Background: an optimization exercise with open tools, aiming at small area and a short achievable clock period. Do not read the settings as production practice. At most, simulation tests tie the RTL to the original design; equivalence was not proved. Some runs may be left out. An edit can pass the tests and still lose a function that they never use. The RTL of run 2 was laid out without a check of its function.

<file path="flow/design.v">
`timescale 1ns / 10ps
`timescale 1ns / 1ps
`timescale 1ns / 10ps
module pipelined_4stage(clk, rst, imem_addr, imem_data, aluout);
input clk;										
input rst;
output [9:0] imem_addr;			 
input [32-1:0] imem_data;	 
output [32-1:0] aluout;
wire [32-1:0]inst_addr;
wire [32-1:0] inst_out;
wire [32-1:0] inst_in;
assign imem_addr = inst_addr[9:0];
assign inst_out = imem_data;
datapath_mux DP(
	.clk(clk),
	.rst(rst),
	.inst(inst_out),
	.WB_aluout(aluout)
);
PC1 pc(
	.clk(clk),
	.rst(rst),
	.currPC(inst_addr),
	.nextPC(inst_addr)
);
IF_ID_stage IIS(
	.clk(clk),
	.rst(rst), 
	.instout(inst_out), 
	.instin(inst_in)
);
endmodule
`timescale 1ns / 10ps
`timescale 1ns / 1ps
module datapath_mux (
	clk,
	rst,
	inst,
	WB_aluout
);
input		  clk;
input		  rst;
input  [32-1:0] inst;
output  [32-1:0] WB_aluout;
wire [32-1:0] inst_out;
wire [2:0]	aluop_in;
wire [2:0]	aluop_out;
wire alusrc_in;
wire alusrc_out;
wire regDST;
wire wen;
wire [32-1:0] rdata1_in;
wire [32-1:0] rdata2_in;
wire [32-1:0] rdata1_out;
wire [32-1:0] rdata2_out;
wire [32-1:0] wdata_out;
wire [5-1:0] waddr_out;
wire [32-1:0] aluout;
wire [5-1:0] WB_muxout;
wire [32-1:0]rdata2_imm=alusrc_out ? {16'b0,inst_out[15:0]} : rdata2_out; 
wire [5-1:0]waddr_regDST=regDST ? inst[15:11] : inst[20:16]; 
control CO (
    .inst_cntrl(inst[31:26]),
    .wen_cntrl(wen),
    .alusrc_cntrl(alusrc_in),
    .regdst_cntrl(regDST),
    .aluop_cntrl(aluop_in)
);
regfile RFO (
    .clk(clk),
    .rst(rst),
    .wen(wen),
    .raddr1(inst[25:21]),
    .raddr2(inst[20:16]),
    .waddr(WB_muxout),
    .wdata(WB_aluout),
    .rdata1(rdata1_in),
    .rdata2(rdata2_in)
);
ID_EXE_stage IXS(
    .clk(clk),  
    .rst(rst), 
    .aluop_in(aluop_in), 
    .alusrc_in(alusrc_in), 
    .rdata1_in(rdata1_in), 
    .rdata2_in(rdata2_in),
    .inst_in(inst),
    .wregdst_in(waddr_regDST),
    .aluop_out(aluop_out),
    .alusrc_out(alusrc_out), 
    .rdata1_out(rdata1_out), 
    .rdata2_out(rdata2_out), 
    .inst_out(inst_out),
    .wregdst_out(waddr_out)
);
alu ALU0 (
    .a(rdata1_out),
    .b(rdata2_imm),
    .op(aluop_out),
    .out(aluout)
);
EXE_WBstage EWS(
	.clk(clk),
	.rst(rst),
	.aluin(aluout),
	.aluout(WB_aluout),
	.muxin(waddr_out),
	.muxout(WB_muxout)	
);
endmodule  
`timescale 1ns / 10ps
module PC1(clk,rst,nextPC,currPC);
		 input clk,rst;		 
		 input [32 - 1:0]nextPC;		  
		 output reg [32 - 1:0]currPC;
always @(posedge clk)
  begin
    if(rst)
      begin
	currPC <= 0;
      end
    else
      begin
        currPC <= nextPC + 1;
      end
  end
endmodule	
`timescale 1ns / 10ps
module IF_ID_stage (
	clk,  rst, instout, instin
);
input clk, rst;
input [32 - 1:0]instout;
output reg [32 - 1:0]instin;
always @(posedge clk)
  begin
    if(rst)
      begin
	instin <= 0;
      end
    else
      begin
        instin <= instout;
      end
  end
endmodule
`timescale 1ns / 10ps
module ID_EXE_stage (
	clk,  rst, aluop_in, alusrc_in, rdata1_in, rdata2_in, inst_in, wregdst_in,
	aluop_out, alusrc_out, rdata1_out, rdata2_out, inst_out, wregdst_out
);
input clk, rst, alusrc_in;
input [2:0] aluop_in;
input [32-1:0] rdata1_in;
input [32-1:0] rdata2_in;
input [32-1:0] inst_in;
input [5-1:0] wregdst_in;
output reg alusrc_out;
output reg[2:0] aluop_out;
output reg [32-1:0] rdata1_out;
output reg [32-1:0] rdata2_out;
output reg [32-1:0] inst_out;
output reg [5-1:0] wregdst_out;
always @(posedge clk)
  begin
    if(rst)
      begin
	aluop_out <= 0; 
	alusrc_out <= 0; 
	rdata1_out <= 0; 
	rdata2_out <= 0; 
	inst_out <= 0;
	wregdst_out <= 0;
      end
    else
      begin
        aluop_out <= aluop_in; 
	alusrc_out <= alusrc_in; 
	rdata1_out <= rdata1_in; 
	rdata2_out <= rdata2_in; 
	inst_out <= inst_in;
	wregdst_out <= wregdst_in;
      end
  end
endmodule
`timescale 1ns / 10ps
module EXE_WBstage (
	clk,  rst, aluin, aluout,
	muxin, muxout             
);
input clk, rst;
input [32-1:0]aluin;
input [5-1:0]muxin;
output reg[5-1:0]muxout;
output reg [32-1:0]aluout;
always @(posedge clk)
  begin
    if(rst)
      begin
	aluout <= 0;
	muxout <= 0;
      end
    else
      begin
        aluout <= aluin;
	muxout <= muxin;
      end
  end
endmodule
`timescale 1ns / 10ps
module alu(
   a,    
   b,    
   op,    
   out    
   );
   input [32-1:0] a, b;
   input [2:0] op;
   output reg [32-1:0] out;
always @(a or b or op )
begin
   case(op)
       6'b000000: out = a+b;
       6'b000001: out = a - b;
       6'b000010: out = a & b;
       6'b000011:  out = a^b;
       6'b000100: out = a<=b;
       6'b000101: out = a*b;
       6'b000110: out = a+b;
default: out = 0;  
   endcase
end
endmodule
`timescale 1ns / 10ps
module control(
  input [5:0] inst_cntrl, 
  output reg wen_cntrl,
  output reg alusrc_cntrl,
  output reg regdst_cntrl,
  output reg [2:0] aluop_cntrl
  );
  always@(inst_cntrl)
  begin
    case(inst_cntrl)
			6'b000000: begin
					wen_cntrl=1;
					alusrc_cntrl=0;
					regdst_cntrl=1;
					aluop_cntrl=inst_cntrl[2:0];
			end
        6'b000001: begin
                wen_cntrl=1;
					 alusrc_cntrl=0;
					 regdst_cntrl=1;
                aluop_cntrl=inst_cntrl[2:0];
        end
        6'b000010: begin
                wen_cntrl=1;
					 alusrc_cntrl=0;
					 regdst_cntrl=1;
                aluop_cntrl=inst_cntrl[2:0];
        end
        6'b000011: begin
                wen_cntrl=1;
					 alusrc_cntrl=0;
					 regdst_cntrl=1;
                aluop_cntrl=inst_cntrl[2:0];
        end
        6'b000100: begin
                wen_cntrl=1;
					 alusrc_cntrl=0;
					 regdst_cntrl=1;
                aluop_cntrl=inst_cntrl[2:0];
        end
        6'b000101: begin
                wen_cntrl=1;
					 alusrc_cntrl=0;
					 regdst_cntrl=1;
                aluop_cntrl=inst_cntrl[2:0];
			end
		6'b000110: begin
                wen_cntrl=1;
					 alusrc_cntrl=1;
					 regdst_cntrl=0;
                aluop_cntrl=inst_cntrl[2:0];
        end
		default: begin
				wen_cntrl=1; 
				alusrc_cntrl=0;
				regdst_cntrl=1;
				aluop_cntrl=inst_cntrl[2:0];
		end	
    endcase
  end
endmodule
`timescale 1ns / 10ps
`timescale 1ns / 1ps
module regfile (
	clk,
	rst,
	wen,
	raddr1, 
	raddr2, 
	waddr, 
	wdata, 
	rdata1,
	rdata2
	);
	input clk;
	input rst;
	input wen;
	input [5-1:0] raddr1; 
	input [5-1:0] raddr2; 
	input [5-1:0] waddr; 
	input [32-1:0] wdata; 
	output [32-1:0] rdata1;
	output [32-1:0] rdata2;
	reg [32-1:0] regdata [0:32-1];
integer i;
	always@(posedge clk)
		begin
			if(rst)
				begin
					for (i=0; i<32; i=i+1)
					regdata[i] <=0;
					regdata[8] <=5; 
					regdata[3] <=2;
				end
			else
				regdata[waddr] <= (wen == 1) ? wdata : regdata[waddr]; 
		end
	assign rdata1 = ((wen) && (waddr == raddr1)) ? wdata : regdata[raddr1]; 
	assign rdata2 = ((wen) && (waddr == raddr2)) ? wdata : regdata[raddr2];
endmodule 
</file>
<file path="flow/run.sh">
#!/bin/bash
# synth_recipe.tcl (not shown) runs the flow's synth.tcl, then flattens the netlist and writes it again
# the make line also repeats each setting of config.mk as NAME=value (left out here)
make -C /OpenROAD-flow-scripts/flow DESIGN_CONFIG=/design/flow/config.mk WORK_HOME=/design/flow/orfs CLKGATE_MAP_FILE= SYNTH_SCRIPT=/design/flow/synth_recipe.tcl finish
</file>
<file path="flow/config.mk">
export PLATFORM = sky130hd
export DESIGN_NAME = pipelined_4stage
export DESIGN_NICKNAME = pipelined_4stage
export VERILOG_FILES = /design/flow/design.v
export SDC_FILE = /design/flow/constraint.sdc
export NUM_CORES = 4
export LEC_CHECK = 0
export CAP_MARGIN = 20
export CORE_MARGIN = 2
export CORE_UTILIZATION = 40
export SLEW_MARGIN = 20
</file>
<file path="flow/constraint.sdc">
create_clock -name core_clock -period 8.0 [get_ports {clk}]
set_input_delay 1.6000 -clock core_clock [delete_from_list [all_inputs] [get_ports {clk}]]
set_output_delay 1.6000 -clock core_clock [all_outputs]
set_load 0.01 [all_outputs]
</file>
Run 1, wires after detailed routing:
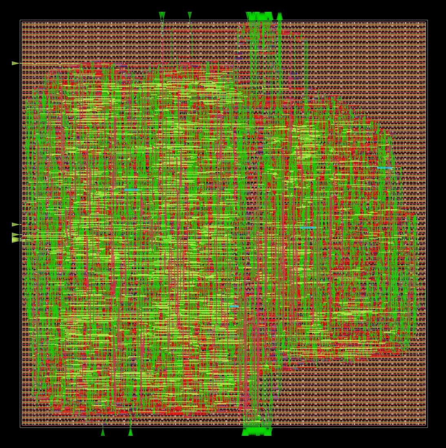
routed wire length: 265.4 mm
average wire per standard cell: 30.86 um
All-Layer GR Usage: 27.45%

Run 1, the metal 1 layer:
(1 px per um) Supply wires on this layer in gray.
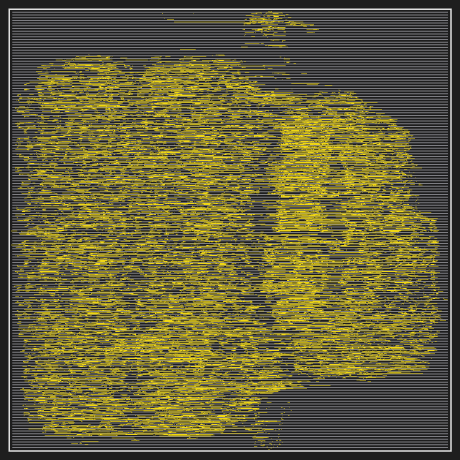
The layer holds 36% of the routed length. 6313 nets have wire on it. The layer carries 95.8 mm of wire.
Vias: 51680
GR Util met1: 34.80%

Run 1, ports around the boundary:
Pins as bars across the die edge, other pins in gray.
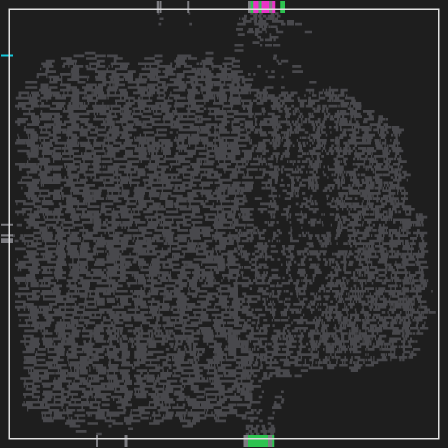
Key: aluout = green [pins 32, direction output, edge 21 bottom, 11 top]; imem_addr = magenta [pins 10, direction output, edge top]; clk = cyan [pins 1, direction input, edge left]
Die Wd: 440.2 um
count of port buffers added during placement: 75

Run 1, power grid:
Pins as bars on the die edge.
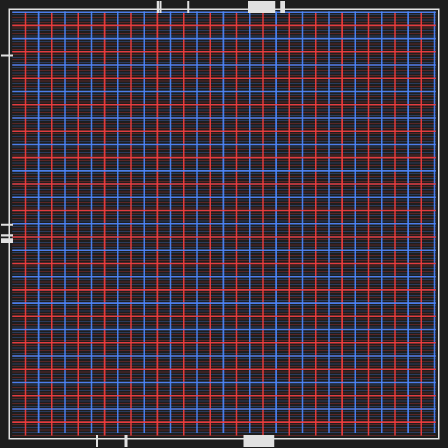
Key: VDD = blue; VSS = red
76 signal pins sit on the boundary. 32 straps on met4. 161 met1 rails follow the rows. The core has 160 rows.
die height: 440.2 um
Floorplan Core Area: 189600 sq um

## run 1: registers in the layout, indices dropped and copies added, names as in the netlist
name	count
DP.IXS.wregdst_out	5
DP.IXS.rdata2_out	32
DP.IXS.rdata1_out	32
DP.EWS.muxout	5
DP.RFO.regdata	1024
pc.currPC	10
DP.IXS.inst_out	16
DP.EWS.aluout	32
DP.IXS.aluop_out	3
DP.IXS.alusrc_out	1
## run 1: layer usage
layer	track usage (%)	part of all wire (%)
met5	0	0.018
met3	4.862	9.8
met1	34.80	36
met4	13.46	5.6
met2	45.46	48
## run 1: synth_stat cells, types with 92 or more instances
| library cell | instances | share of area [%] |
|---|---|---|
| nor2_1 | 1210 | 6.0 |
| edfxtp_1 | 1024 | 40 |
| mux4_2 | 641 | 19 |
| inv_1 | 448 | 2.2 |
| fa_1 | 410 | 11 |
| clkbuf_1 | 337 | 1.7 |
| nand2_1 | 304 | 1.5 |
| and2_1 | 277 | 2.3 |
| ha_1 | 188 | 3.1 |
| buf_1 | 151 | 0.74 |
| dfxtp_1 | 136 | 3.6 |
| mux2i_1 | 95 | 1.2 |
| xnor2_1 | 92 | 1.1 |
## run 1: final timing paths
kind | start | end | slack, ns | cells past startpoint
setup / recovery | DP.IXS.alusrc_out | DP.EWS.aluout[29] | 0.31 | 26
hold / removal | DP.IXS.wregdst_out[1] | DP.EWS.muxout[1] | 0.45 | 1
setup reg to reg | DP.IXS.alusrc_out | DP.EWS.aluout[29] | 0.31 | 26
hold reg to reg | DP.IXS.wregdst_out[1] | DP.EWS.muxout[1] | 0.45 | 1
## run 1: kinds of logic after synthesis
group           after synthesis  share of synthesized area (%)
compound gates              411                          3.721
mux                         744                          20.35
buf+inv                     955                          4.749
simple gates               2035                          11.74
xor+xnor                    129                          1.575
flops                      1160                          43.99
fa+ha+maj                   598                          13.88
## run 1: cell usage in the layout (no fill, tap or decap), types with 11 or more instances in the layout
cell type        count
a211oi_1            78
a21o_1              22
a21oi_1             89
a22oi_1             11
a31oi_1             17
and2_1             277
buf_12              17
buf_4              238
clkbuf_1            21
clkbuf_16          124
clkdlybuf4s50_1     64
clkinv_1            24
clkinv_2            21
dfxtp_1            134
edfxtp_1          1024
fa_1               410
ha_1               187
inv_1              445
mux2i_1             91
mux4_2             641
nand2_1            272
nand2_2             32
nand2b_1            46
nand2b_2            22
nand3_1             18
nor2_1            1208
nor2b_1             51
nor3_1              28
o21a_1              16
o21ai_0             55
o21bai_1            19
o22ai_1             13
xnor2_1             92
xor2_1              32
## run 1: final cells by class
| type | instances | area (sq um) | share of cell area, % |
|---|---|---|---|
| clock buffer | 153 | 3292 | 3.895 |
| clock inverter | 68 | 654.4 | 0.7743 |
| inverter | 454 | 1704 | 2.016 |
| timing repair buffer | 330 | 2894 | 3.424 |
| antenna | 6 | 15.01 | 0.01777 |
| multi-input combinational | 3917 | 39340 | 46.54 |
| tap | 2511 | 3142 | 3.717 |
| sequential | 1160 | 33480 | 39.61 |
## run 1: worst reg2reg max path, cell delays in order (launching register included)
cell	delay, ns
dfxtp_4	0.38
buf_12	0.15
buf_12	0.14
buf_4	0.22
nor2b_1	0.13
buf_4	0.32
nand2_1	0.17
fa_1	0.56
inv_1	0.06
fa_1	0.53
inv_1	0.05
fa_1	0.49
fa_1	0.54
inv_1	0.05
fa_1	0.51
fa_1	0.45
fa_1	0.55
fa_1	0.45
ha_1	0.44
nand2_1	0.08
nor2_1	0.15
inv_1	0.06
a211oi_1	0.30
o32ai_1	0.16
xnor2_1	0.21
a222oi_1	0.29
a31oi_1	0.12
## run 1: stage by stage
| step | cell area [sq um] | utilization [%] |
|---|---|---|
| finish | 84520 | 44.58 |
| global route | 84510 | 44.58 |
| CTS | 84410 | 44.52 |
| detailed placement | 80450 | 42.44 |
| global placement | 80440 | 42.43 |
| floorplan | 76090 | - |
## run 1: timing repair
action / in CTS / in global routing
cloned: 0 / 0
pin swaps: 0 / 1
resized for setup: 2 / 19
hold buffers: 0 / 0
setup buffers: 0 / 3
setup endpoints to repair: 4 / 10
==> results.cfg, run 1 <==
[synth]
synthesized_instance_count = 6032
synth_seq_cells = 1160
ys_dominant_reg_cell = edfxtp_1
post_synth.cell_area_avg_sq_um = 12.61
synth.yosys.warnings = 7

[worst_setup_path]
cell_family_with_the_largest_share_of_critical_path_delay = adder cells
worst_ep_arrival_time_ns = 8.30
timing.critical_path.slowest_stage_cell = fa_1
critPathBufInv = 8
startpoint_type = flop
critPathMostFrequentCell = fa_1
crit_path_end_kind = flop
worst-setup-path-type = reg2reg
critical_path.max_fanout = 18

[run_status]
outcome = complete, no violations

[clocking]
clock-root-buffer = clkbuf_16
numClockSinks = 1160
tritoncts.num_buffers = 118
htree_num_levels = 3
clkLatencyLatePin_ns = 0.77
clk_pin_slew_worst_setup_hold_paths_ns = 0.07
tritoncts = done

[placement]
hpwl_after_dpl_mm = 171.4
preCtsSetupSlack_ns = -0.09886

[global_routing]
grt_pass1_vias = 53080

[route]
number_of_optimization_iterations_in_the_first_detailed_route_pass = 8
drc_errors = 0
vias_per_cell = 6.010
drt.antenna.violating_nets = 0
detailedRoute.firstIterationViolations = 6719

[die]
design.die.area_sq_um = 193700
initial_utilization_pct = 40.14
ios = 76

[sta]
achievable-frequency_mhz = 130.1
timing.hold.ws_ns = 0.4468
worst_pin_slew_ns = 1.201
setup_violations = 0
final.setup.tns_ns = 0
final_count_of_hold_timing_violations = 0
period_needed_ns = 7.687

[final_layout]
num-nets-final = 6613
final_layout_size_suffix_gt1_share_pct = 19.80
finish.cell_count_without_fillers = 8599
syn2layout_area_growth_pct = 11.07

[run]
maxCapViolations = 0

[hold_path]
hold_path_class = reg2reg
Run 1, the whole layout, all layers:
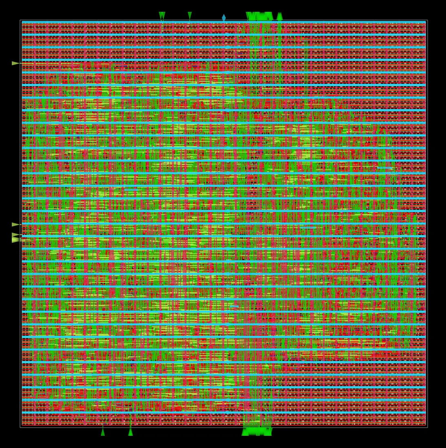

==> run 2: too many edits to list; what changed since run 1 <==
flow/design.v: 335 -> 1820 lines; modules unchanged: 0
  pipelined_4stage: edited, 30 -> 91 lines
  alu_id: new, 1033 lines
  alu_ex: new, 556 lines
  cmp_bit: new, 9 lines
  cmp_node: new, 11 lines
  cmp_top: new, 8 lines
  booth_ppi: new, 13 lines
  booth_seli: new, 10 lines
  fa: new, 10 lines
  ha: new, 9 lines
  booth_pp: new, 12 lines
  booth_sel: new, 9 lines
  bit_xor: new, 7 lines
  rf_hold: new, 9 lines
  rf_dec: new, 14 lines
  rf_read: new, 14 lines
  removed: datapath_mux, PC1, IF_ID_stage, ID_EXE_stage, EXE_WBstage, alu, control, regfile
==> module booth_pp as of run 2 <==
module booth_pp (
  input  one,
  input  two,
  input  neg,
  input  a,
  input  am1,
  output pp
);
  wire m;
  booth_sel S (.one(one), .two(two), .a(a), .am1(am1), .m(m));
  bit_xor X (.a(m), .b(neg), .y(pp));
endmodule
==> module booth_seli as of run 2 <==
module booth_seli (
  input  one,
  input  two,
  input  a,
  input  am1,
  input  i,
  output m
);
  assign m = (one & a) | (two & am1) | i;
endmodule
==> module rf_hold as of run 2 <==
module rf_hold (
  input  load,
  input  hold,
  input  d,
  input  q,
  output next
);
  assign next = (load & d) | (hold & q);
endmodule
==> module rf_read as of run 2 <==
module rf_read (
  input  [32:0]   sel,
  input  [1055:0] d,
  output [31:0]   q
);
  reg [31:0] r;
  integer i;
  always @(*) begin
    r = 32'b0;
    for (i = 0; i < 33; i = i + 1)
      r = r | ({32{sel[i]}} & d[32*i +: 32]);
  end
  assign q = r;
endmodule
==> module bit_xor as of run 2 <==
module bit_xor (
  input  a,
  input  b,
  output y
);
  assign y = a ^ b;
endmodule
==> module cmp_node as of run 2 <==
module cmp_node (
  input  gh,
  input  eh,
  input  gl,
  input  el,
  output g,
  output e
);
  assign g = gh | (eh & gl);
  assign e = eh & el;
endmodule
==> module pipelined_4stage as of run 2 <==
module pipelined_4stage(clk, rst, imem_addr, imem_data, aluout);
input clk;
input rst;
output [9:0] imem_addr;			 
input [32-1:0] imem_data;	 
output [32-1:0] aluout;
reg [9:0] pc;
always @(posedge clk)
  if (rst) pc <= 10'd0;
  else pc <= pc + 10'd1;
assign imem_addr = pc;
reg [31:0] regdata [0:31];    
reg [291-1:0] ex_r;          
reg [4:0] ex_waddr;
reg ex_valid;                 
reg [31:0] wb_x, wb_y;        
wire [31:0] wb_aluout = wb_x + wb_y;
reg [4:0] wb_waddr;
wire [31:0] wsel = 32'd1 << wb_waddr;
wire [31:0] wload = wsel | {32{rst}};
wire [31:0] wd0 = rst ? 32'd0 : wb_aluout;
wire [31:0] wd3 = rst ? 32'd2 : wb_aluout;
wire [31:0] wd8 = rst ? 32'd5 : wb_aluout;
genvar g, h;
generate
  for (g = 0; g < 32; g = g + 1) begin : RF
    wire [31:0] d = g == 8 ? wd8 : g == 3 ? wd3 : wd0;
    wire [31:0] next;
    for (h = 0; h < 32; h = h + 1) begin : B
      rf_hold H (.load(wload[g]), .hold(~wload[g]), .d(d[h]), .q(regdata[g][h]),
                 .next(next[h]));
    end
    always @(posedge clk)
      regdata[g] <= next;
  end
endgenerate
wire [5:0] opcode = imem_data[31:26];
wire [4:0] rs = imem_data[25:21];
wire [4:0] rt = imem_data[20:16];
wire [2:0] aluop = opcode[2:0];
wire alusrc = opcode == 6'b000110;
wire [4:0] waddr_id = alusrc ? rt : imem_data[15:11];
wire [31:0] sel1, sel2;
rf_dec DEC1 (.addr(rs), .keep(~wsel), .sel(sel1));
rf_dec DEC2 (.addr(rt), .keep(~wsel), .sel(sel2));
wire fwd1 = rs == wb_waddr;
wire fwd2 = rt == wb_waddr;
wire [1023:0] rflat;
generate
  for (g = 0; g < 32; g = g + 1) begin : RFLAT
    assign rflat[32*g +: 32] = regdata[g];
  end
endgenerate
wire [31:0] opa, opb;
rf_read RD1 (.sel({fwd1, sel1}), .d({wb_aluout, rflat}), .q(opa));
rf_read RD2 (.sel({fwd2, sel2}), .d({wb_aluout, rflat}), .q(opb));
wire [291-1:0] r_id;
alu_id ALUID (
  .a(opa), .b(opb), .imm(imem_data[15:0]), .alusrc(alusrc),
  .op_add(aluop == 3'd0 || aluop == 3'd6),
  .op_sub(aluop == 3'd1),
  .op_and(aluop == 3'd2),
  .op_xor(aluop == 3'd3),
  .op_com(aluop == 3'd4),
  .op_mul(aluop == 3'd5),
  .r(r_id)
);
always @(posedge clk) begin
  ex_r <= r_id;
  if (rst) begin
    ex_waddr <= 5'd0;
    ex_valid <= 1'b0;
  end else begin
    ex_waddr <= waddr_id;
    ex_valid <= 1'b1;
  end
end
wire [31:0] ex_x, ex_y;
alu_ex ALUEX (.r(ex_r), .x(ex_x), .y(ex_y));
always @(posedge clk)
  if (rst || !ex_valid) begin
    wb_x <= 32'd0;
    wb_y <= 32'd0;
    wb_waddr <= 5'd0;
  end else begin
    wb_x <= ex_x;
    wb_y <= ex_y;
    wb_waddr <= ex_waddr;
  end
assign aluout = wb_aluout;
endmodule
==> module booth_ppi as of run 2 <==
module booth_ppi (
  input  one,
  input  two,
  input  neg,
  input  a,
  input  am1,
  input  i,
  output pp
);
  wire m;
  booth_seli S (.one(one), .two(two), .a(a), .am1(am1), .i(i), .m(m));
  bit_xor X (.a(m), .b(neg), .y(pp));
endmodule
==> module ha as of run 2 <==
module ha (
  input  a,
  input  b,
  output s,
  output co
);
  assign s = a ^ b;
  assign co = a & b;
endmodule
==> module rf_dec as of run 2 <==
module rf_dec (
  input  [4:0]  addr,
  input  [31:0] keep,
  output [31:0] sel
);
  wire [3:0] lo = 4'd1 << addr[1:0];
  wire [7:0] hi = 8'd1 << addr[4:2];
  genvar i;
  generate
    for (i = 0; i < 32; i = i + 1) begin : S
      assign sel[i] = lo[i % 4] & hi[i / 4] & keep[i];
    end
  endgenerate
endmodule
==> module cmp_top as of run 2 <==
module cmp_top (
  input  gh,
  input  eh,
  input  gl,
  output g
);
  assign g = gh | (eh & gl);
endmodule
==> module fa as of run 2 <==
module fa (
  input  a,
  input  b,
  input  c,
  output s,
  output co
);
  assign s = a ^ b ^ c;
  assign co = (a & b) | (a & c) | (b & c);
endmodule
==> module cmp_bit as of run 2 <==
module cmp_bit (
  input  a,
  input  b,
  output gt,
  output eq
);
  assign gt = a & ~b;
  assign eq = ~(a ^ b);
endmodule
==> module booth_sel as of run 2 <==
module booth_sel (
  input  one,
  input  two,
  input  a,
  input  am1,
  output m
);
  assign m = (one & a) | (two & am1);
endmodule
--- a/flow/config.mk
+++ b/flow/config.mk
@@ -8,4 +8,7 @@
 export CAP_MARGIN = 20
 export CORE_MARGIN = 2
-export CORE_UTILIZATION = 40
+export CORE_UTILIZATION = 35
+export PLACE_DENSITY = 0.45
+export SETUP_SLACK_MARGIN = 3.4
 export SLEW_MARGIN = 20
+export SYNTH_HIERARCHICAL = 1
Run 2, the whole layout, all layers:
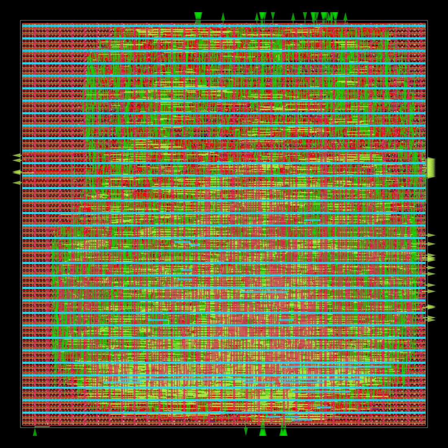
I/O pin count: 76
Final Core Density: 42.03%
routed wire length: 390.1 mm
non-filler instance count after layout: 9154

==> run 2 against run 1 <==
Net effect:
- still clean on timing, DRC and antenna
- setup slack gained 2.5 ns
- first-iteration DRC count grew 60%
- design area shrank 4.3%
- fmax grew 49%
- sequential share of layout area shrank 4.9 points
- critical path type is now reg2out
- largest cell class unchanged
==> results.cfg, run 2 <==
[run_status]
outcome = complete, no violations

[route]
drc_errors = 0
drt.antenna.violating_nets = 0
average_wire_per_standard_cell_um = 42.62
vias = 64210
detailedRoute.firstIterationViolations = 10770
vias_per_cell = 7.014
number_of_optimization_iterations_in_the_first_detailed_route_pass = 11

[sta]
setup_violations = 0
worst_pin_slew_ns = 1.145
period_needed_ns = 5.163
achievable-frequency_mhz = 193.7
final.setup.tns_ns = 0
final_count_of_hold_timing_violations = 0

[synth]
synth.yosys.warnings = 10
post_synth.cell_area_avg_sq_um = 10.75

[final_layout]
syn2layout_area_growth_pct = 19.32
area.sequential_sq_um = 28030
largest_register_ff_count = 1024
multi_input_gate_area_sq_um = 38330
biggestRegsByFlops = regdata x1024, ex_r x291
layout.cells.most_common_list = dfxtp_1, a22o_1, a22oi_1
cell_area_after_layout_sq_um = 80850
regMostFlops = regdata
final_layout_size_suffix_gt1_share_pct = 20.33
num-nets-final = 6840

[worst_setup_path]
regToRegSetupSlack_ns = 2.98
worst-setup-path-type = reg2out
critical_path.max_fanout = 3
crit_path_end_kind = primary output
startpoint_type = flop

[hold_path]
hold-path-endpoint = wb_waddr[2]
worstHoldPathCells = 1
hold_path_class = reg2reg

[placement]
preCtsSetupSlack_ns = 1.340
hpwl_after_dpl_mm = 227.0
place_area_sq_um = 70190

[clocking]
clkLatencyLatePin_ns = 0.86
clock-root-buffer = clkbuf_16
htree_num_levels = 4
tritoncts.num_buffers = 163
numClockSinks = 1400

[die]
initial_utilization_pct = 35.22
design.die.area_sq_um = 197100

[run]
maxCapViolations = 0

[global_routing]
groute.usage.overall_pct = 37.56
Run 2, ports around the boundary:
Pins as bars across the die edge, other pins in gray.
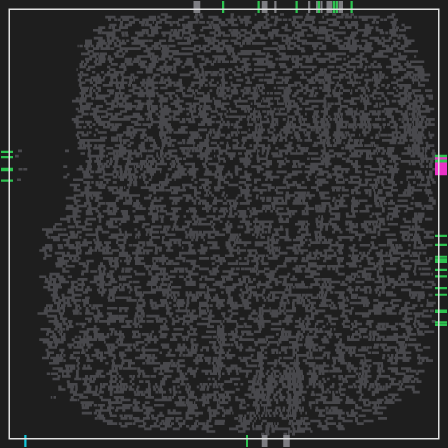
Key: clk = cyan [pins 1, direction input, edge bottom]; aluout = green [pins 32, direction output, edge 19 right, 7 top, 5 left, 1 bottom]; imem_addr = magenta [pins 10, direction output, edge right]
All pins by edge: 30 top, 29 right, 12 bottom, 5 left.
Die Wd: 444 um
die height: 444 um

[run 2: critical path, cell delays in order, from the launching register on]
cell and delay, ns:
dfxtp_1 0.31, ha_2 0.18, inv_2 0.04, fa_2 0.33, and2b_2 0.25, o2111a_2 0.26, o2111ai_2 0.13, nor3b_4 0.20
buf_6 0.13, a311o_2 0.36, xnor2_1 0.15, buf_4 0.24, buf_6 0.13
[run 2: layout make-up]
cell class | count | area share [%]
clock buffers | 237 | 5.953
multi-input cells | 4243 | 47.41
repair buffers | 582 | 6.704
clock inverters | 58 | 0.8898
flip-flops and latches | 1400 | 34.67
diodes | 32 | 0.09904
inverters | 76 | 0.3621
well taps | 2526 | 3.909
[run 2: metrics by stage]
stage                     std cells
after global placement         8581
after CTS                      9040
after floorplan                6320
final                          9154
after detailed placement       8581
after global routing           9133
[run 2: layer usage]
layer	up-vias	global-route usage (%)	share of wire (%)
met5	-	1.123	0.19
li1	25000	-	-
met3	1625	14.09	13
met4	38	26.56	8.6
met2	5503	52.60	40
met1	32050	47.13	38
[run 2: worst max path at each step]
stage	slack, ns	to	from
floorplan	3.41	ex_r[103]	imem_data[20]
global placement	1.36	ex_r[1]	imem_data[16]
detailed placement	1.34	ex_r[1]	imem_data[19]
CTS	2.80	aluout[24]	wb_y[0]
global route	2.73	aluout[26]	wb_y[0]
finish	2.84	aluout[28]	wb_y[0]
[run 2: repair_timing]
action | in CTS | in global routing
cloned | 12 | 10
endpoints found under the setup margin | 313 | 296
pin swaps | 106 | 93
setup buffers | 152 | 72
hold buffers | 0 | 0
gates resized for setup | 547 | 219
Run 2, wires after detailed routing:
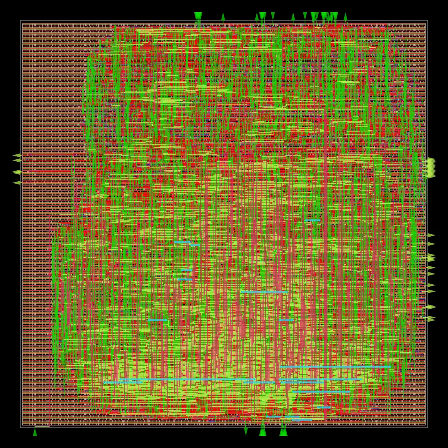

==> inputs of run 3 (changes only) <==
--- a/flow/design.v
+++ b/flow/design.v
@@ -17,6 +17,11 @@
 reg [4:0] ex_waddr;
 reg ex_valid;                 
-reg [31:0] wb_x, wb_y;        
-wire [31:0] wb_aluout = wb_x + wb_y;
+reg [20-1:0] wb_lo;         
+reg wb_c;                     
+reg [12-1:0] wb_xh, wb_yh;  
+wire [12-1:0] hi_out, hi_int;
+add12 ADDO (.a(wb_xh), .b(wb_yh), .ci(wb_c), .s(hi_out), .co());
+add12 ADDI (.a(wb_xh), .b(wb_yh), .ci(wb_c), .s(hi_int), .co());
+wire [31:0] wb_aluout = {hi_int, wb_lo};
 reg [4:0] wb_waddr;
 wire [31:0] wsel = 32'd1 << wb_waddr;
@@ -79,17 +84,23 @@
   end
 end
-wire [31:0] ex_x, ex_y;
-alu_ex ALUEX (.r(ex_r), .x(ex_x), .y(ex_y));
+wire [20-1:0] ex_lo;
+wire ex_c;
+wire [12-1:0] ex_xh, ex_yh;
+alu_ex ALUEX (.r(ex_r), .lo(ex_lo), .clo(ex_c), .xh(ex_xh), .yh(ex_yh));
 always @(posedge clk)
   if (rst || !ex_valid) begin
-    wb_x <= 32'd0;
-    wb_y <= 32'd0;
+    wb_lo <= 0;
+    wb_c <= 1'b0;
+    wb_xh <= 0;
+    wb_yh <= 0;
     wb_waddr <= 5'd0;
   end else begin
-    wb_x <= ex_x;
-    wb_y <= ex_y;
+    wb_lo <= ex_lo;
+    wb_c <= ex_c;
+    wb_xh <= ex_xh;
+    wb_yh <= ex_yh;
     wb_waddr <= ex_waddr;
   end
-assign aluout = wb_aluout;
+assign aluout = {hi_out, wb_lo};
 endmodule
 `timescale 1ns / 10ps
@@ -1129,6 +1140,8 @@
 module alu_ex (
   input  [290:0] r,
-  output [31:0] x,
-  output [31:0] y
+  output [19:0] lo,      
+  output        clo,     
+  output [11:0] xh,      
+  output [11:0] yh
 );
   wire se1, ce1;
@@ -1618,4 +1631,5 @@
   wire se243, ce243;
   fa Fe243 (.a(se182), .b(ce210), .c(se211), .s(se243), .co(ce243));
+  wire [31:0] x, y;
   assign x[0] = se212;
   assign y[0] = se183;
@@ -1682,4 +1696,348 @@
   assign x[31] = ce242;
   assign y[31] = se243;
+  add20 ADDLO (.a(x[19:0]), .b(y[19:0]), .ci(1'b0), .s(lo), .co(clo));
+  assign xh = x[31:20];
+  assign yh = y[31:20];
+endmodule
+module add20 (
+  input  [19:0] a,
+  input  [19:0] b,
+  input  ci,
+  output [19:0] s,
+  output co
+);
+  wire g0_0, p0_0;
+  ha B0 (.a(a[0]), .b(b[0]), .s(p0_0), .co(g0_0));
+  wire g0_1, p0_1;
+  ha B1 (.a(a[1]), .b(b[1]), .s(p0_1), .co(g0_1));
+  wire g0_2, p0_2;
+  ha B2 (.a(a[2]), .b(b[2]), .s(p0_2), .co(g0_2));
+  wire g0_3, p0_3;
+  ha B3 (.a(a[3]), .b(b[3]), .s(p0_3), .co(g0_3));
+  wire g0_4, p0_4;
+  ha B4 (.a(a[4]), .b(b[4]), .s(p0_4), .co(g0_4));
+  wire g0_5, p0_5;
+  ha B5 (.a(a[5]), .b(b[5]), .s(p0_5), .co(g0_5));
+  wire g0_6, p0_6;
+  ha B6 (.a(a[6]), .b(b[6]), .s(p0_6), .co(g0_6));
+  wire g0_7, p0_7;
+  ha B7 (.a(a[7]), .b(b[7]), .s(p0_7), .co(g0_7));
+  wire g0_8, p0_8;
+  ha B8 (.a(a[8]), .b(b[8]), .s(p0_8), .co(g0_8));
+  wire g0_9, p0_9;
+  ha B9 (.a(a[9]), .b(b[9]), .s(p0_9), .co(g0_9));
+  wire g0_10, p0_10;
+  ha B10 (.a(a[10]), .b(b[10]), .s(p0_10), .co(g0_10));
+  wire g0_11, p0_11;
+  ha B11 (.a(a[11]), .b(b[11]), .s(p0_11), .co(g0_11));
+  wire g0_12, p0_12;
+  ha B12 (.a(a[12]), .b(b[12]), .s(p0_12), .co(g0_12));
+  wire g0_13, p0_13;
+  ha B13 (.a(a[13]), .b(b[13]), .s(p0_13), .co(g0_13));
+  wire g0_14, p0_14;
+  ha B14 (.a(a[14]), .b(b[14]), .s(p0_14), .co(g0_14));
+  wire g0_15, p0_15;
+  ha B15 (.a(a[15]), .b(b[15]), .s(p0_15), .co(g0_15));
+  wire g0_16, p0_16;
+  ha B16 (.a(a[16]), .b(b[16]), .s(p0_16), .co(g0_16));
+  wire g0_17, p0_17;
+  ha B17 (.a(a[17]), .b(b[17]), .s(p0_17), .co(g0_17));
+  wire g0_18, p0_18;
+  ha B18 (.a(a[18]), .b(b[18]), .s(p0_18), .co(g0_18));
+  wire g0_19, p0_19;
+  ha B19 (.a(a[19]), .b(b[19]), .s(p0_19), .co(g0_19));
+  wire gc_0;
+  pfx_g C0 (.gh(g0_0), .ph(p0_0), .gl(ci), .g(gc_0));
+  wire g1_1;
+  pfx_g X1_1 (.gh(g0_1), .ph(p0_1), .gl(gc_0), .g(g1_1));
+  wire g1_2, p1_2;
+  pfx X1_2 (.gh(g0_2), .ph(p0_2), .gl(g0_1), .pl(p0_1), .g(g1_2), .p(p1_2));
+  wire g1_3, p1_3;
+  pfx X1_3 (.gh(g0_3), .ph(p0_3), .gl(g0_2), .pl(p0_2), .g(g1_3), .p(p1_3));
+  wire g1_4, p1_4;
+  pfx X1_4 (.gh(g0_4), .ph(p0_4), .gl(g0_3), .pl(p0_3), .g(g1_4), .p(p1_4));
+  wire g1_5, p1_5;
+  pfx X1_5 (.gh(g0_5), .ph(p0_5), .gl(g0_4), .pl(p0_4), .g(g1_5), .p(p1_5));
+  wire g1_6, p1_6;
+  pfx X1_6 (.gh(g0_6), .ph(p0_6), .gl(g0_5), .pl(p0_5), .g(g1_6), .p(p1_6));
+  wire g1_7, p1_7;
+  pfx X1_7 (.gh(g0_7), .ph(p0_7), .gl(g0_6), .pl(p0_6), .g(g1_7), .p(p1_7));
+  wire g1_8, p1_8;
+  pfx X1_8 (.gh(g0_8), .ph(p0_8), .gl(g0_7), .pl(p0_7), .g(g1_8), .p(p1_8));
+  wire g1_9, p1_9;
+  pfx X1_9 (.gh(g0_9), .ph(p0_9), .gl(g0_8), .pl(p0_8), .g(g1_9), .p(p1_9));
+  wire g1_10, p1_10;
+  pfx X1_10 (.gh(g0_10), .ph(p0_10), .gl(g0_9), .pl(p0_9), .g(g1_10), .p(p1_10));
+  wire g1_11, p1_11;
+  pfx X1_11 (.gh(g0_11), .ph(p0_11), .gl(g0_10), .pl(p0_10), .g(g1_11), .p(p1_11));
+  wire g1_12, p1_12;
+  pfx X1_12 (.gh(g0_12), .ph(p0_12), .gl(g0_11), .pl(p0_11), .g(g1_12), .p(p1_12));
+  wire g1_13, p1_13;
+  pfx X1_13 (.gh(g0_13), .ph(p0_13), .gl(g0_12), .pl(p0_12), .g(g1_13), .p(p1_13));
+  wire g1_14, p1_14;
+  pfx X1_14 (.gh(g0_14), .ph(p0_14), .gl(g0_13), .pl(p0_13), .g(g1_14), .p(p1_14));
+  wire g1_15, p1_15;
+  pfx X1_15 (.gh(g0_15), .ph(p0_15), .gl(g0_14), .pl(p0_14), .g(g1_15), .p(p1_15));
+  wire g1_16, p1_16;
+  pfx X1_16 (.gh(g0_16), .ph(p0_16), .gl(g0_15), .pl(p0_15), .g(g1_16), .p(p1_16));
+  wire g1_17, p1_17;
+  pfx X1_17 (.gh(g0_17), .ph(p0_17), .gl(g0_16), .pl(p0_16), .g(g1_17), .p(p1_17));
+  wire g1_18, p1_18;
+  pfx X1_18 (.gh(g0_18), .ph(p0_18), .gl(g0_17), .pl(p0_17), .g(g1_18), .p(p1_18));
+  wire g1_19, p1_19;
+  pfx X1_19 (.gh(g0_19), .ph(p0_19), .gl(g0_18), .pl(p0_18), .g(g1_19), .p(p1_19));
+  wire g2_2;
+  pfx_g X2_2 (.gh(g1_2), .ph(p1_2), .gl(gc_0), .g(g2_2));
+  wire g2_3;
+  pfx_g X2_3 (.gh(g1_3), .ph(p1_3), .gl(g1_1), .g(g2_3));
+  wire g2_4, p2_4;
+  pfx X2_4 (.gh(g1_4), .ph(p1_4), .gl(g1_2), .pl(p1_2), .g(g2_4), .p(p2_4));
+  wire g2_5, p2_5;
+  pfx X2_5 (.gh(g1_5), .ph(p1_5), .gl(g1_3), .pl(p1_3), .g(g2_5), .p(p2_5));
+  wire g2_6, p2_6;
+  pfx X2_6 (.gh(g1_6), .ph(p1_6), .gl(g1_4), .pl(p1_4), .g(g2_6), .p(p2_6));
+  wire g2_7, p2_7;
+  pfx X2_7 (.gh(g1_7), .ph(p1_7), .gl(g1_5), .pl(p1_5), .g(g2_7), .p(p2_7));
+  wire g2_8, p2_8;
+  pfx X2_8 (.gh(g1_8), .ph(p1_8), .gl(g1_6), .pl(p1_6), .g(g2_8), .p(p2_8));
+  wire g2_9, p2_9;
+  pfx X2_9 (.gh(g1_9), .ph(p1_9), .gl(g1_7), .pl(p1_7), .g(g2_9), .p(p2_9));
+  wire g2_10, p2_10;
+  pfx X2_10 (.gh(g1_10), .ph(p1_10), .gl(g1_8), .pl(p1_8), .g(g2_10), .p(p2_10));
+  wire g2_11, p2_11;
+  pfx X2_11 (.gh(g1_11), .ph(p1_11), .gl(g1_9), .pl(p1_9), .g(g2_11), .p(p2_11));
+  wire g2_12, p2_12;
+  pfx X2_12 (.gh(g1_12), .ph(p1_12), .gl(g1_10), .pl(p1_10), .g(g2_12), .p(p2_12));
+  wire g2_13, p2_13;
+  pfx X2_13 (.gh(g1_13), .ph(p1_13), .gl(g1_11), .pl(p1_11), .g(g2_13), .p(p2_13));
+  wire g2_14, p2_14;
+  pfx X2_14 (.gh(g1_14), .ph(p1_14), .gl(g1_12), .pl(p1_12), .g(g2_14), .p(p2_14));
+  wire g2_15, p2_15;
+  pfx X2_15 (.gh(g1_15), .ph(p1_15), .gl(g1_13), .pl(p1_13), .g(g2_15), .p(p2_15));
+  wire g2_16, p2_16;
+  pfx X2_16 (.gh(g1_16), .ph(p1_16), .gl(g1_14), .pl(p1_14), .g(g2_16), .p(p2_16));
+  wire g2_17, p2_17;
+  pfx X2_17 (.gh(g1_17), .ph(p1_17), .gl(g1_15), .pl(p1_15), .g(g2_17), .p(p2_17));
+  wire g2_18, p2_18;
+  pfx X2_18 (.gh(g1_18), .ph(p1_18), .gl(g1_16), .pl(p1_16), .g(g2_18), .p(p2_18));
+  wire g2_19, p2_19;
+  pfx X2_19 (.gh(g1_19), .ph(p1_19), .gl(g1_17), .pl(p1_17), .g(g2_19), .p(p2_19));
+  wire g3_4;
+  pfx_g X3_4 (.gh(g2_4), .ph(p2_4), .gl(gc_0), .g(g3_4));
+  wire g3_5;
+  pfx_g X3_5 (.gh(g2_5), .ph(p2_5), .gl(g1_1), .g(g3_5));
+  wire g3_6;
+  pfx_g X3_6 (.gh(g2_6), .ph(p2_6), .gl(g2_2), .g(g3_6));
+  wire g3_7;
+  pfx_g X3_7 (.gh(g2_7), .ph(p2_7), .gl(g2_3), .g(g3_7));
+  wire g3_8, p3_8;
+  pfx X3_8 (.gh(g2_8), .ph(p2_8), .gl(g2_4), .pl(p2_4), .g(g3_8), .p(p3_8));
+  wire g3_9, p3_9;
+  pfx X3_9 (.gh(g2_9), .ph(p2_9), .gl(g2_5), .pl(p2_5), .g(g3_9), .p(p3_9));
+  wire g3_10, p3_10;
+  pfx X3_10 (.gh(g2_10), .ph(p2_10), .gl(g2_6), .pl(p2_6), .g(g3_10), .p(p3_10));
+  wire g3_11, p3_11;
+  pfx X3_11 (.gh(g2_11), .ph(p2_11), .gl(g2_7), .pl(p2_7), .g(g3_11), .p(p3_11));
+  wire g3_12, p3_12;
+  pfx X3_12 (.gh(g2_12), .ph(p2_12), .gl(g2_8), .pl(p2_8), .g(g3_12), .p(p3_12));
+  wire g3_13, p3_13;
+  pfx X3_13 (.gh(g2_13), .ph(p2_13), .gl(g2_9), .pl(p2_9), .g(g3_13), .p(p3_13));
+  wire g3_14, p3_14;
+  pfx X3_14 (.gh(g2_14), .ph(p2_14), .gl(g2_10), .pl(p2_10), .g(g3_14), .p(p3_14));
+  wire g3_15, p3_15;
+  pfx X3_15 (.gh(g2_15), .ph(p2_15), .gl(g2_11), .pl(p2_11), .g(g3_15), .p(p3_15));
+  wire g3_16, p3_16;
+  pfx X3_16 (.gh(g2_16), .ph(p2_16), .gl(g2_12), .pl(p2_12), .g(g3_16), .p(p3_16));
+  wire g3_17, p3_17;
+  pfx X3_17 (.gh(g2_17), .ph(p2_17), .gl(g2_13), .pl(p2_13), .g(g3_17), .p(p3_17));
+  wire g3_18, p3_18;
+  pfx X3_18 (.gh(g2_18), .ph(p2_18), .gl(g2_14), .pl(p2_14), .g(g3_18), .p(p3_18));
+  wire g3_19, p3_19;
+  pfx X3_19 (.gh(g2_19), .ph(p2_19), .gl(g2_15), .pl(p2_15), .g(g3_19), .p(p3_19));
+  wire g4_8;
+  pfx_g X4_8 (.gh(g3_8), .ph(p3_8), .gl(gc_0), .g(g4_8));
+  wire g4_9;
+  pfx_g X4_9 (.gh(g3_9), .ph(p3_9), .gl(g1_1), .g(g4_9));
+  wire g4_10;
+  pfx_g X4_10 (.gh(g3_10), .ph(p3_10), .gl(g2_2), .g(g4_10));
+  wire g4_11;
+  pfx_g X4_11 (.gh(g3_11), .ph(p3_11), .gl(g2_3), .g(g4_11));
+  wire g4_12;
+  pfx_g X4_12 (.gh(g3_12), .ph(p3_12), .gl(g3_4), .g(g4_12));
+  wire g4_13;
+  pfx_g X4_13 (.gh(g3_13), .ph(p3_13), .gl(g3_5), .g(g4_13));
+  wire g4_14;
+  pfx_g X4_14 (.gh(g3_14), .ph(p3_14), .gl(g3_6), .g(g4_14));
+  wire g4_15;
+  pfx_g X4_15 (.gh(g3_15), .ph(p3_15), .gl(g3_7), .g(g4_15));
+  wire g4_16, p4_16;
+  pfx X4_16 (.gh(g3_16), .ph(p3_16), .gl(g3_8), .pl(p3_8), .g(g4_16), .p(p4_16));
+  wire g4_17, p4_17;
+  pfx X4_17 (.gh(g3_17), .ph(p3_17), .gl(g3_9), .pl(p3_9), .g(g4_17), .p(p4_17));
+  wire g4_18, p4_18;
+  pfx X4_18 (.gh(g3_18), .ph(p3_18), .gl(g3_10), .pl(p3_10), .g(g4_18), .p(p4_18));
+  wire g4_19, p4_19;
+  pfx X4_19 (.gh(g3_19), .ph(p3_19), .gl(g3_11), .pl(p3_11), .g(g4_19), .p(p4_19));
+  wire g5_16;
+  pfx_g X5_16 (.gh(g4_16), .ph(p4_16), .gl(gc_0), .g(g5_16));
+  wire g5_17;
+  pfx_g X5_17 (.gh(g4_17), .ph(p4_17), .gl(g1_1), .g(g5_17));
+  wire g5_18;
+  pfx_g X5_18 (.gh(g4_18), .ph(p4_18), .gl(g2_2), .g(g5_18));
+  wire g5_19;
+  pfx_g X5_19 (.gh(g4_19), .ph(p4_19), .gl(g2_3), .g(g5_19));
+  bit_xor S0 (.a(p0_0), .b(ci), .y(s[0]));
+  bit_xor S1 (.a(p0_1), .b(gc_0), .y(s[1]));
+  bit_xor S2 (.a(p0_2), .b(g1_1), .y(s[2]));
+  bit_xor S3 (.a(p0_3), .b(g2_2), .y(s[3]));
+  bit_xor S4 (.a(p0_4), .b(g2_3), .y(s[4]));
+  bit_xor S5 (.a(p0_5), .b(g3_4), .y(s[5]));
+  bit_xor S6 (.a(p0_6), .b(g3_5), .y(s[6]));
+  bit_xor S7 (.a(p0_7), .b(g3_6), .y(s[7]));
+  bit_xor S8 (.a(p0_8), .b(g3_7), .y(s[8]));
+  bit_xor S9 (.a(p0_9), .b(g4_8), .y(s[9]));
+  bit_xor S10 (.a(p0_10), .b(g4_9), .y(s[10]));
+  bit_xor S11 (.a(p0_11), .b(g4_10), .y(s[11]));
+  bit_xor S12 (.a(p0_12), .b(g4_11), .y(s[12]));
+  bit_xor S13 (.a(p0_13), .b(g4_12), .y(s[13]));
+  bit_xor S14 (.a(p0_14), .b(g4_13), .y(s[14]));
+  bit_xor S15 (.a(p0_15), .b(g4_14), .y(s[15]));
+  bit_xor S16 (.a(p0_16), .b(g4_15), .y(s[16]));
+  bit_xor S17 (.a(p0_17), .b(g5_16), .y(s[17]));
+  bit_xor S18 (.a(p0_18), .b(g5_17), .y(s[18]));
+  bit_xor S19 (.a(p0_19), .b(g5_18), .y(s[19]));
+  assign co = g5_19;
+endmodule
+module add12 (
+  input  [11:0] a,
+  input  [11:0] b,
+  input  ci,
+  output [11:0] s,
+  output co
+);
+  wire g0_0, p0_0;
+  ha B0 (.a(a[0]), .b(b[0]), .s(p0_0), .co(g0_0));
+  wire g0_1, p0_1;
+  ha B1 (.a(a[1]), .b(b[1]), .s(p0_1), .co(g0_1));
+  wire g0_2, p0_2;
+  ha B2 (.a(a[2]), .b(b[2]), .s(p0_2), .co(g0_2));
+  wire g0_3, p0_3;
+  ha B3 (.a(a[3]), .b(b[3]), .s(p0_3), .co(g0_3));
+  wire g0_4, p0_4;
+  ha B4 (.a(a[4]), .b(b[4]), .s(p0_4), .co(g0_4));
+  wire g0_5, p0_5;
+  ha B5 (.a(a[5]), .b(b[5]), .s(p0_5), .co(g0_5));
+  wire g0_6, p0_6;
+  ha B6 (.a(a[6]), .b(b[6]), .s(p0_6), .co(g0_6));
+  wire g0_7, p0_7;
+  ha B7 (.a(a[7]), .b(b[7]), .s(p0_7), .co(g0_7));
+  wire g0_8, p0_8;
+  ha B8 (.a(a[8]), .b(b[8]), .s(p0_8), .co(g0_8));
+  wire g0_9, p0_9;
+  ha B9 (.a(a[9]), .b(b[9]), .s(p0_9), .co(g0_9));
+  wire g0_10, p0_10;
+  ha B10 (.a(a[10]), .b(b[10]), .s(p0_10), .co(g0_10));
+  wire g0_11, p0_11;
+  ha B11 (.a(a[11]), .b(b[11]), .s(p0_11), .co(g0_11));
+  wire gc_0;
+  pfx_g C0 (.gh(g0_0), .ph(p0_0), .gl(ci), .g(gc_0));
+  wire g1_1;
+  pfx_g X1_1 (.gh(g0_1), .ph(p0_1), .gl(gc_0), .g(g1_1));
+  wire g1_2, p1_2;
+  pfx X1_2 (.gh(g0_2), .ph(p0_2), .gl(g0_1), .pl(p0_1), .g(g1_2), .p(p1_2));
+  wire g1_3, p1_3;
+  pfx X1_3 (.gh(g0_3), .ph(p0_3), .gl(g0_2), .pl(p0_2), .g(g1_3), .p(p1_3));
+  wire g1_4, p1_4;
+  pfx X1_4 (.gh(g0_4), .ph(p0_4), .gl(g0_3), .pl(p0_3), .g(g1_4), .p(p1_4));
+  wire g1_5, p1_5;
+  pfx X1_5 (.gh(g0_5), .ph(p0_5), .gl(g0_4), .pl(p0_4), .g(g1_5), .p(p1_5));
+  wire g1_6, p1_6;
+  pfx X1_6 (.gh(g0_6), .ph(p0_6), .gl(g0_5), .pl(p0_5), .g(g1_6), .p(p1_6));
+  wire g1_7, p1_7;
+  pfx X1_7 (.gh(g0_7), .ph(p0_7), .gl(g0_6), .pl(p0_6), .g(g1_7), .p(p1_7));
+  wire g1_8, p1_8;
+  pfx X1_8 (.gh(g0_8), .ph(p0_8), .gl(g0_7), .pl(p0_7), .g(g1_8), .p(p1_8));
+  wire g1_9, p1_9;
+  pfx X1_9 (.gh(g0_9), .ph(p0_9), .gl(g0_8), .pl(p0_8), .g(g1_9), .p(p1_9));
+  wire g1_10, p1_10;
+  pfx X1_10 (.gh(g0_10), .ph(p0_10), .gl(g0_9), .pl(p0_9), .g(g1_10), .p(p1_10));
+  wire g1_11, p1_11;
+  pfx X1_11 (.gh(g0_11), .ph(p0_11), .gl(g0_10), .pl(p0_10), .g(g1_11), .p(p1_11));
+  wire g2_2;
+  pfx_g X2_2 (.gh(g1_2), .ph(p1_2), .gl(gc_0), .g(g2_2));
+  wire g2_3;
+  pfx_g X2_3 (.gh(g1_3), .ph(p1_3), .gl(g1_1), .g(g2_3));
+  wire g2_4, p2_4;
+  pfx X2_4 (.gh(g1_4), .ph(p1_4), .gl(g1_2), .pl(p1_2), .g(g2_4), .p(p2_4));
+  wire g2_5, p2_5;
+  pfx X2_5 (.gh(g1_5), .ph(p1_5), .gl(g1_3), .pl(p1_3), .g(g2_5), .p(p2_5));
+  wire g2_6, p2_6;
+  pfx X2_6 (.gh(g1_6), .ph(p1_6), .gl(g1_4), .pl(p1_4), .g(g2_6), .p(p2_6));
+  wire g2_7, p2_7;
+  pfx X2_7 (.gh(g1_7), .ph(p1_7), .gl(g1_5), .pl(p1_5), .g(g2_7), .p(p2_7));
+  wire g2_8, p2_8;
+  pfx X2_8 (.gh(g1_8), .ph(p1_8), .gl(g1_6), .pl(p1_6), .g(g2_8), .p(p2_8));
+  wire g2_9, p2_9;
+  pfx X2_9 (.gh(g1_9), .ph(p1_9), .gl(g1_7), .pl(p1_7), .g(g2_9), .p(p2_9));
+  wire g2_10, p2_10;
+  pfx X2_10 (.gh(g1_10), .ph(p1_10), .gl(g1_8), .pl(p1_8), .g(g2_10), .p(p2_10));
+  wire g2_11, p2_11;
+  pfx X2_11 (.gh(g1_11), .ph(p1_11), .gl(g1_9), .pl(p1_9), .g(g2_11), .p(p2_11));
+  wire g3_4;
+  pfx_g X3_4 (.gh(g2_4), .ph(p2_4), .gl(gc_0), .g(g3_4));
+  wire g3_5;
+  pfx_g X3_5 (.gh(g2_5), .ph(p2_5), .gl(g1_1), .g(g3_5));
+  wire g3_6;
+  pfx_g X3_6 (.gh(g2_6), .ph(p2_6), .gl(g2_2), .g(g3_6));
+  wire g3_7;
+  pfx_g X3_7 (.gh(g2_7), .ph(p2_7), .gl(g2_3), .g(g3_7));
+  wire g3_8, p3_8;
+  pfx X3_8 (.gh(g2_8), .ph(p2_8), .gl(g2_4), .pl(p2_4), .g(g3_8), .p(p3_8));
+  wire g3_9, p3_9;
+  pfx X3_9 (.gh(g2_9), .ph(p2_9), .gl(g2_5), .pl(p2_5), .g(g3_9), .p(p3_9));
+  wire g3_10, p3_10;
+  pfx X3_10 (.gh(g2_10), .ph(p2_10), .gl(g2_6), .pl(p2_6), .g(g3_10), .p(p3_10));
+  wire g3_11, p3_11;
+  pfx X3_11 (.gh(g2_11), .ph(p2_11), .gl(g2_7), .pl(p2_7), .g(g3_11), .p(p3_11));
+  wire g4_8;
+  pfx_g X4_8 (.gh(g3_8), .ph(p3_8), .gl(gc_0), .g(g4_8));
+  wire g4_9;
+  pfx_g X4_9 (.gh(g3_9), .ph(p3_9), .gl(g1_1), .g(g4_9));
+  wire g4_10;
+  pfx_g X4_10 (.gh(g3_10), .ph(p3_10), .gl(g2_2), .g(g4_10));
+  wire g4_11;
+  pfx_g X4_11 (.gh(g3_11), .ph(p3_11), .gl(g2_3), .g(g4_11));
+  bit_xor S0 (.a(p0_0), .b(ci), .y(s[0]));
+  bit_xor S1 (.a(p0_1), .b(gc_0), .y(s[1]));
+  bit_xor S2 (.a(p0_2), .b(g1_1), .y(s[2]));
+  bit_xor S3 (.a(p0_3), .b(g2_2), .y(s[3]));
+  bit_xor S4 (.a(p0_4), .b(g2_3), .y(s[4]));
+  bit_xor S5 (.a(p0_5), .b(g3_4), .y(s[5]));
+  bit_xor S6 (.a(p0_6), .b(g3_5), .y(s[6]));
+  bit_xor S7 (.a(p0_7), .b(g3_6), .y(s[7]));
+  bit_xor S8 (.a(p0_8), .b(g3_7), .y(s[8]));
+  bit_xor S9 (.a(p0_9), .b(g4_8), .y(s[9]));
+  bit_xor S10 (.a(p0_10), .b(g4_9), .y(s[10]));
+  bit_xor S11 (.a(p0_11), .b(g4_10), .y(s[11]));
+  assign co = g4_11;
+endmodule
+module pfx (
+  input  gh,
+  input  ph,
+  input  gl,
+  input  pl,
+  output g,
+  output p
+);
+  assign g = gh | (ph & gl);
+  assign p = ph & pl;
+endmodule
+module pfx_g (
+  input  gh,
+  input  ph,
+  input  gl,
+  output g
+);
+  assign g = gh | (ph & gl);
 endmodule
 module cmp_bit (
--- a/flow/config.mk
+++ b/flow/config.mk
@@ -10,5 +10,5 @@
 export CORE_UTILIZATION = 35
 export PLACE_DENSITY = 0.45
-export SETUP_SLACK_MARGIN = 3.4
+export SETUP_SLACK_MARGIN = 3.6
 export SLEW_MARGIN = 20
 export SYNTH_HIERARCHICAL = 1
Run 3, wires after detailed routing:
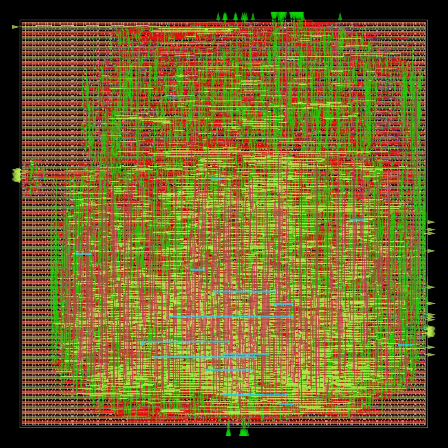
All-Layer GR Usage: 39.17%
Vias: 65100

==> run 3 against run 2 <==
Net effect:
- count of clock-buffer cells in the layout down 1
- first-iteration DRC count up 15%
- critical path type is now reg2reg
- critical endpoint is now ex_r[1]
- largest cell class unchanged
==> results.cfg, run 3 <==
[run_status]
outcome = complete, no violations

[worst_setup_path]
timing.critical_path.slowest_stage_cell = nor4_4
worst-setup-path-type = reg2reg
critical_path_s_largest_stage_delay_ns = 0.74
critPathMostFrequentCell = a21o_1
cp-endpoint = ex_r[1]
critPathBufInv = 3
regToRegSetupSlack_ns = 3.37
critical_path_cell_count = 17
cell_family_with_the_largest_share_of_critical_path_delay = simple AND/OR/NAND/NOR gates
startpoint_type = flop
critical_path.max_fanout = 17
setup.worst_path.start = wb_waddr[3]
critical_path.cell_chain = nor2b_2 > buf_8 > nand2_2 > and3_4 > buf_12 > a22oi_2 > nand4_1 > nor4_4 > nand2_1 > buf_6 > ha_1 > a21o_1 > a21o_1 > a21o_1 > a21o_1 > a21o_1 > nor2b_1
crit_path_end_kind = flop

[clocking]
tritoncts = done
clkLatencyLatePin_ns = 0.86
clock-root-buffer = clkbuf_16
tritoncts.num_buffers = 162
ctsHoldBuffers = 0
numClockSinks = 1381
htree_num_levels = 4

[route]
average_wire_per_standard_cell_um = 43.64
detailedRoute.firstIterationViolations = 12350
vias_per_cell = 7.087
drc_errors = 0
number_of_optimization_iterations_in_the_first_detailed_route_pass = 12
wl_mm = 400.9

[final_layout]
final_core_utilization_pct = 42.22
largest_register_ff_count = 1024
num-nets-final = 6890
layout.cells.most_common_list = dfxtp_1, a22o_1, a22oi_1
regMostFlops = regdata
biggestRegsByFlops = regdata x1024, ex_r x291, wb_lo x20
final_layout_size_suffix_gt1_share_pct = 19.26
syn2layout_area_growth_pct = 20.11

[sta]
final_count_of_hold_timing_violations = 0
period_needed_ns = 4.626
setup_violations = 0
worst_pin_slew_ns = 1.339
final.setup.tns_ns = 0

[synth]
synth.yosys.warnings = 10
post_synth.cell_area_avg_sq_um = 10.82

[die]
design.die.area_sq_um = 196300
initial_utilization_pct = 35.15

[run]
maxCapViolations = 0

[placement]
hpwl_after_dpl_mm = 215.3

[hold_path]
hold_path_class = reg2reg

[global_routing]
antenna_found_initial = 42
grt_pass1_vias = 60500
Run 3, ports around the boundary:
Pins as bars across the die edge, other pins in gray.
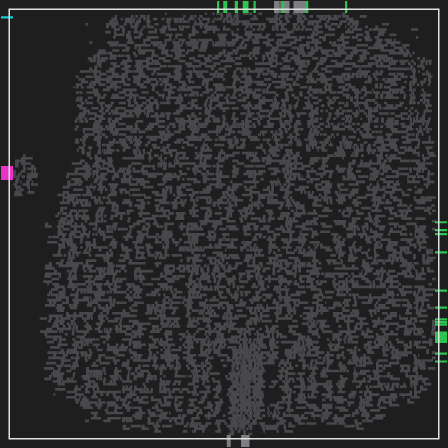
Key: aluout = green [pins 32, direction output, edge 19 right, 13 top]; imem_addr = magenta [pins 10, direction output, edge left]; clk = cyan [pins 1, direction input, edge left]
All pins by edge: 36 top, 19 right, 11 left, 10 bottom.
Die Wd: 443.1 um
die height: 443.1 um

-- run 3: cell types whose count changed in the layout (fill, tap and decap cells not counted), moves of 38 or more --
cell	before	now
a21o_1	38	155
and2_1	124	182
buf_4	387	430
buf_6	86	47
ha_1	93	131
nand2_1	112	74
-- run 3: final cells by class --
| class | count | area [sq um] |
|---|---|---|
| tap | 2526 | 3161 |
| clock inverter | 56 | 623.1 |
| multi-input combinational | 4271 | 38530 |
| fill | 18210 | 110900 |
| clock buffer | 236 | 4770 |
| antenna | 28 | 70.07 |
| sequential | 1381 | 27670 |
| timing repair buffer | 623 | 5995 |
| inverter | 65 | 247.7 |
-- run 3: layer usage --
metal  wire length, um  global-route usage (%)  up-vias
met5               674                   1.465        -
li1                  -                       -    25090
met4             37000                   28.84       28
met2            154600                   52.73     5945
met1            151100                   49.09    32150
met3             57520                   16.80     1891
-- run 3: worst min path at each step --
stage                 from     endpoint  slack (ns)  cells after the start
2_1_floorplan  ex_waddr[0]  wb_waddr[0]        0.41                      1
3_3_place_gp   ex_waddr[0]  wb_waddr[0]        0.41                      1
3_5_place_dp   ex_waddr[2]  wb_waddr[2]        0.41                      1
4_1_cts        ex_waddr[3]  wb_waddr[3]        0.43                      1
5_1_grt        ex_waddr[3]  wb_waddr[3]        0.45                      1
6_report       ex_waddr[3]  wb_waddr[3]        0.43                      1
-- run 3: timing repair --
action	in CTS	in global routing
endpoints found under the setup margin	298	262
resized for setup	300	207
setup buffers	166	122
gates cloned	29	7
pin swaps	35	75
-- run 3: stage by stage --
| step | cells | setup slack [ns] | instance area, sq um | hold slack (ns) |
|---|---|---|---|---|
| after floorplan | 6253 | 3.381 | 67700 | 0.4057 |
| after global placement | 8540 | 1.396 | 70610 | 0.4116 |
| after detailed placement | 8540 | 1.391 | 70620 | 0.4142 |
| after CTS | 9027 | 3.227 | 78830 | 0.4290 |
| after global routing | 9167 | 3.453 | 81010 | 0.4481 |
| final | 9186 | 3.374 | 81060 | 0.4268 |
Run 3, power grid:
Pins as bars on the die edge.
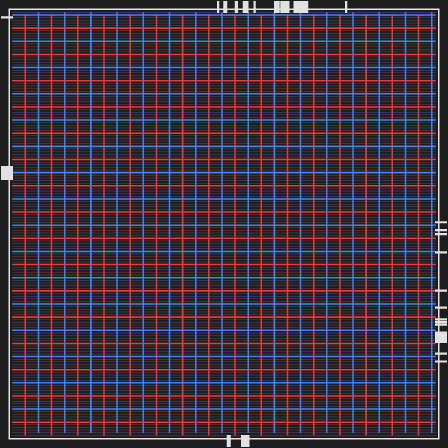

## Run 4: large edit since run 3, in outline
flow/design.v: 2178 -> 2171 lines; modules unchanged: 15
  pipelined_4stage: edited, 102 -> 112 lines
  alu_id: edited, 1033 -> 887 lines
  alu_ex: edited, 562 -> 700 lines
  add20: edited, 209 -> 206 lines
  addpg12: new, 93 lines
  booth_enc: new, 14 lines
  removed: add12
==> module pipelined_4stage as of run 4 <==
module pipelined_4stage(clk, rst, imem_addr, imem_data, aluout);
input clk;
input rst;
output [9:0] imem_addr;			 
input [32-1:0] imem_data;	 
output [32-1:0] aluout;
reg [9:0] pc;
always @(posedge clk)
  if (rst) pc <= 10'd0;
  else pc <= pc + 10'd1;
assign imem_addr = pc;
reg [31:0] regdata [0:31];    
reg [290-1:0] ex_r;          
reg [4:0] ex_waddr;
reg ex_valid;                 
reg ex_com;                   
reg [20-1:0] wb_lo;         
reg wb_c;                     
reg [12-1:0] wb_ph, wb_gh;  
wire [12-1:0] hi_out, hi_int;
addpg12 ADDOUT (.p(wb_ph), .g(wb_gh), .ci(wb_c), .s(hi_out));
addpg12 ADDINT (.p(wb_ph), .g(wb_gh), .ci(wb_c), .s(hi_int));
wire [31:0] wb_aluout = {hi_int, wb_lo};
reg [4:0] wb_waddr;
wire [31:0] wsel = 32'd1 << wb_waddr;
wire [31:0] wload = wsel | {32{rst}};
wire [31:0] wd0 = rst ? 32'd0 : wb_aluout;
wire [31:0] wd3 = rst ? 32'd2 : wb_aluout;
wire [31:0] wd8 = rst ? 32'd5 : wb_aluout;
genvar g, h;
generate
  for (g = 0; g < 32; g = g + 1) begin : RF
    wire [31:0] d = g == 8 ? wd8 : g == 3 ? wd3 : wd0;
    wire [31:0] next;
    for (h = 0; h < 32; h = h + 1) begin : B
      rf_hold H (.load(wload[g]), .hold(~wload[g]), .d(d[h]), .q(regdata[g][h]),
                 .next(next[h]));
    end
    always @(posedge clk)
      regdata[g] <= next;
  end
endgenerate
wire [5:0] opcode = imem_data[31:26];
wire [4:0] rs = imem_data[25:21];
wire [4:0] rt = imem_data[20:16];
wire [2:0] aluop = opcode[2:0];
wire alusrc = opcode == 6'b000110;
wire [4:0] waddr_id = alusrc ? rt : imem_data[15:11];
wire [31:0] sel1, sel2;
rf_dec DEC1 (.addr(rs), .keep(~wsel), .sel(sel1));
rf_dec DEC2 (.addr(rt), .keep(~wsel), .sel(sel2));
wire fwd1 = rs == wb_waddr;
wire fwd2 = rt == wb_waddr;
wire [1023:0] rflat;
generate
  for (g = 0; g < 32; g = g + 1) begin : RFLAT
    assign rflat[32*g +: 32] = regdata[g];
  end
endgenerate
wire [31:0] opa, opb;
rf_read RD1 (.sel({fwd1, sel1}), .d({wb_aluout, rflat}), .q(opa));
rf_read RD2 (.sel({fwd2, sel2}), .d({wb_aluout, rflat}), .q(opb));
wire [290-1:0] r_id;
alu_id ALUID (
  .a(opa), .b(opb), .imm(imem_data[15:0]), .alusrc(alusrc),
  .op_add(aluop == 3'd0 || aluop == 3'd6),
  .op_sub(aluop == 3'd1),
  .op_and(aluop == 3'd2),
  .op_xor(aluop == 3'd3),
  .op_com(aluop == 3'd4),
  .op_mul(aluop == 3'd5),
  .r(r_id)
);
always @(posedge clk) begin
  ex_r <= r_id;
  if (rst) begin
    ex_waddr <= 5'd0;
    ex_valid <= 1'b0;
    ex_com <= 1'b0;
  end else begin
    ex_waddr <= waddr_id;
    ex_valid <= 1'b1;
    ex_com <= aluop == 3'd4;
  end
end
wire [20-1:0] ex_lo;
wire ex_c;
wire [12-1:0] ex_ph, ex_gh;
wire ex_le;
alu_ex ALUEX (.r(ex_r), .lo(ex_lo), .clo(ex_c), .ph(ex_ph), .gh(ex_gh), .le(ex_le));
always @(posedge clk)
  if (rst || !ex_valid) begin
    wb_lo <= 0;
    wb_c <= 1'b0;
    wb_ph <= 0;
    wb_gh <= 0;
    wb_waddr <= 5'd0;
  end else if (ex_com) begin
    wb_lo <= {{(20-1){1'b0}}, ex_le};
    wb_c <= 1'b0;
    wb_ph <= 0;
    wb_gh <= 0;
    wb_waddr <= ex_waddr;
  end else begin
    wb_lo <= ex_lo;
    wb_c <= ex_c;
    wb_ph <= ex_ph;
    wb_gh <= ex_gh;
    wb_waddr <= ex_waddr;
  end
assign aluout = {hi_out, wb_lo};
endmodule
==> module booth_enc as of run 4 <==
module booth_enc (
  input  b1,
  input  b0,
  input  bm1,
  input  mul,
  output one,
  output two,
  output neg
);
  wire x0 = b0 ^ bm1;
  assign one = mul & x0;
  assign two = mul & ~x0 & (b1 ^ b0);
  assign neg = mul & b1;
endmodule
==> module addpg12 as of run 4 <==
module addpg12 (
  input  [11:0] p,
  input  [11:0] g,
  input  ci,
  output [11:0] s
);
  wire g1_1;
  pfx_g X1_1 (.gh(g[0]), .ph(p[0]), .gl(ci), .g(g1_1));
  wire g1_2, p1_2;
  pfx X1_2 (.gh(g[1]), .ph(p[1]), .gl(g[0]), .pl(p[0]), .g(g1_2), .p(p1_2));
  wire g1_3, p1_3;
  pfx X1_3 (.gh(g[2]), .ph(p[2]), .gl(g[1]), .pl(p[1]), .g(g1_3), .p(p1_3));
  wire g1_4, p1_4;
  pfx X1_4 (.gh(g[3]), .ph(p[3]), .gl(g[2]), .pl(p[2]), .g(g1_4), .p(p1_4));
  wire g1_5, p1_5;
  pfx X1_5 (.gh(g[4]), .ph(p[4]), .gl(g[3]), .pl(p[3]), .g(g1_5), .p(p1_5));
  wire g1_6, p1_6;
  pfx X1_6 (.gh(g[5]), .ph(p[5]), .gl(g[4]), .pl(p[4]), .g(g1_6), .p(p1_6));
  wire g1_7, p1_7;
  pfx X1_7 (.gh(g[6]), .ph(p[6]), .gl(g[5]), .pl(p[5]), .g(g1_7), .p(p1_7));
  wire g1_8, p1_8;
  pfx X1_8 (.gh(g[7]), .ph(p[7]), .gl(g[6]), .pl(p[6]), .g(g1_8), .p(p1_8));
  wire g1_9, p1_9;
  pfx X1_9 (.gh(g[8]), .ph(p[8]), .gl(g[7]), .pl(p[7]), .g(g1_9), .p(p1_9));
  wire g1_10, p1_10;
  pfx X1_10 (.gh(g[9]), .ph(p[9]), .gl(g[8]), .pl(p[8]), .g(g1_10), .p(p1_10));
  wire g1_11, p1_11;
  pfx X1_11 (.gh(g[10]), .ph(p[10]), .gl(g[9]), .pl(p[9]), .g(g1_11), .p(p1_11));
  wire g1_12, p1_12;
  pfx X1_12 (.gh(g[11]), .ph(p[11]), .gl(g[10]), .pl(p[10]), .g(g1_12), .p(p1_12));
  wire g2_2;
  pfx_g X2_2 (.gh(g1_2), .ph(p1_2), .gl(ci), .g(g2_2));
  wire g2_3;
  pfx_g X2_3 (.gh(g1_3), .ph(p1_3), .gl(g1_1), .g(g2_3));
  wire g2_4, p2_4;
  pfx X2_4 (.gh(g1_4), .ph(p1_4), .gl(g1_2), .pl(p1_2), .g(g2_4), .p(p2_4));
  wire g2_5, p2_5;
  pfx X2_5 (.gh(g1_5), .ph(p1_5), .gl(g1_3), .pl(p1_3), .g(g2_5), .p(p2_5));
  wire g2_6, p2_6;
  pfx X2_6 (.gh(g1_6), .ph(p1_6), .gl(g1_4), .pl(p1_4), .g(g2_6), .p(p2_6));
  wire g2_7, p2_7;
  pfx X2_7 (.gh(g1_7), .ph(p1_7), .gl(g1_5), .pl(p1_5), .g(g2_7), .p(p2_7));
  wire g2_8, p2_8;
  pfx X2_8 (.gh(g1_8), .ph(p1_8), .gl(g1_6), .pl(p1_6), .g(g2_8), .p(p2_8));
  wire g2_9, p2_9;
  pfx X2_9 (.gh(g1_9), .ph(p1_9), .gl(g1_7), .pl(p1_7), .g(g2_9), .p(p2_9));
  wire g2_10, p2_10;
  pfx X2_10 (.gh(g1_10), .ph(p1_10), .gl(g1_8), .pl(p1_8), .g(g2_10), .p(p2_10));
  wire g2_11, p2_11;
  pfx X2_11 (.gh(g1_11), .ph(p1_11), .gl(g1_9), .pl(p1_9), .g(g2_11), .p(p2_11));
  wire g2_12, p2_12;
  pfx X2_12 (.gh(g1_12), .ph(p1_12), .gl(g1_10), .pl(p1_10), .g(g2_12), .p(p2_12));
  wire g3_4;
  pfx_g X3_4 (.gh(g2_4), .ph(p2_4), .gl(ci), .g(g3_4));
  wire g3_5;
  pfx_g X3_5 (.gh(g2_5), .ph(p2_5), .gl(g1_1), .g(g3_5));
  wire g3_6;
  pfx_g X3_6 (.gh(g2_6), .ph(p2_6), .gl(g2_2), .g(g3_6));
  wire g3_7;
  pfx_g X3_7 (.gh(g2_7), .ph(p2_7), .gl(g2_3), .g(g3_7));
  wire g3_8, p3_8;
  pfx X3_8 (.gh(g2_8), .ph(p2_8), .gl(g2_4), .pl(p2_4), .g(g3_8), .p(p3_8));
  wire g3_9, p3_9;
  pfx X3_9 (.gh(g2_9), .ph(p2_9), .gl(g2_5), .pl(p2_5), .g(g3_9), .p(p3_9));
  wire g3_10, p3_10;
  pfx X3_10 (.gh(g2_10), .ph(p2_10), .gl(g2_6), .pl(p2_6), .g(g3_10), .p(p3_10));
  wire g3_11, p3_11;
  pfx X3_11 (.gh(g2_11), .ph(p2_11), .gl(g2_7), .pl(p2_7), .g(g3_11), .p(p3_11));
  wire g3_12, p3_12;
  pfx X3_12 (.gh(g2_12), .ph(p2_12), .gl(g2_8), .pl(p2_8), .g(g3_12), .p(p3_12));
  wire g4_8;
  pfx_g X4_8 (.gh(g3_8), .ph(p3_8), .gl(ci), .g(g4_8));
  wire g4_9;
  pfx_g X4_9 (.gh(g3_9), .ph(p3_9), .gl(g1_1), .g(g4_9));
  wire g4_10;
  pfx_g X4_10 (.gh(g3_10), .ph(p3_10), .gl(g2_2), .g(g4_10));
  wire g4_11;
  pfx_g X4_11 (.gh(g3_11), .ph(p3_11), .gl(g2_3), .g(g4_11));
  wire g4_12;
  pfx_g X4_12 (.gh(g3_12), .ph(p3_12), .gl(g3_4), .g(g4_12));
  bit_xor S0 (.a(p[0]), .b(ci), .y(s[0]));
  bit_xor S1 (.a(p[1]), .b(g1_1), .y(s[1]));
  bit_xor S2 (.a(p[2]), .b(g2_2), .y(s[2]));
  bit_xor S3 (.a(p[3]), .b(g2_3), .y(s[3]));
  bit_xor S4 (.a(p[4]), .b(g3_4), .y(s[4]));
  bit_xor S5 (.a(p[5]), .b(g3_5), .y(s[5]));
  bit_xor S6 (.a(p[6]), .b(g3_6), .y(s[6]));
  bit_xor S7 (.a(p[7]), .b(g3_7), .y(s[7]));
  bit_xor S8 (.a(p[8]), .b(g4_8), .y(s[8]));
  bit_xor S9 (.a(p[9]), .b(g4_9), .y(s[9]));
  bit_xor S10 (.a(p[10]), .b(g4_10), .y(s[10]));
  bit_xor S11 (.a(p[11]), .b(g4_11), .y(s[11]));
endmodule
--- a/flow/config.mk
+++ b/flow/config.mk
@@ -9,4 +9,6 @@
 export CORE_MARGIN = 2
 export CORE_UTILIZATION = 35
+export CTS_CLUSTER_DIAMETER = 90
+export CTS_CLUSTER_SIZE = 20
 export PLACE_DENSITY = 0.45
 export SETUP_SLACK_MARGIN = 3.6
Run 4, power grid:
Pins as bars on the die edge.
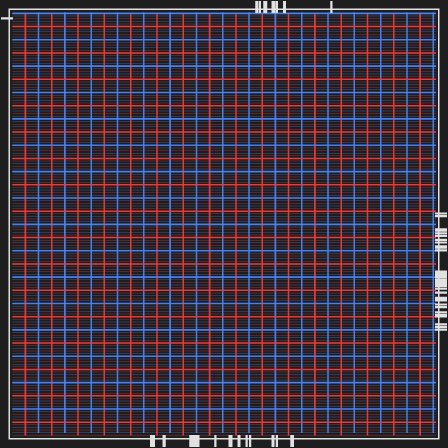
Key: VDD = blue; VSS = red
76 signal pins sit on the boundary. 161 met1 rails follow the rows. 32 straps on met4.
Die Wd: 441.4 um
die height: 441.4 um

Run 4, ports around the boundary:
Pins as bars across the die edge, other pins in gray.
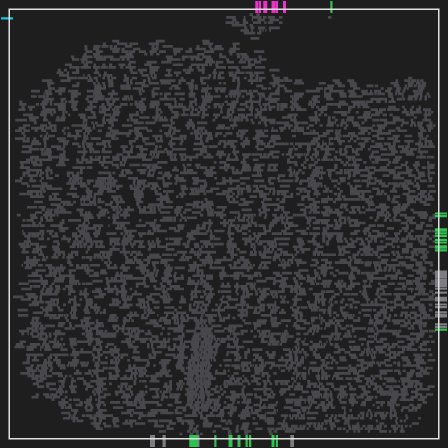
Key: imem_addr = magenta [pins 10, direction output, edge top]; clk = cyan [pins 1, direction input, edge left]; aluout = green [pins 32, direction output, edge 19 bottom, 12 right, 1 top]
All pins by edge: 35 right, 29 bottom, 11 top, 1 left.

==> run 4 against run 3 <==
Net effect:
- synthesized cell count is 0.71% lower
- final cell count is 3.2% lower
- routed wire length is 4.5% lower
- design area is 5.1% lower
- die area is 0.77% lower
- sequential share of layout area is 1.8 points higher
==> results.cfg, run 4 <==
[sta]
setup_violations = 0
final.setup.tns_ns = 0
achievable-frequency_mhz = 223.1
final_count_of_hold_timing_violations = 0
worst_pin_slew_ns = 1.223
fin_ws_ns = 3.517
period_needed_ns = 4.483

[die]
design.die.area_sq_um = 194800
initial_utilization_pct = 35.21

[global_routing]
groute.usage.overall_pct = 37.65
antenna_found_initial = 21

[run_status]
outcome = complete, no violations

[final_layout]
biggestRegsByFlops = regdata x1024, ex_r x290, wb_lo x20
largest_register_ff_count = 1024
syn2layout_area_growth_pct = 14.84
final_layout_size_suffix_gt1_share_pct = 15.81
layout.cells.most_common_list = dfxtp_1, a22o_1, a22oi_1
regMostFlops = regdata
num-nets-final = 6687

[route]
wl_mm = 382.9
detailedRoute.firstIterationViolations = 10580
vias_per_cell = 7.032
vias = 62540
drc_errors = 0
average_wire_per_standard_cell_um = 43.06
number_of_optimization_iterations_in_the_first_detailed_route_pass = 10

[hold_path]
hold-path-endpoint = wb_waddr[0]
hold_path_class = reg2reg
worstHoldPathCells = 1

[clocking]
tritoncts = done
clock-root-buffer = clkbuf_16
ctsHoldBuffers = 0
htree_num_levels = 3
clkLatencyLatePin_ns = 0.79
tritoncts.num_buffers = 90
numClockSinks = 1380

[worst_setup_path]
regToRegSetupSlack_ns = 3.59
worst-setup-path-type = in2reg
critical_path.max_fanout = 16
crit_path_end_kind = flop

[run]
maxCapViolations = 0

[placement]
place_area_sq_um = 70540
preCtsSetupSlack_ns = 1.233
hpwl_after_dpl_mm = 230.7

[synth]
synth.yosys.warnings = 10
post_synth.cell_area_avg_sq_um = 10.81
run 4: cell types whose count changed in the layout (fill, tap and decap cells not counted), moves of 28 or more:
cell	delta
clkbuf_1	-35
buf_4	-59
a222oi_1	+32
inv_1	+43
clkbuf_16	-80
clkinv_2	-28
run 4: timing repair:
action | 4_1_cts | 5_1_grt
cloned | 9 | 5
hold endpoints to repair | 0 | 0
gates resized for setup | 330 | 122
buffers inserted | 110 | 54
endpoints found under the setup margin | 298 | 272
pin swaps | 74 | 59
run 4: worst max path at each step:
| stage | start | end | slack (ns) | depth (start not counted) |
|---|---|---|---|---|
| floorplan | rst | regdata[27][0] | 3.54 | 5 |
| global placement | imem_data[18] | ex_r[176] | 1.28 | 12 |
| detailed placement | imem_data[18] | ex_r[139] | 1.23 | 12 |
| CTS | wb_ph[3] | aluout[24] | 3.57 | 5 |
| global route | imem_data[18] | ex_r[171] | 3.57 | 14 |
| finish | imem_data[21] | ex_r[6] | 3.52 | 14 |
run 4: cell type report:
class,count,area (sq um)
multi-input cells,4194,37750
diodes,24,60.06
repair buffers,535,4992
fillers,18280,113300
inverters,113,439.2
clock buffers,100,2381
well taps,2511,3142
flip-flops and latches,1380,27650
clock inverters,36,476.7
run 4: per-stage QoR:
stage	util (%)	cells	hold WS, ns
after CTS	39.83	8809	0.4439
after global routing	40.40	8871	0.4662
after floorplan	-	6211	0.4057
after global placement	37.08	8554	0.4130
after detailed placement	37.09	8554	0.4147
final	40.43	8893	0.4453
run 4: worst max-delay path: stages:
cell and delay, ns:
clkbuf_4 0.18, nor2b_2 0.23, and3_4 0.26, buf_4 0.28, a22oi_2 0.22, nand4_1 0.17
nor4_4 0.76, nand2_4 0.11, buf_12 0.21, ha_1 0.30, a222oi_1 0.25, inv_1 0.07
a221o_1 0.28, xor2_1 0.14
run 4: per-layer routing:
metal,wire [um],track usage (%)
met4,33780,25.90
met3,46430,11.90
met2,159500,55.65
met5,198,0
met1,143000,46.60
Run 4, clock wires, drivers and flops:
(1 px per um)
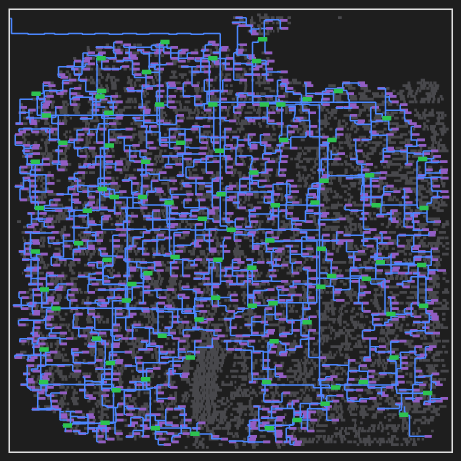

==> inputs of run 5 (changes only) <==
--- a/flow/config.mk
+++ b/flow/config.mk
@@ -12,5 +12,5 @@
 export CTS_CLUSTER_SIZE = 20
 export PLACE_DENSITY = 0.45
-export SETUP_SLACK_MARGIN = 3.6
+export SETUP_SLACK_MARGIN = 3.3
 export SLEW_MARGIN = 20
 export SYNTH_HIERARCHICAL = 1
Run 5, clock wires, drivers and flops:
(1 px per um)
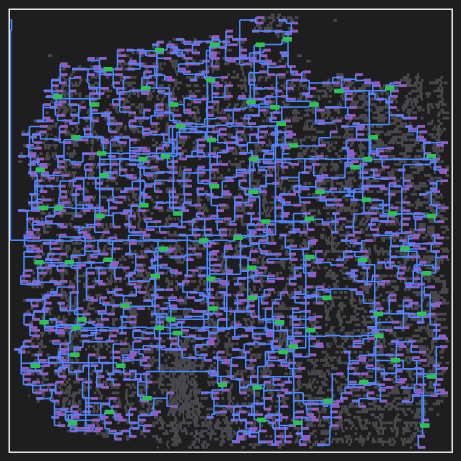
Key: flip-flops = purple [count 1380]; clock wires = blue [length 18700 um]; cells driving clock nets = green [count 88]
There are 89 routed clock nets.
clock latency at the later pin of the worst-skew pair: 0.80 ns

==> run 5 against run 4 <==
Net effect:
- still clean
- synthesized area unchanged
- via count down 1.6%
- final cell count decreased by 1.0%
- flip-flop and latch count is the same
- setup slack worse by 0.27 ns
- non-clock buffer count is 66 lower
- utilization fell by 0.96 points
- first-iteration DRC count decreased by 5.4%
- clock skew down 0.00050 ns
- critical path type unchanged
- largest cell class unchanged
==> results.cfg, run 5 <==
[run_status]
outcome = complete, no violations

[die]
die_height_um = 441.4
initial_utilization_pct = 35.21
die_w_um = 441.4

[sta]
worst_pin_slew_ns = 1.247
setup_violations = 0
final.setup.tns_ns = 0
period_needed_ns = 4.756
fin_ws_ns = 3.244
achievable-frequency_mhz = 210.3
timing.hold.ws_ns = 0.4471

[route]
wl_mm = 376.5
vias_per_cell = 6.986
average_wire_per_standard_cell_um = 42.77
vias = 61510
drc_errors = 0
number_of_optimization_iterations_in_the_first_detailed_route_pass = 12

[final_layout]
final_core_utilization_pct = 39.48
num-nets-final = 6608
largest_register_ff_count = 1024
final_layout_size_suffix_gt1_share_pct = 13.30
layout.cells.most_common_list = dfxtp_1, a22o_1, a22oi_1
biggestRegsByFlops = regdata x1024, ex_r x290, wb_lo x20

[run]
maxCapViolations = 0

[clocking]
tritoncts = done
htree_num_levels = 3
tritoncts.num_buffers = 88
ctsHoldBuffers = 0

[synth]
post_synth.cell_area_avg_sq_um = 10.81
synth.yosys.warnings = 10

[hold_path]
hold_path_class = reg2reg

[worst_setup_path]
setup.worst_path.start = imem_data[23]
critical_path.max_fanout = 17

[global_routing]
antenna_found_initial = 20
Run 5, ports around the boundary:
Pins as bars across the die edge, other pins in gray.
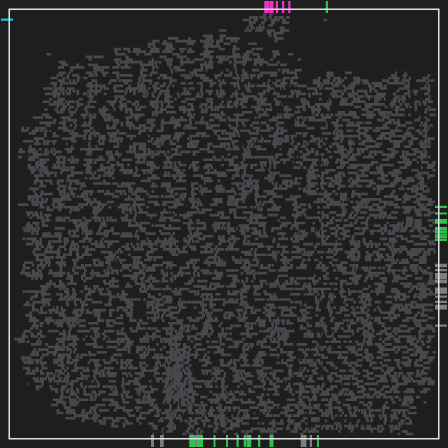
Key: aluout = green [pins 32, direction output, edge 20 bottom, 11 right, 1 top]; imem_addr = magenta [pins 10, direction output, edge top]; clk = cyan [pins 1, direction input, edge left]
All pins by edge: 34 bottom, 30 right, 11 top, 1 left.

-- run 5: metal layers --
metal  share of wire (%)  vias to the layer above  track usage [%]
met5               0.092                        -           0.8309
met4                 8.2                       22            23.60
met3                  12                     1430            11.80
met2                  42                     4578            56.01
met1                  38                    31110            45.73
li1                    -                    24370                -
-- run 5: worst max-delay path: stages --
cell and delay [ns]:
buf_2 0.22, and3b_1 0.27, and3_4 0.33, buf_6 0.26
a22oi_1 0.19, nand4_1 0.27, nor4_4 0.72, nand2_1 0.21
buf_12 0.22, ha_1 0.29, a222oi_1 0.27, inv_1 0.07
a221o_1 0.27, xor2_1 0.14
-- run 5: timing repair --
item,CTS,global route
buffers inserted,60,27
pin swaps,27,21
cloned,0,3
resized for setup,144,80
setup endpoints to repair,283,235
-- run 5: stage by stage --
step / instances / instance area, sq um
floorplan: 6211 / 67070
global placement: 8565 / 70710
detailed placement: 8566 / 70730
CTS: 8760 / 74560
global route: 8791 / 75050
finish: 8804 / 75080
-- run 5: path summary, 6_finish.rpt --
kind,end,slack [ns],cells past startpoint
worst min-delay path,wb_waddr[1],0.45,1
worst max register to register,ex_r[92],3.39,15
worst min register to register,wb_waddr[1],0.45,1
worst max-delay path,ex_r[92],3.24,14
-- run 5: final cells by class --
type	count	area, sq um
Timing Repair Buffer	469	4138
Clock inverter	31	362.8
Antenna cell	14	35.03
Fill cell	18440	115100
Clock buffer	103	2392
Sequential cell	1380	27630
Tap cell	2511	3142
Multi-Input combinational cell	4183	36940
Inverter	113	439.2
Run 5, the metal 1 layer:
(1 px per um) Supply wires on this layer in gray.
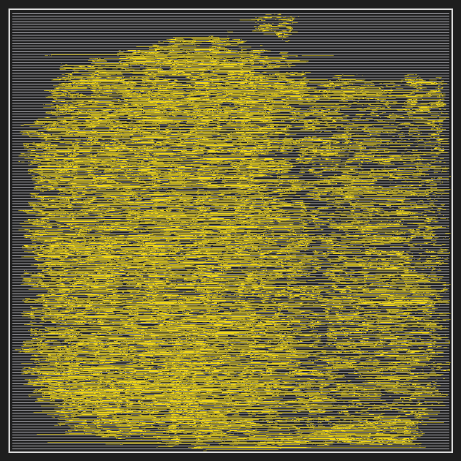

==> inputs of run 6 (changes only) <==
--- a/flow/design.v
+++ b/flow/design.v
@@ -50,18 +50,21 @@
 wire alusrc = opcode == 6'b000110;
 wire [4:0] waddr_id = alusrc ? rt : imem_data[15:11];
-wire [31:0] sel1, sel2;
-rf_dec DEC1 (.addr(rs), .keep(~wsel), .sel(sel1));
-rf_dec DEC2 (.addr(rt), .keep(~wsel), .sel(sel2));
-wire fwd1 = rs == wb_waddr;
-wire fwd2 = rt == wb_waddr;
-wire [1023:0] rflat;
+wire [31:0] opa, opb;
+genvar hf;
 generate
-  for (g = 0; g < 32; g = g + 1) begin : RFLAT
-    assign rflat[32*g +: 32] = regdata[g];
+  for (hf = 0; hf < 2; hf = hf + 1) begin : RD
+    wire [31:0] sel1, sel2;
+    wire fwd1, fwd2;
+    rf_dec DEC1 (.addr(rs), .keep(~wsel), .waddr(wb_waddr), .sel(sel1), .fwd(fwd1));
+    rf_dec DEC2 (.addr(rt), .keep(~wsel), .waddr(wb_waddr), .sel(sel2), .fwd(fwd2));
+    wire [527:0] d;
+    assign d[16*32 +: 16] = wb_aluout[16*hf +: 16];
+    for (g = 0; g < 32; g = g + 1) begin : D
+      assign d[16*g +: 16] = regdata[g][16*hf +: 16];
+    end
+    rf_read16 RD1 (.sel({fwd1, sel1}), .d(d), .q(opa[16*hf +: 16]));
+    rf_read16 RD2 (.sel({fwd2, sel2}), .d(d), .q(opb[16*hf +: 16]));
   end
 endgenerate
-wire [31:0] opa, opb;
-rf_read RD1 (.sel({fwd1, sel1}), .d({wb_aluout, rflat}), .q(opa));
-rf_read RD2 (.sel({fwd2, sel2}), .d({wb_aluout, rflat}), .q(opb));
 wire [290-1:0] r_id;
 alu_id ALUID (
@@ -2145,6 +2148,9 @@
   input  [4:0]  addr,
   input  [31:0] keep,
-  output [31:0] sel
+  input  [4:0]  waddr,
+  output [31:0] sel,
+  output        fwd
 );
+  assign fwd = addr == waddr;
   wire [3:0] lo = 4'd1 << addr[1:0];
   wire [7:0] hi = 8'd1 << addr[4:2];
@@ -2156,15 +2162,15 @@
   endgenerate
 endmodule
-module rf_read (
-  input  [32:0]   sel,
-  input  [1055:0] d,
-  output [31:0]   q
+module rf_read16 (
+  input  [32:0]  sel,
+  input  [527:0] d,
+  output [15:0]  q
 );
-  reg [31:0] r;
+  reg [15:0] r;
   integer i;
   always @(*) begin
-    r = 32'b0;
+    r = 16'b0;
     for (i = 0; i < 33; i = i + 1)
-      r = r | ({32{sel[i]}} & d[32*i +: 32]);
+      r = r | ({16{sel[i]}} & d[16*i +: 16]);
   end
   assign q = r;
--- a/flow/config.mk
+++ b/flow/config.mk
@@ -12,5 +12,5 @@
 export CTS_CLUSTER_SIZE = 20
 export PLACE_DENSITY = 0.45
-export SETUP_SLACK_MARGIN = 3.3
+export SETUP_SLACK_MARGIN = 3.6
 export SLEW_MARGIN = 20
 export SYNTH_HIERARCHICAL = 1
Run 6, the metal 1 layer:
(1 px per um) Supply wires on this layer in gray.
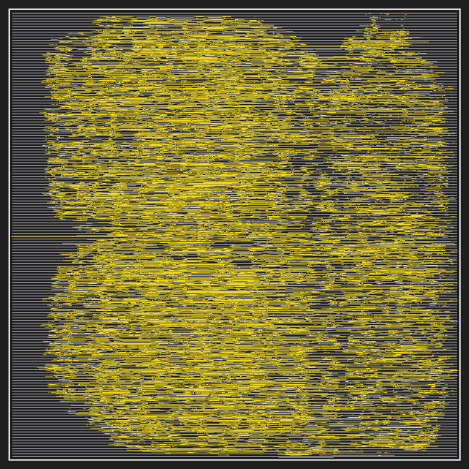
The longest straight run is 151 um. The layer holds 40% of the routed length. 6454 nets have wire on it. The layer carries 146 mm of wire. The wires run mostly horizontal.
Vias: 61010
GR Util met1: 44.76%

Run 6, clock wires, drivers and flops:
(1 px per um)
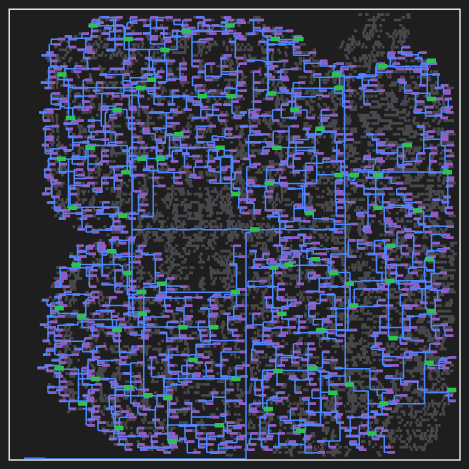
Key: clock wires = blue [length 18600 um]; cells driving clock nets = green [count 89]; flip-flops = purple [count 1380]
Position of the flops: widely spread.
final worst clock skew: 0.05090 ns
clock latency at the later pin of the worst-skew pair: 0.78 ns

==> run 6 against run 5 <==
Net effect:
- critical path depth fell by 1
- synthesized cell count is 3.1% higher
- via count down 0.81%
- highest routed layer unchanged
==> results.cfg, run 6 <==
[route]
average_wire_per_standard_cell_um = 39.98
vias_per_cell = 6.715
wl_mm = 363.2
detailedRoute.firstIterationViolations = 8946
number_of_optimization_iterations_in_the_first_detailed_route_pass = 14
drc_errors = 0

[final_layout]
largest_register_ff_count = 1024
biggestRegsByFlops = regdata x1024, ex_r x290, wb_lo x20
final_layout_size_suffix_gt1_share_pct = 16.57
nFillCells = 19140
final_core_utilization_pct = 39.47
layout.cells.most_common_list = dfxtp_1, a22o_1, a22oi_1
num-nets-final = 6761
mostFrequentLayoutCell = dfxtp_1

[die]
initial_utilization_pct = 35.19
coreArea_sq_um = 197200
design.die.area_sq_um = 201900
die_height_um = 449.3
die_w_um = 449.3

[worst_setup_path]
setup.worst_path.start = imem_data[25]
cell_family_with_the_largest_share_of_critical_path_delay = simple AND/OR/NAND/NOR gates
critical_path.max_fanout = 5
critPathBufInv = 3
critical_path.cell_chain = clkbuf_16 > and3b_2 > and3_4 > buf_4 > a22oi_1 > nand4_1 > nor4_2 > nand2_4 > ha_4 > a222oi_1 > inv_1 > a221o_1 > xor2_1
critical_path_s_largest_stage_delay_ns = 0.99
timing.critical_path.slowest_stage_cell = nor4_2
regToRegSetupSlack_ns = 3.51

[clocking]
htree_num_levels = 3
clock_path_buffers = 3
tritoncts.num_buffers = 89
numClockSinks = 1380
tritoncts = done

[sta]
achievable-frequency_mhz = 221.0
period_needed_ns = 4.526
normalized_max_slew_margin_pct = 17.49
worst_pin_slew_ns = 1.236
fin_ws_ns = 3.474
final.setup.tns_ns = 0
timing.hold.ws_ns = 0.4404
setup_violations = 0

[run_status]
outcome = complete, no violations

[synth]
post_synth.cell_area_avg_sq_um = 10.86
synth.yosys.warnings = 10

[hold_path]
hold_path_class = reg2reg

[global_routing]
grt_first_pass_wirelength_mm = 487.2
antenna_found_initial = 15

[placement]
gp_congestion = 0.9980

[run]
maxCapViolations = 0
==> run 6: layout make-up <==
| class | instances | area, sq um | area share [%] |
|---|---|---|---|
| diodes | 13 | 32.53 | 0.04179 |
| clock buffers | 100 | 2330 | 2.993 |
| clock inverters | 35 | 456.7 | 0.5867 |
| inverters | 114 | 441.7 | 0.5674 |
| multi-input cells | 4286 | 38740 | 49.77 |
| flip-flops and latches | 1380 | 27650 | 35.53 |
| well taps | 2640 | 3303 | 4.244 |
| repair buffers | 517 | 4878 | 6.267 |
==> run 6: worst paths after layout <==
kind,endpoint,cells past startpoint
worst max-delay path,ex_r[11],13
worst min register to register,wb_waddr[3],1
worst min-delay path,wb_waddr[3],1
worst max register to register,ex_r[11],14
==> run 6: metal layers <==
| layer | up-vias | wire (um) | track usage (%) |
|---|---|---|---|
| met3 | 1011 | 40840 | 9.826 |
| met2 | 4114 | 156400 | 51.40 |
| li1 | 24860 | - | - |
| met5 | - | 197 | 0 |
| met4 | 8 | 19300 | 15.35 |
| met1 | 31010 | 146500 | 44.76 |
==> run 6: what timing repair did <==
action                                  4_1_cts  5_1_grt
pin swaps                                    42      104
cloned                                        4       13
endpoints found under the setup margin      292      265
hold buffers                                  0        0
resized for setup                           281      269
setup buffers                                16       85
==> run 6: per-stage QoR <==
stage               std cells  area, sq um
floorplan                6406        70170
global placement         8814        71980
detailed placement       8819        72070
CTS                      8974        75770
global route             9082        77830
finish                   9085        77840
Run 6, ports around the boundary:
Pins as bars across the die edge, other pins in gray.
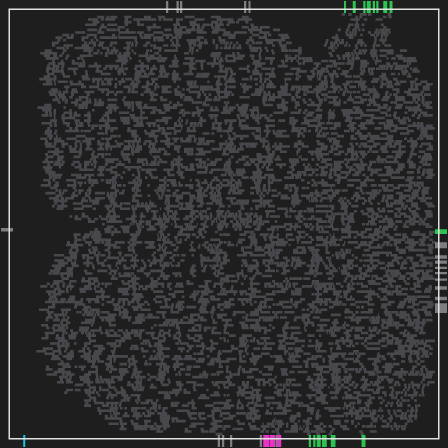

==> inputs of run 7 (changes only) <==
--- a/flow/config.mk
+++ b/flow/config.mk
@@ -12,5 +12,5 @@
 export CTS_CLUSTER_SIZE = 20
 export PLACE_DENSITY = 0.45
-export SETUP_SLACK_MARGIN = 3.6
+export SETUP_SLACK_MARGIN = 3.8
 export SLEW_MARGIN = 20
 export SYNTH_HIERARCHICAL = 1
Run 7, ports around the boundary:
Pins as bars across the die edge, other pins in gray.
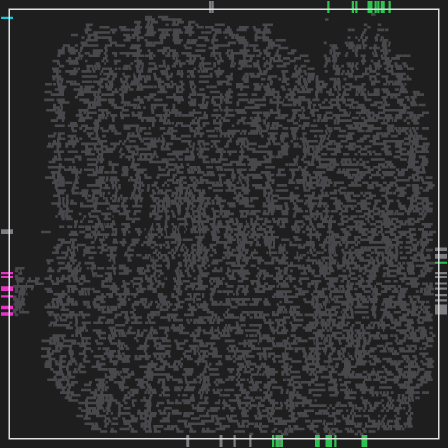
Key: aluout = green [pins 32, direction output, edge 19 bottom, 12 top, 1 right]; clk = cyan [pins 1, direction input, edge left]; imem_addr = magenta [pins 10, direction output, edge left]
All pins by edge: 29 bottom, 19 right, 14 top, 14 left.
die height: 449.3 um
Die Wd: 449.3 um

Run 7, the whole layout, all layers:
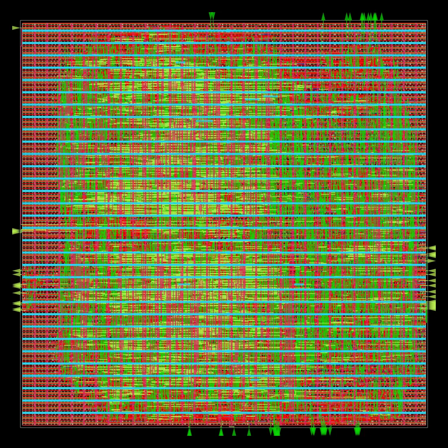
Final Core Density: 41.45%
non-filler instance count after layout: 9322
routed wire length: 370.0 mm
number of rows created at floorplan: 163
die footprint: 201900 sq um

==> run 7 against run 6 <==
Net effect:
- synthesized area is the same
- first-iteration DRC count grew 4.2%
- final cell count grew 2.6%
- register-to-register slack gained 0.12 ns
- global-route usage grew 0.55 points
- setup slack gained 0.046 ns
- flip-flop and latch count is the same
- synthesized cell count is the same
- critical endpoint is now ex_r[83]
- highest routed layer unchanged
==> results.cfg, run 7 <==
[sta]
final.setup.tns_ns = 0
worst_pin_slew_ns = 1.203
timing.hold.ws_ns = 0.4471
achievable-frequency_mhz = 223.2
setup_violations = 0
report.final.slew_viol_count = 0
final.setup_skew_ns = 0.05318
normalized_max_slew_margin_pct = 19.77
period_needed_ns = 4.480

[final_layout]
largest_register_ff_count = 1024
final_layout_size_suffix_gt1_share_pct = 22.51
num-nets-final = 7005
mostFrequentLayoutCell = dfxtp_1
biggestRegsByFlops = regdata x1024, ex_r x290, wb_lo x20
layout.cells.most_common_list = dfxtp_1, a22o_1, a22oi_1

[clocking]
numClockSinks = 1380
ctsHoldBuffers = 0
clock_path_buffers = 3
clkLatencyLatePin_ns = 0.77
htree_num_levels = 3
tritoncts.num_buffers = 89
tritoncts = done

[route]
detailedRoute.firstIterationViolations = 9324
average_wire_per_standard_cell_um = 39.69
met3RoutedLength_mm = 42.85
dr.max_layer_used = met5
vias = 62420
number_of_optimization_iterations_in_the_first_detailed_route_pass = 9
drc_errors = 0
wl_met1_mm = 147.6
met2RoutedLength_mm = 157.2
vias_per_cell = 6.696

[run]
maxCapViolations = 0

[worst_setup_path]
critical_path.max_fanout = 5
startpoint_type = primary input
timing.critical_path.slowest_stage_cell = nor4_4
crit_path_end_kind = flop
critical_path.cell_chain = buf_16 > buf_12 > and3b_2 > and3_4 > buf_4 > a22oi_2 > nand4_1 > nor4_4 > nand2_4 > ha_4 > a222oi_1 > inv_1 > a221o_1 > xor2_1
critical_path_s_largest_stage_delay_ns = 0.83

[die]
initial_utilization_pct = 35.19
coreArea_sq_um = 197200
ios = 76

[synth]
synth.yosys.warnings = 10
post_synth.cell_area_avg_sq_um = 10.86

[run_status]
outcome = complete, no violations

[hold_path]
hold_path_class = reg2reg

[global_routing]
globalRoute.totalOverflow = 0
groute.usage.overall_pct = 34.58
antenna_found_initial = 15
grt_first_pass_wirelength_mm = 494.8

[placement]
gp_congestion = 0.9953
## run 7: repair_timing
item                                    4_1_cts  5_1_grt
pin swaps                                   131      274
setup buffers                               123      185
gates cloned                                 23       25
endpoints found under the setup margin      300      280
gates resized for setup                     519      287
## run 7: final timing paths
kind         cells after the start          start  slack [ns]     endpoint
max                             14  imem_data[25]        3.52     ex_r[83]
min                              1    ex_waddr[3]        0.45  wb_waddr[3]
max reg2reg                     16    wb_waddr[2]        3.63     ex_r[41]
min reg2reg                      1    ex_waddr[3]        0.45  wb_waddr[3]
## run 7: layer usage
layer / vias to the layer above / GRT usage (%)
li1: 25350 / -
met1: 31680 / 45.26
met2: 4351 / 51.39
met3: 1026 / 10.23
met4: 14 / 17.64
met5: - / 0
## run 7: area by class of cell
| class | instances | area, sq um |
|---|---|---|
| sequential | 1380 | 27670 |
| timing repair buffer | 746 | 7396 |
| inverter | 114 | 455.4 |
| tap | 2640 | 3303 |
| timing repair inverter | 1 | 7.507 |
| clock inverter | 32 | 451.7 |
| fill | 18860 | 115500 |
| multi-input combinational | 4300 | 40040 |
| clock buffer | 101 | 2397 |
| antenna | 8 | 20.02 |
## run 7: worst max-delay path, delay by kind of cell
family	cells	cell delay [ns]
simple gates	5	1.89
compound gates	3	0.77
buf+inv	4	0.44
fa+ha+maj	1	0.24
xor+xnor	1	0.16
## run 7: through the flow
stage                     cell area [sq um]  instances  setup slack [ns]
after floorplan                       70870       6406             3.528
after global placement                72500       8823            0.9823
after detailed placement              72520       8824             1.199
after CTS                             78470       9103             3.645
after global routing                  81730       9320             3.475
final                                 81740       9322             3.520
Run 7, wires after detailed routing:
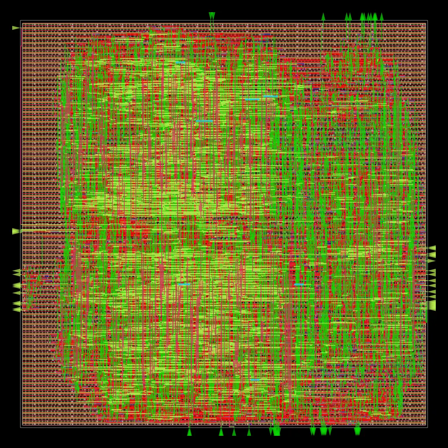

--- run 8: outline of the changes from run 7 ---
flow/design.v: 2177 -> 2752 lines; modules unchanged: 16
  pipelined_4stage: edited, 115 -> 115 lines
  alu_id: edited, 887 -> 920 lines
  alu_ex: edited, 700 -> 1245 lines
  rf_dec: edited, 17 -> 14 lines
  rf_read: new, 14 lines
  removed: rf_read16
==> module pipelined_4stage as of run 8 <==
module pipelined_4stage(clk, rst, imem_addr, imem_data, aluout);
input clk;
input rst;
output [9:0] imem_addr;			 
input [32-1:0] imem_data;	 
output [32-1:0] aluout;
reg [9:0] pc;
always @(posedge clk)
  if (rst) pc <= 10'd0;
  else pc <= pc + 10'd1;
assign imem_addr = pc;
reg [31:0] regdata [0:31];    
reg [290-1:0] ex_r;          
reg [32-1:0] ex_ng;         
reg [4:0] ex_waddr;
reg ex_valid;                 
reg ex_com;                   
reg [20-1:0] wb_lo;         
reg wb_c;                     
reg [12-1:0] wb_ph, wb_gh;  
wire [12-1:0] hi_out, hi_int;
addpg12 ADDOUT (.p(wb_ph), .g(wb_gh), .ci(wb_c), .s(hi_out));
addpg12 ADDINT (.p(wb_ph), .g(wb_gh), .ci(wb_c), .s(hi_int));
wire [31:0] wb_aluout = {hi_int, wb_lo};
reg [4:0] wb_waddr;
wire [31:0] wsel = 32'd1 << wb_waddr;
wire [31:0] wload = wsel | {32{rst}};
wire [31:0] wd0 = rst ? 32'd0 : wb_aluout;
wire [31:0] wd3 = rst ? 32'd2 : wb_aluout;
wire [31:0] wd8 = rst ? 32'd5 : wb_aluout;
genvar g, h;
generate
  for (g = 0; g < 32; g = g + 1) begin : RF
    wire [31:0] d = g == 8 ? wd8 : g == 3 ? wd3 : wd0;
    wire [31:0] next;
    for (h = 0; h < 32; h = h + 1) begin : B
      rf_hold H (.load(wload[g]), .hold(~wload[g]), .d(d[h]), .q(regdata[g][h]),
                 .next(next[h]));
    end
    always @(posedge clk)
      regdata[g] <= next;
  end
endgenerate
wire [5:0] opcode = imem_data[31:26];
wire [4:0] rs = imem_data[25:21];
wire [4:0] rt = imem_data[20:16];
wire [2:0] aluop = opcode[2:0];
wire alusrc = opcode == 6'b000110;
wire [4:0] waddr_id = alusrc ? rt : imem_data[15:11];
wire [31:0] sel1, sel2;
rf_dec DEC1 (.addr(rs), .keep(~wsel), .sel(sel1));
rf_dec DEC2 (.addr(rt), .keep(~wsel), .sel(sel2));
wire fwd1 = rs == wb_waddr;
wire fwd2 = rt == wb_waddr;
wire [1023:0] rflat;
generate
  for (g = 0; g < 32; g = g + 1) begin : RFLAT
    assign rflat[32*g +: 32] = regdata[g];
  end
endgenerate
wire [31:0] opa, opb;
rf_read RD1 (.sel({fwd1, sel1}), .d({wb_aluout, rflat}), .q(opa));
rf_read RD2 (.sel({fwd2, sel2}), .d({wb_aluout, rflat}), .q(opb));
wire [290-1:0] r_id;
wire [32-1:0] ng_id;
alu_id ALUID (
  .a(opa), .b(opb), .imm(imem_data[15:0]), .alusrc(alusrc),
  .op_add(aluop == 3'd0 || aluop == 3'd6),
  .op_sub(aluop == 3'd1),
  .op_and(aluop == 3'd2),
  .op_xor(aluop == 3'd3),
  .op_com(aluop == 3'd4),
  .op_mul(aluop == 3'd5),
  .r(r_id), .ng(ng_id)
);
always @(posedge clk) begin
  ex_r <= r_id;
  ex_ng <= ng_id;
  if (rst) begin
    ex_waddr <= 5'd0;
    ex_valid <= 1'b0;
    ex_com <= 1'b0;
  end else begin
    ex_waddr <= waddr_id;
    ex_valid <= 1'b1;
    ex_com <= aluop == 3'd4;
  end
end
wire [20-1:0] ex_lo;
wire ex_c;
wire [12-1:0] ex_ph, ex_gh;
wire ex_le;
alu_ex ALUEX (.r(ex_r), .ng(ex_ng), .lo(ex_lo), .clo(ex_c), .ph(ex_ph), .gh(ex_gh), .le(ex_le));
always @(posedge clk)
  if (rst || !ex_valid) begin
    wb_lo <= 0;
    wb_c <= 1'b0;
    wb_ph <= 0;
    wb_gh <= 0;
    wb_waddr <= 5'd0;
  end else if (ex_com) begin
    wb_lo <= {{(20-1){1'b0}}, ex_le};
    wb_c <= 1'b0;
    wb_ph <= 0;
    wb_gh <= 0;
    wb_waddr <= ex_waddr;
  end else begin
    wb_lo <= ex_lo;
    wb_c <= ex_c;
    wb_ph <= ex_ph;
    wb_gh <= ex_gh;
    wb_waddr <= ex_waddr;
  end
assign aluout = {hi_out, wb_lo};
endmodule
==> module rf_dec as of run 8 <==
module rf_dec (
  input  [4:0]  addr,
  input  [31:0] keep,
  output [31:0] sel
);
  wire [3:0] lo = 4'd1 << addr[1:0];
  wire [7:0] hi = 8'd1 << addr[4:2];
  genvar i;
  generate
    for (i = 0; i < 32; i = i + 1) begin : S
      assign sel[i] = lo[i % 4] & hi[i / 4] & keep[i];
    end
  endgenerate
endmodule
==> module rf_read as of run 8 <==
module rf_read (
  input  [32:0]   sel,
  input  [1055:0] d,
  output [31:0]   q
);
  reg [31:0] r;
  integer i;
  always @(*) begin
    r = 32'b0;
    for (i = 0; i < 33; i = i + 1)
      r = r | ({32{sel[i]}} & d[32*i +: 32]);
  end
  assign q = r;
endmodule
--- a/flow/config.mk
+++ b/flow/config.mk
@@ -12,5 +12,5 @@
 export CTS_CLUSTER_SIZE = 20
 export PLACE_DENSITY = 0.45
-export SETUP_SLACK_MARGIN = 3.8
+export SETUP_SLACK_MARGIN = 3.6
 export SLEW_MARGIN = 20
 export SYNTH_HIERARCHICAL = 1
Run 8, wires after detailed routing:
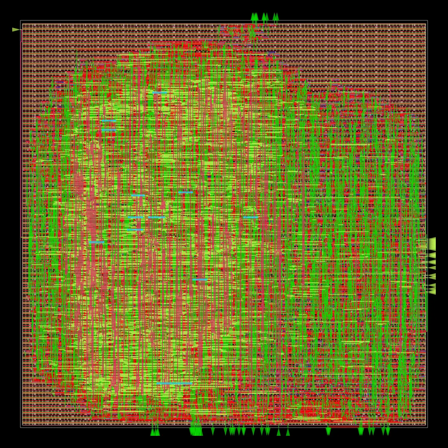
Vias: 61980
met3 routed WL: 45.73 mm
highest metal layer with signal wires: met5

Run 8, the whole layout, all layers:
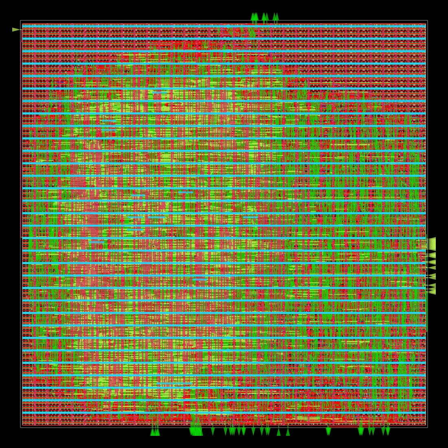
die footprint: 197400 sq um
cell area after layout: 76640 sq um
routed wire length: 384.9 mm
number of rows created at floorplan: 161
non-filler instance count after layout: 8881

==> run 8 against run 7 <==
Net effect:
- final cell count fell by 4.7%
- clock skew rose by 0.019 ns
- global-route usage rose by 3.1 points
- critical path type unchanged
==> results.cfg, run 8 <==
[die]
initial_utilization_pct = 35.23
die_w_um = 444.3
ios = 76
coreArea_sq_um = 192600
die_height_um = 444.3

[route]
drc_errors = 0
detailedRoute.firstIterationViolations = 10100
average_wire_per_standard_cell_um = 43.34
vias_per_cell = 6.978

[final_layout]
nFillCells = 18660
layout.cells.most_common_list = dfxtp_1, a22o_1, a22oi_1
num-nets-final = 6667
mostFrequentLayoutCell = dfxtp_1
multi_input_gate_area_sq_um = 37550
final_layout_size_suffix_gt1_share_pct = 15.35
area.sequential_sq_um = 28340

[sta]
achievable-frequency_mhz = 223.1
worst_pin_slew_ns = 1.252
timing.hold.ws_ns = 0.4318
period_needed_ns = 4.483
normalized_max_slew_margin_pct = 16.36
report.final.slew_viol_count = 0
final.setup_skew_ns = 0.07241

[hold_path]
worstHoldPathCells = 1
hold_path_class = reg2reg

[clocking]
tritoncts.num_buffers = 94
clkLatencyLatePin_ns = 0.82
numClockSinks = 1412

[worst_setup_path]
startpoint_type = primary input
crit_path_end_kind = flop
worstReg2RegStart = ex_ng[1]
reg2regPathDepth = 15
setup.worst_path.start = imem_data[18]
regToRegSetupSlack_ns = 3.57
critical_path.max_fanout = 14

[synth]
synth.yosys.warnings = 10

[run_status]
outcome = complete, no violations

[global_routing]
grt_first_pass_wirelength_mm = 517.2
antenna_found_initial = 37
run 8: layout make-up:
type | instances | share of cell area (%)
multi-input combinational | 4184 | 49.00
sequential | 1412 | 36.98
timing repair buffer | 489 | 5.419
tap | 2526 | 4.124
clock buffer | 100 | 3.179
clock inverter | 41 | 0.6922
inverter | 113 | 0.5567
antenna | 16 | 0.05224
run 8: worst max path at each step:
| stage | end | slack (ns) | depth (start not counted) |
|---|---|---|---|
| 3_5_place_dp | ex_r[71] | 1.51 | 11 |
| 2_1_floorplan | regdata[27][0] | 3.54 | 5 |
| 4_1_cts | wb_c | 3.49 | 13 |
| 6_report | ex_r[92] | 3.52 | 12 |
| 3_3_place_gp | ex_r[92] | 1.51 | 12 |
| 5_1_grt | wb_lo[19] | 3.51 | 15 |
run 8: through the flow:
stage | instance area, sq um | instances | util (%) | setup slack, ns
final | 76640 | 8881 | 39.80 | 3.517
after CTS | 75820 | 8817 | 39.37 | 3.494
after global routing | 76610 | 8871 | 39.78 | 3.507
after floorplan | 67980 | 6275 | - | 3.536
after global placement | 71300 | 8628 | 37.02 | 1.512
after detailed placement | 71350 | 8629 | 37.05 | 1.506
run 8: critical path, cell delays in order:
cell	delay, ns
buf_2	0.22
and3b_1	0.26
and3_4	0.35
buf_4	0.33
a22oi_1	0.22
nand4_1	0.17
nor4_2	0.61
nand2_2	0.34
ha_1	0.37
a222oi_1	0.32
inv_1	0.07
a221o_1	0.25
run 8: timing repair:
action	in CTS	in global routing
pin swaps	57	58
hold buffers	0	0
setup buffers	44	48
resized for setup	290	106
endpoints found under the setup margin	334	206
hold endpoints to repair	0	0
cloned	3	0
run 8: metal layers:
metal | GRT usage, % | share of wire [%] | vias up
met5 | 0.1465 | 0.050 | -
met4 | 24.48 | 8.0 | 24
met3 | 12.20 | 12 | 1497
met2 | 55.65 | 42 | 4995
met1 | 46.92 | 38 | 30960
li1 | - | - | 24500

static timing again, ports no longer ideal:
Ports are ideal in the flow. The routed layouts listed here were re-timed in OpenROAD. Step 1 sets driving cells, clkbuf_16 on the clock port and buf_2 on the other inputs (assumed; they add their load-dependent delay and slew). Step 2 also shifts input and output timing later by t, the mid clock arrival at the registers, as if the neighbouring blocks saw the same clock. Slacks: ideal ports / drivers / drivers and shift; pairs: ideal ports / drivers.
run	t, ns	setup WS [ns]	hold slack, ns	worst setup path at the end	worst register clock-pin slew, ns
run 1	0.827	0.313 / 0.313 / 0.313	0.447 / 0.447 / 0.447	register to register	0.07 / 0.07
run 2	0.932	2.837 / 2.739 / 2.167	0.424 / 0.424 / 0.424	input to register	0.07 / 0.07
run 3	0.928	3.374 / 3.374 / 2.505	0.427 / 0.427 / 0.427	input to register	0.07 / 0.07
run 4	0.845	3.517 / 3.459 / 2.615	0.445 / 0.445 / 0.445	input to register	0.10 / 0.10
run 5	0.856	3.244 / 3.314 / 2.458	0.447 / 0.447 / 0.447	input to register	0.10 / 0.10
run 6	0.840	3.474 / 3.321 / 2.481	0.440 / 0.440 / 0.440	input to register	0.10 / 0.10
run 7	0.828	3.520 / 3.364 / 2.536	0.447 / 0.447 / 0.447	input to register	0.10 / 0.10
run 8	0.880	3.517 / 3.568 / 2.692	0.432 / 0.432 / 0.432	input to register	0.10 / 0.10
After both steps setup and hold are still met in every run listed. The setup slack of run 6, which loses most, moves by -0.153 ns with the drivers and by -0.993 ns with both steps.
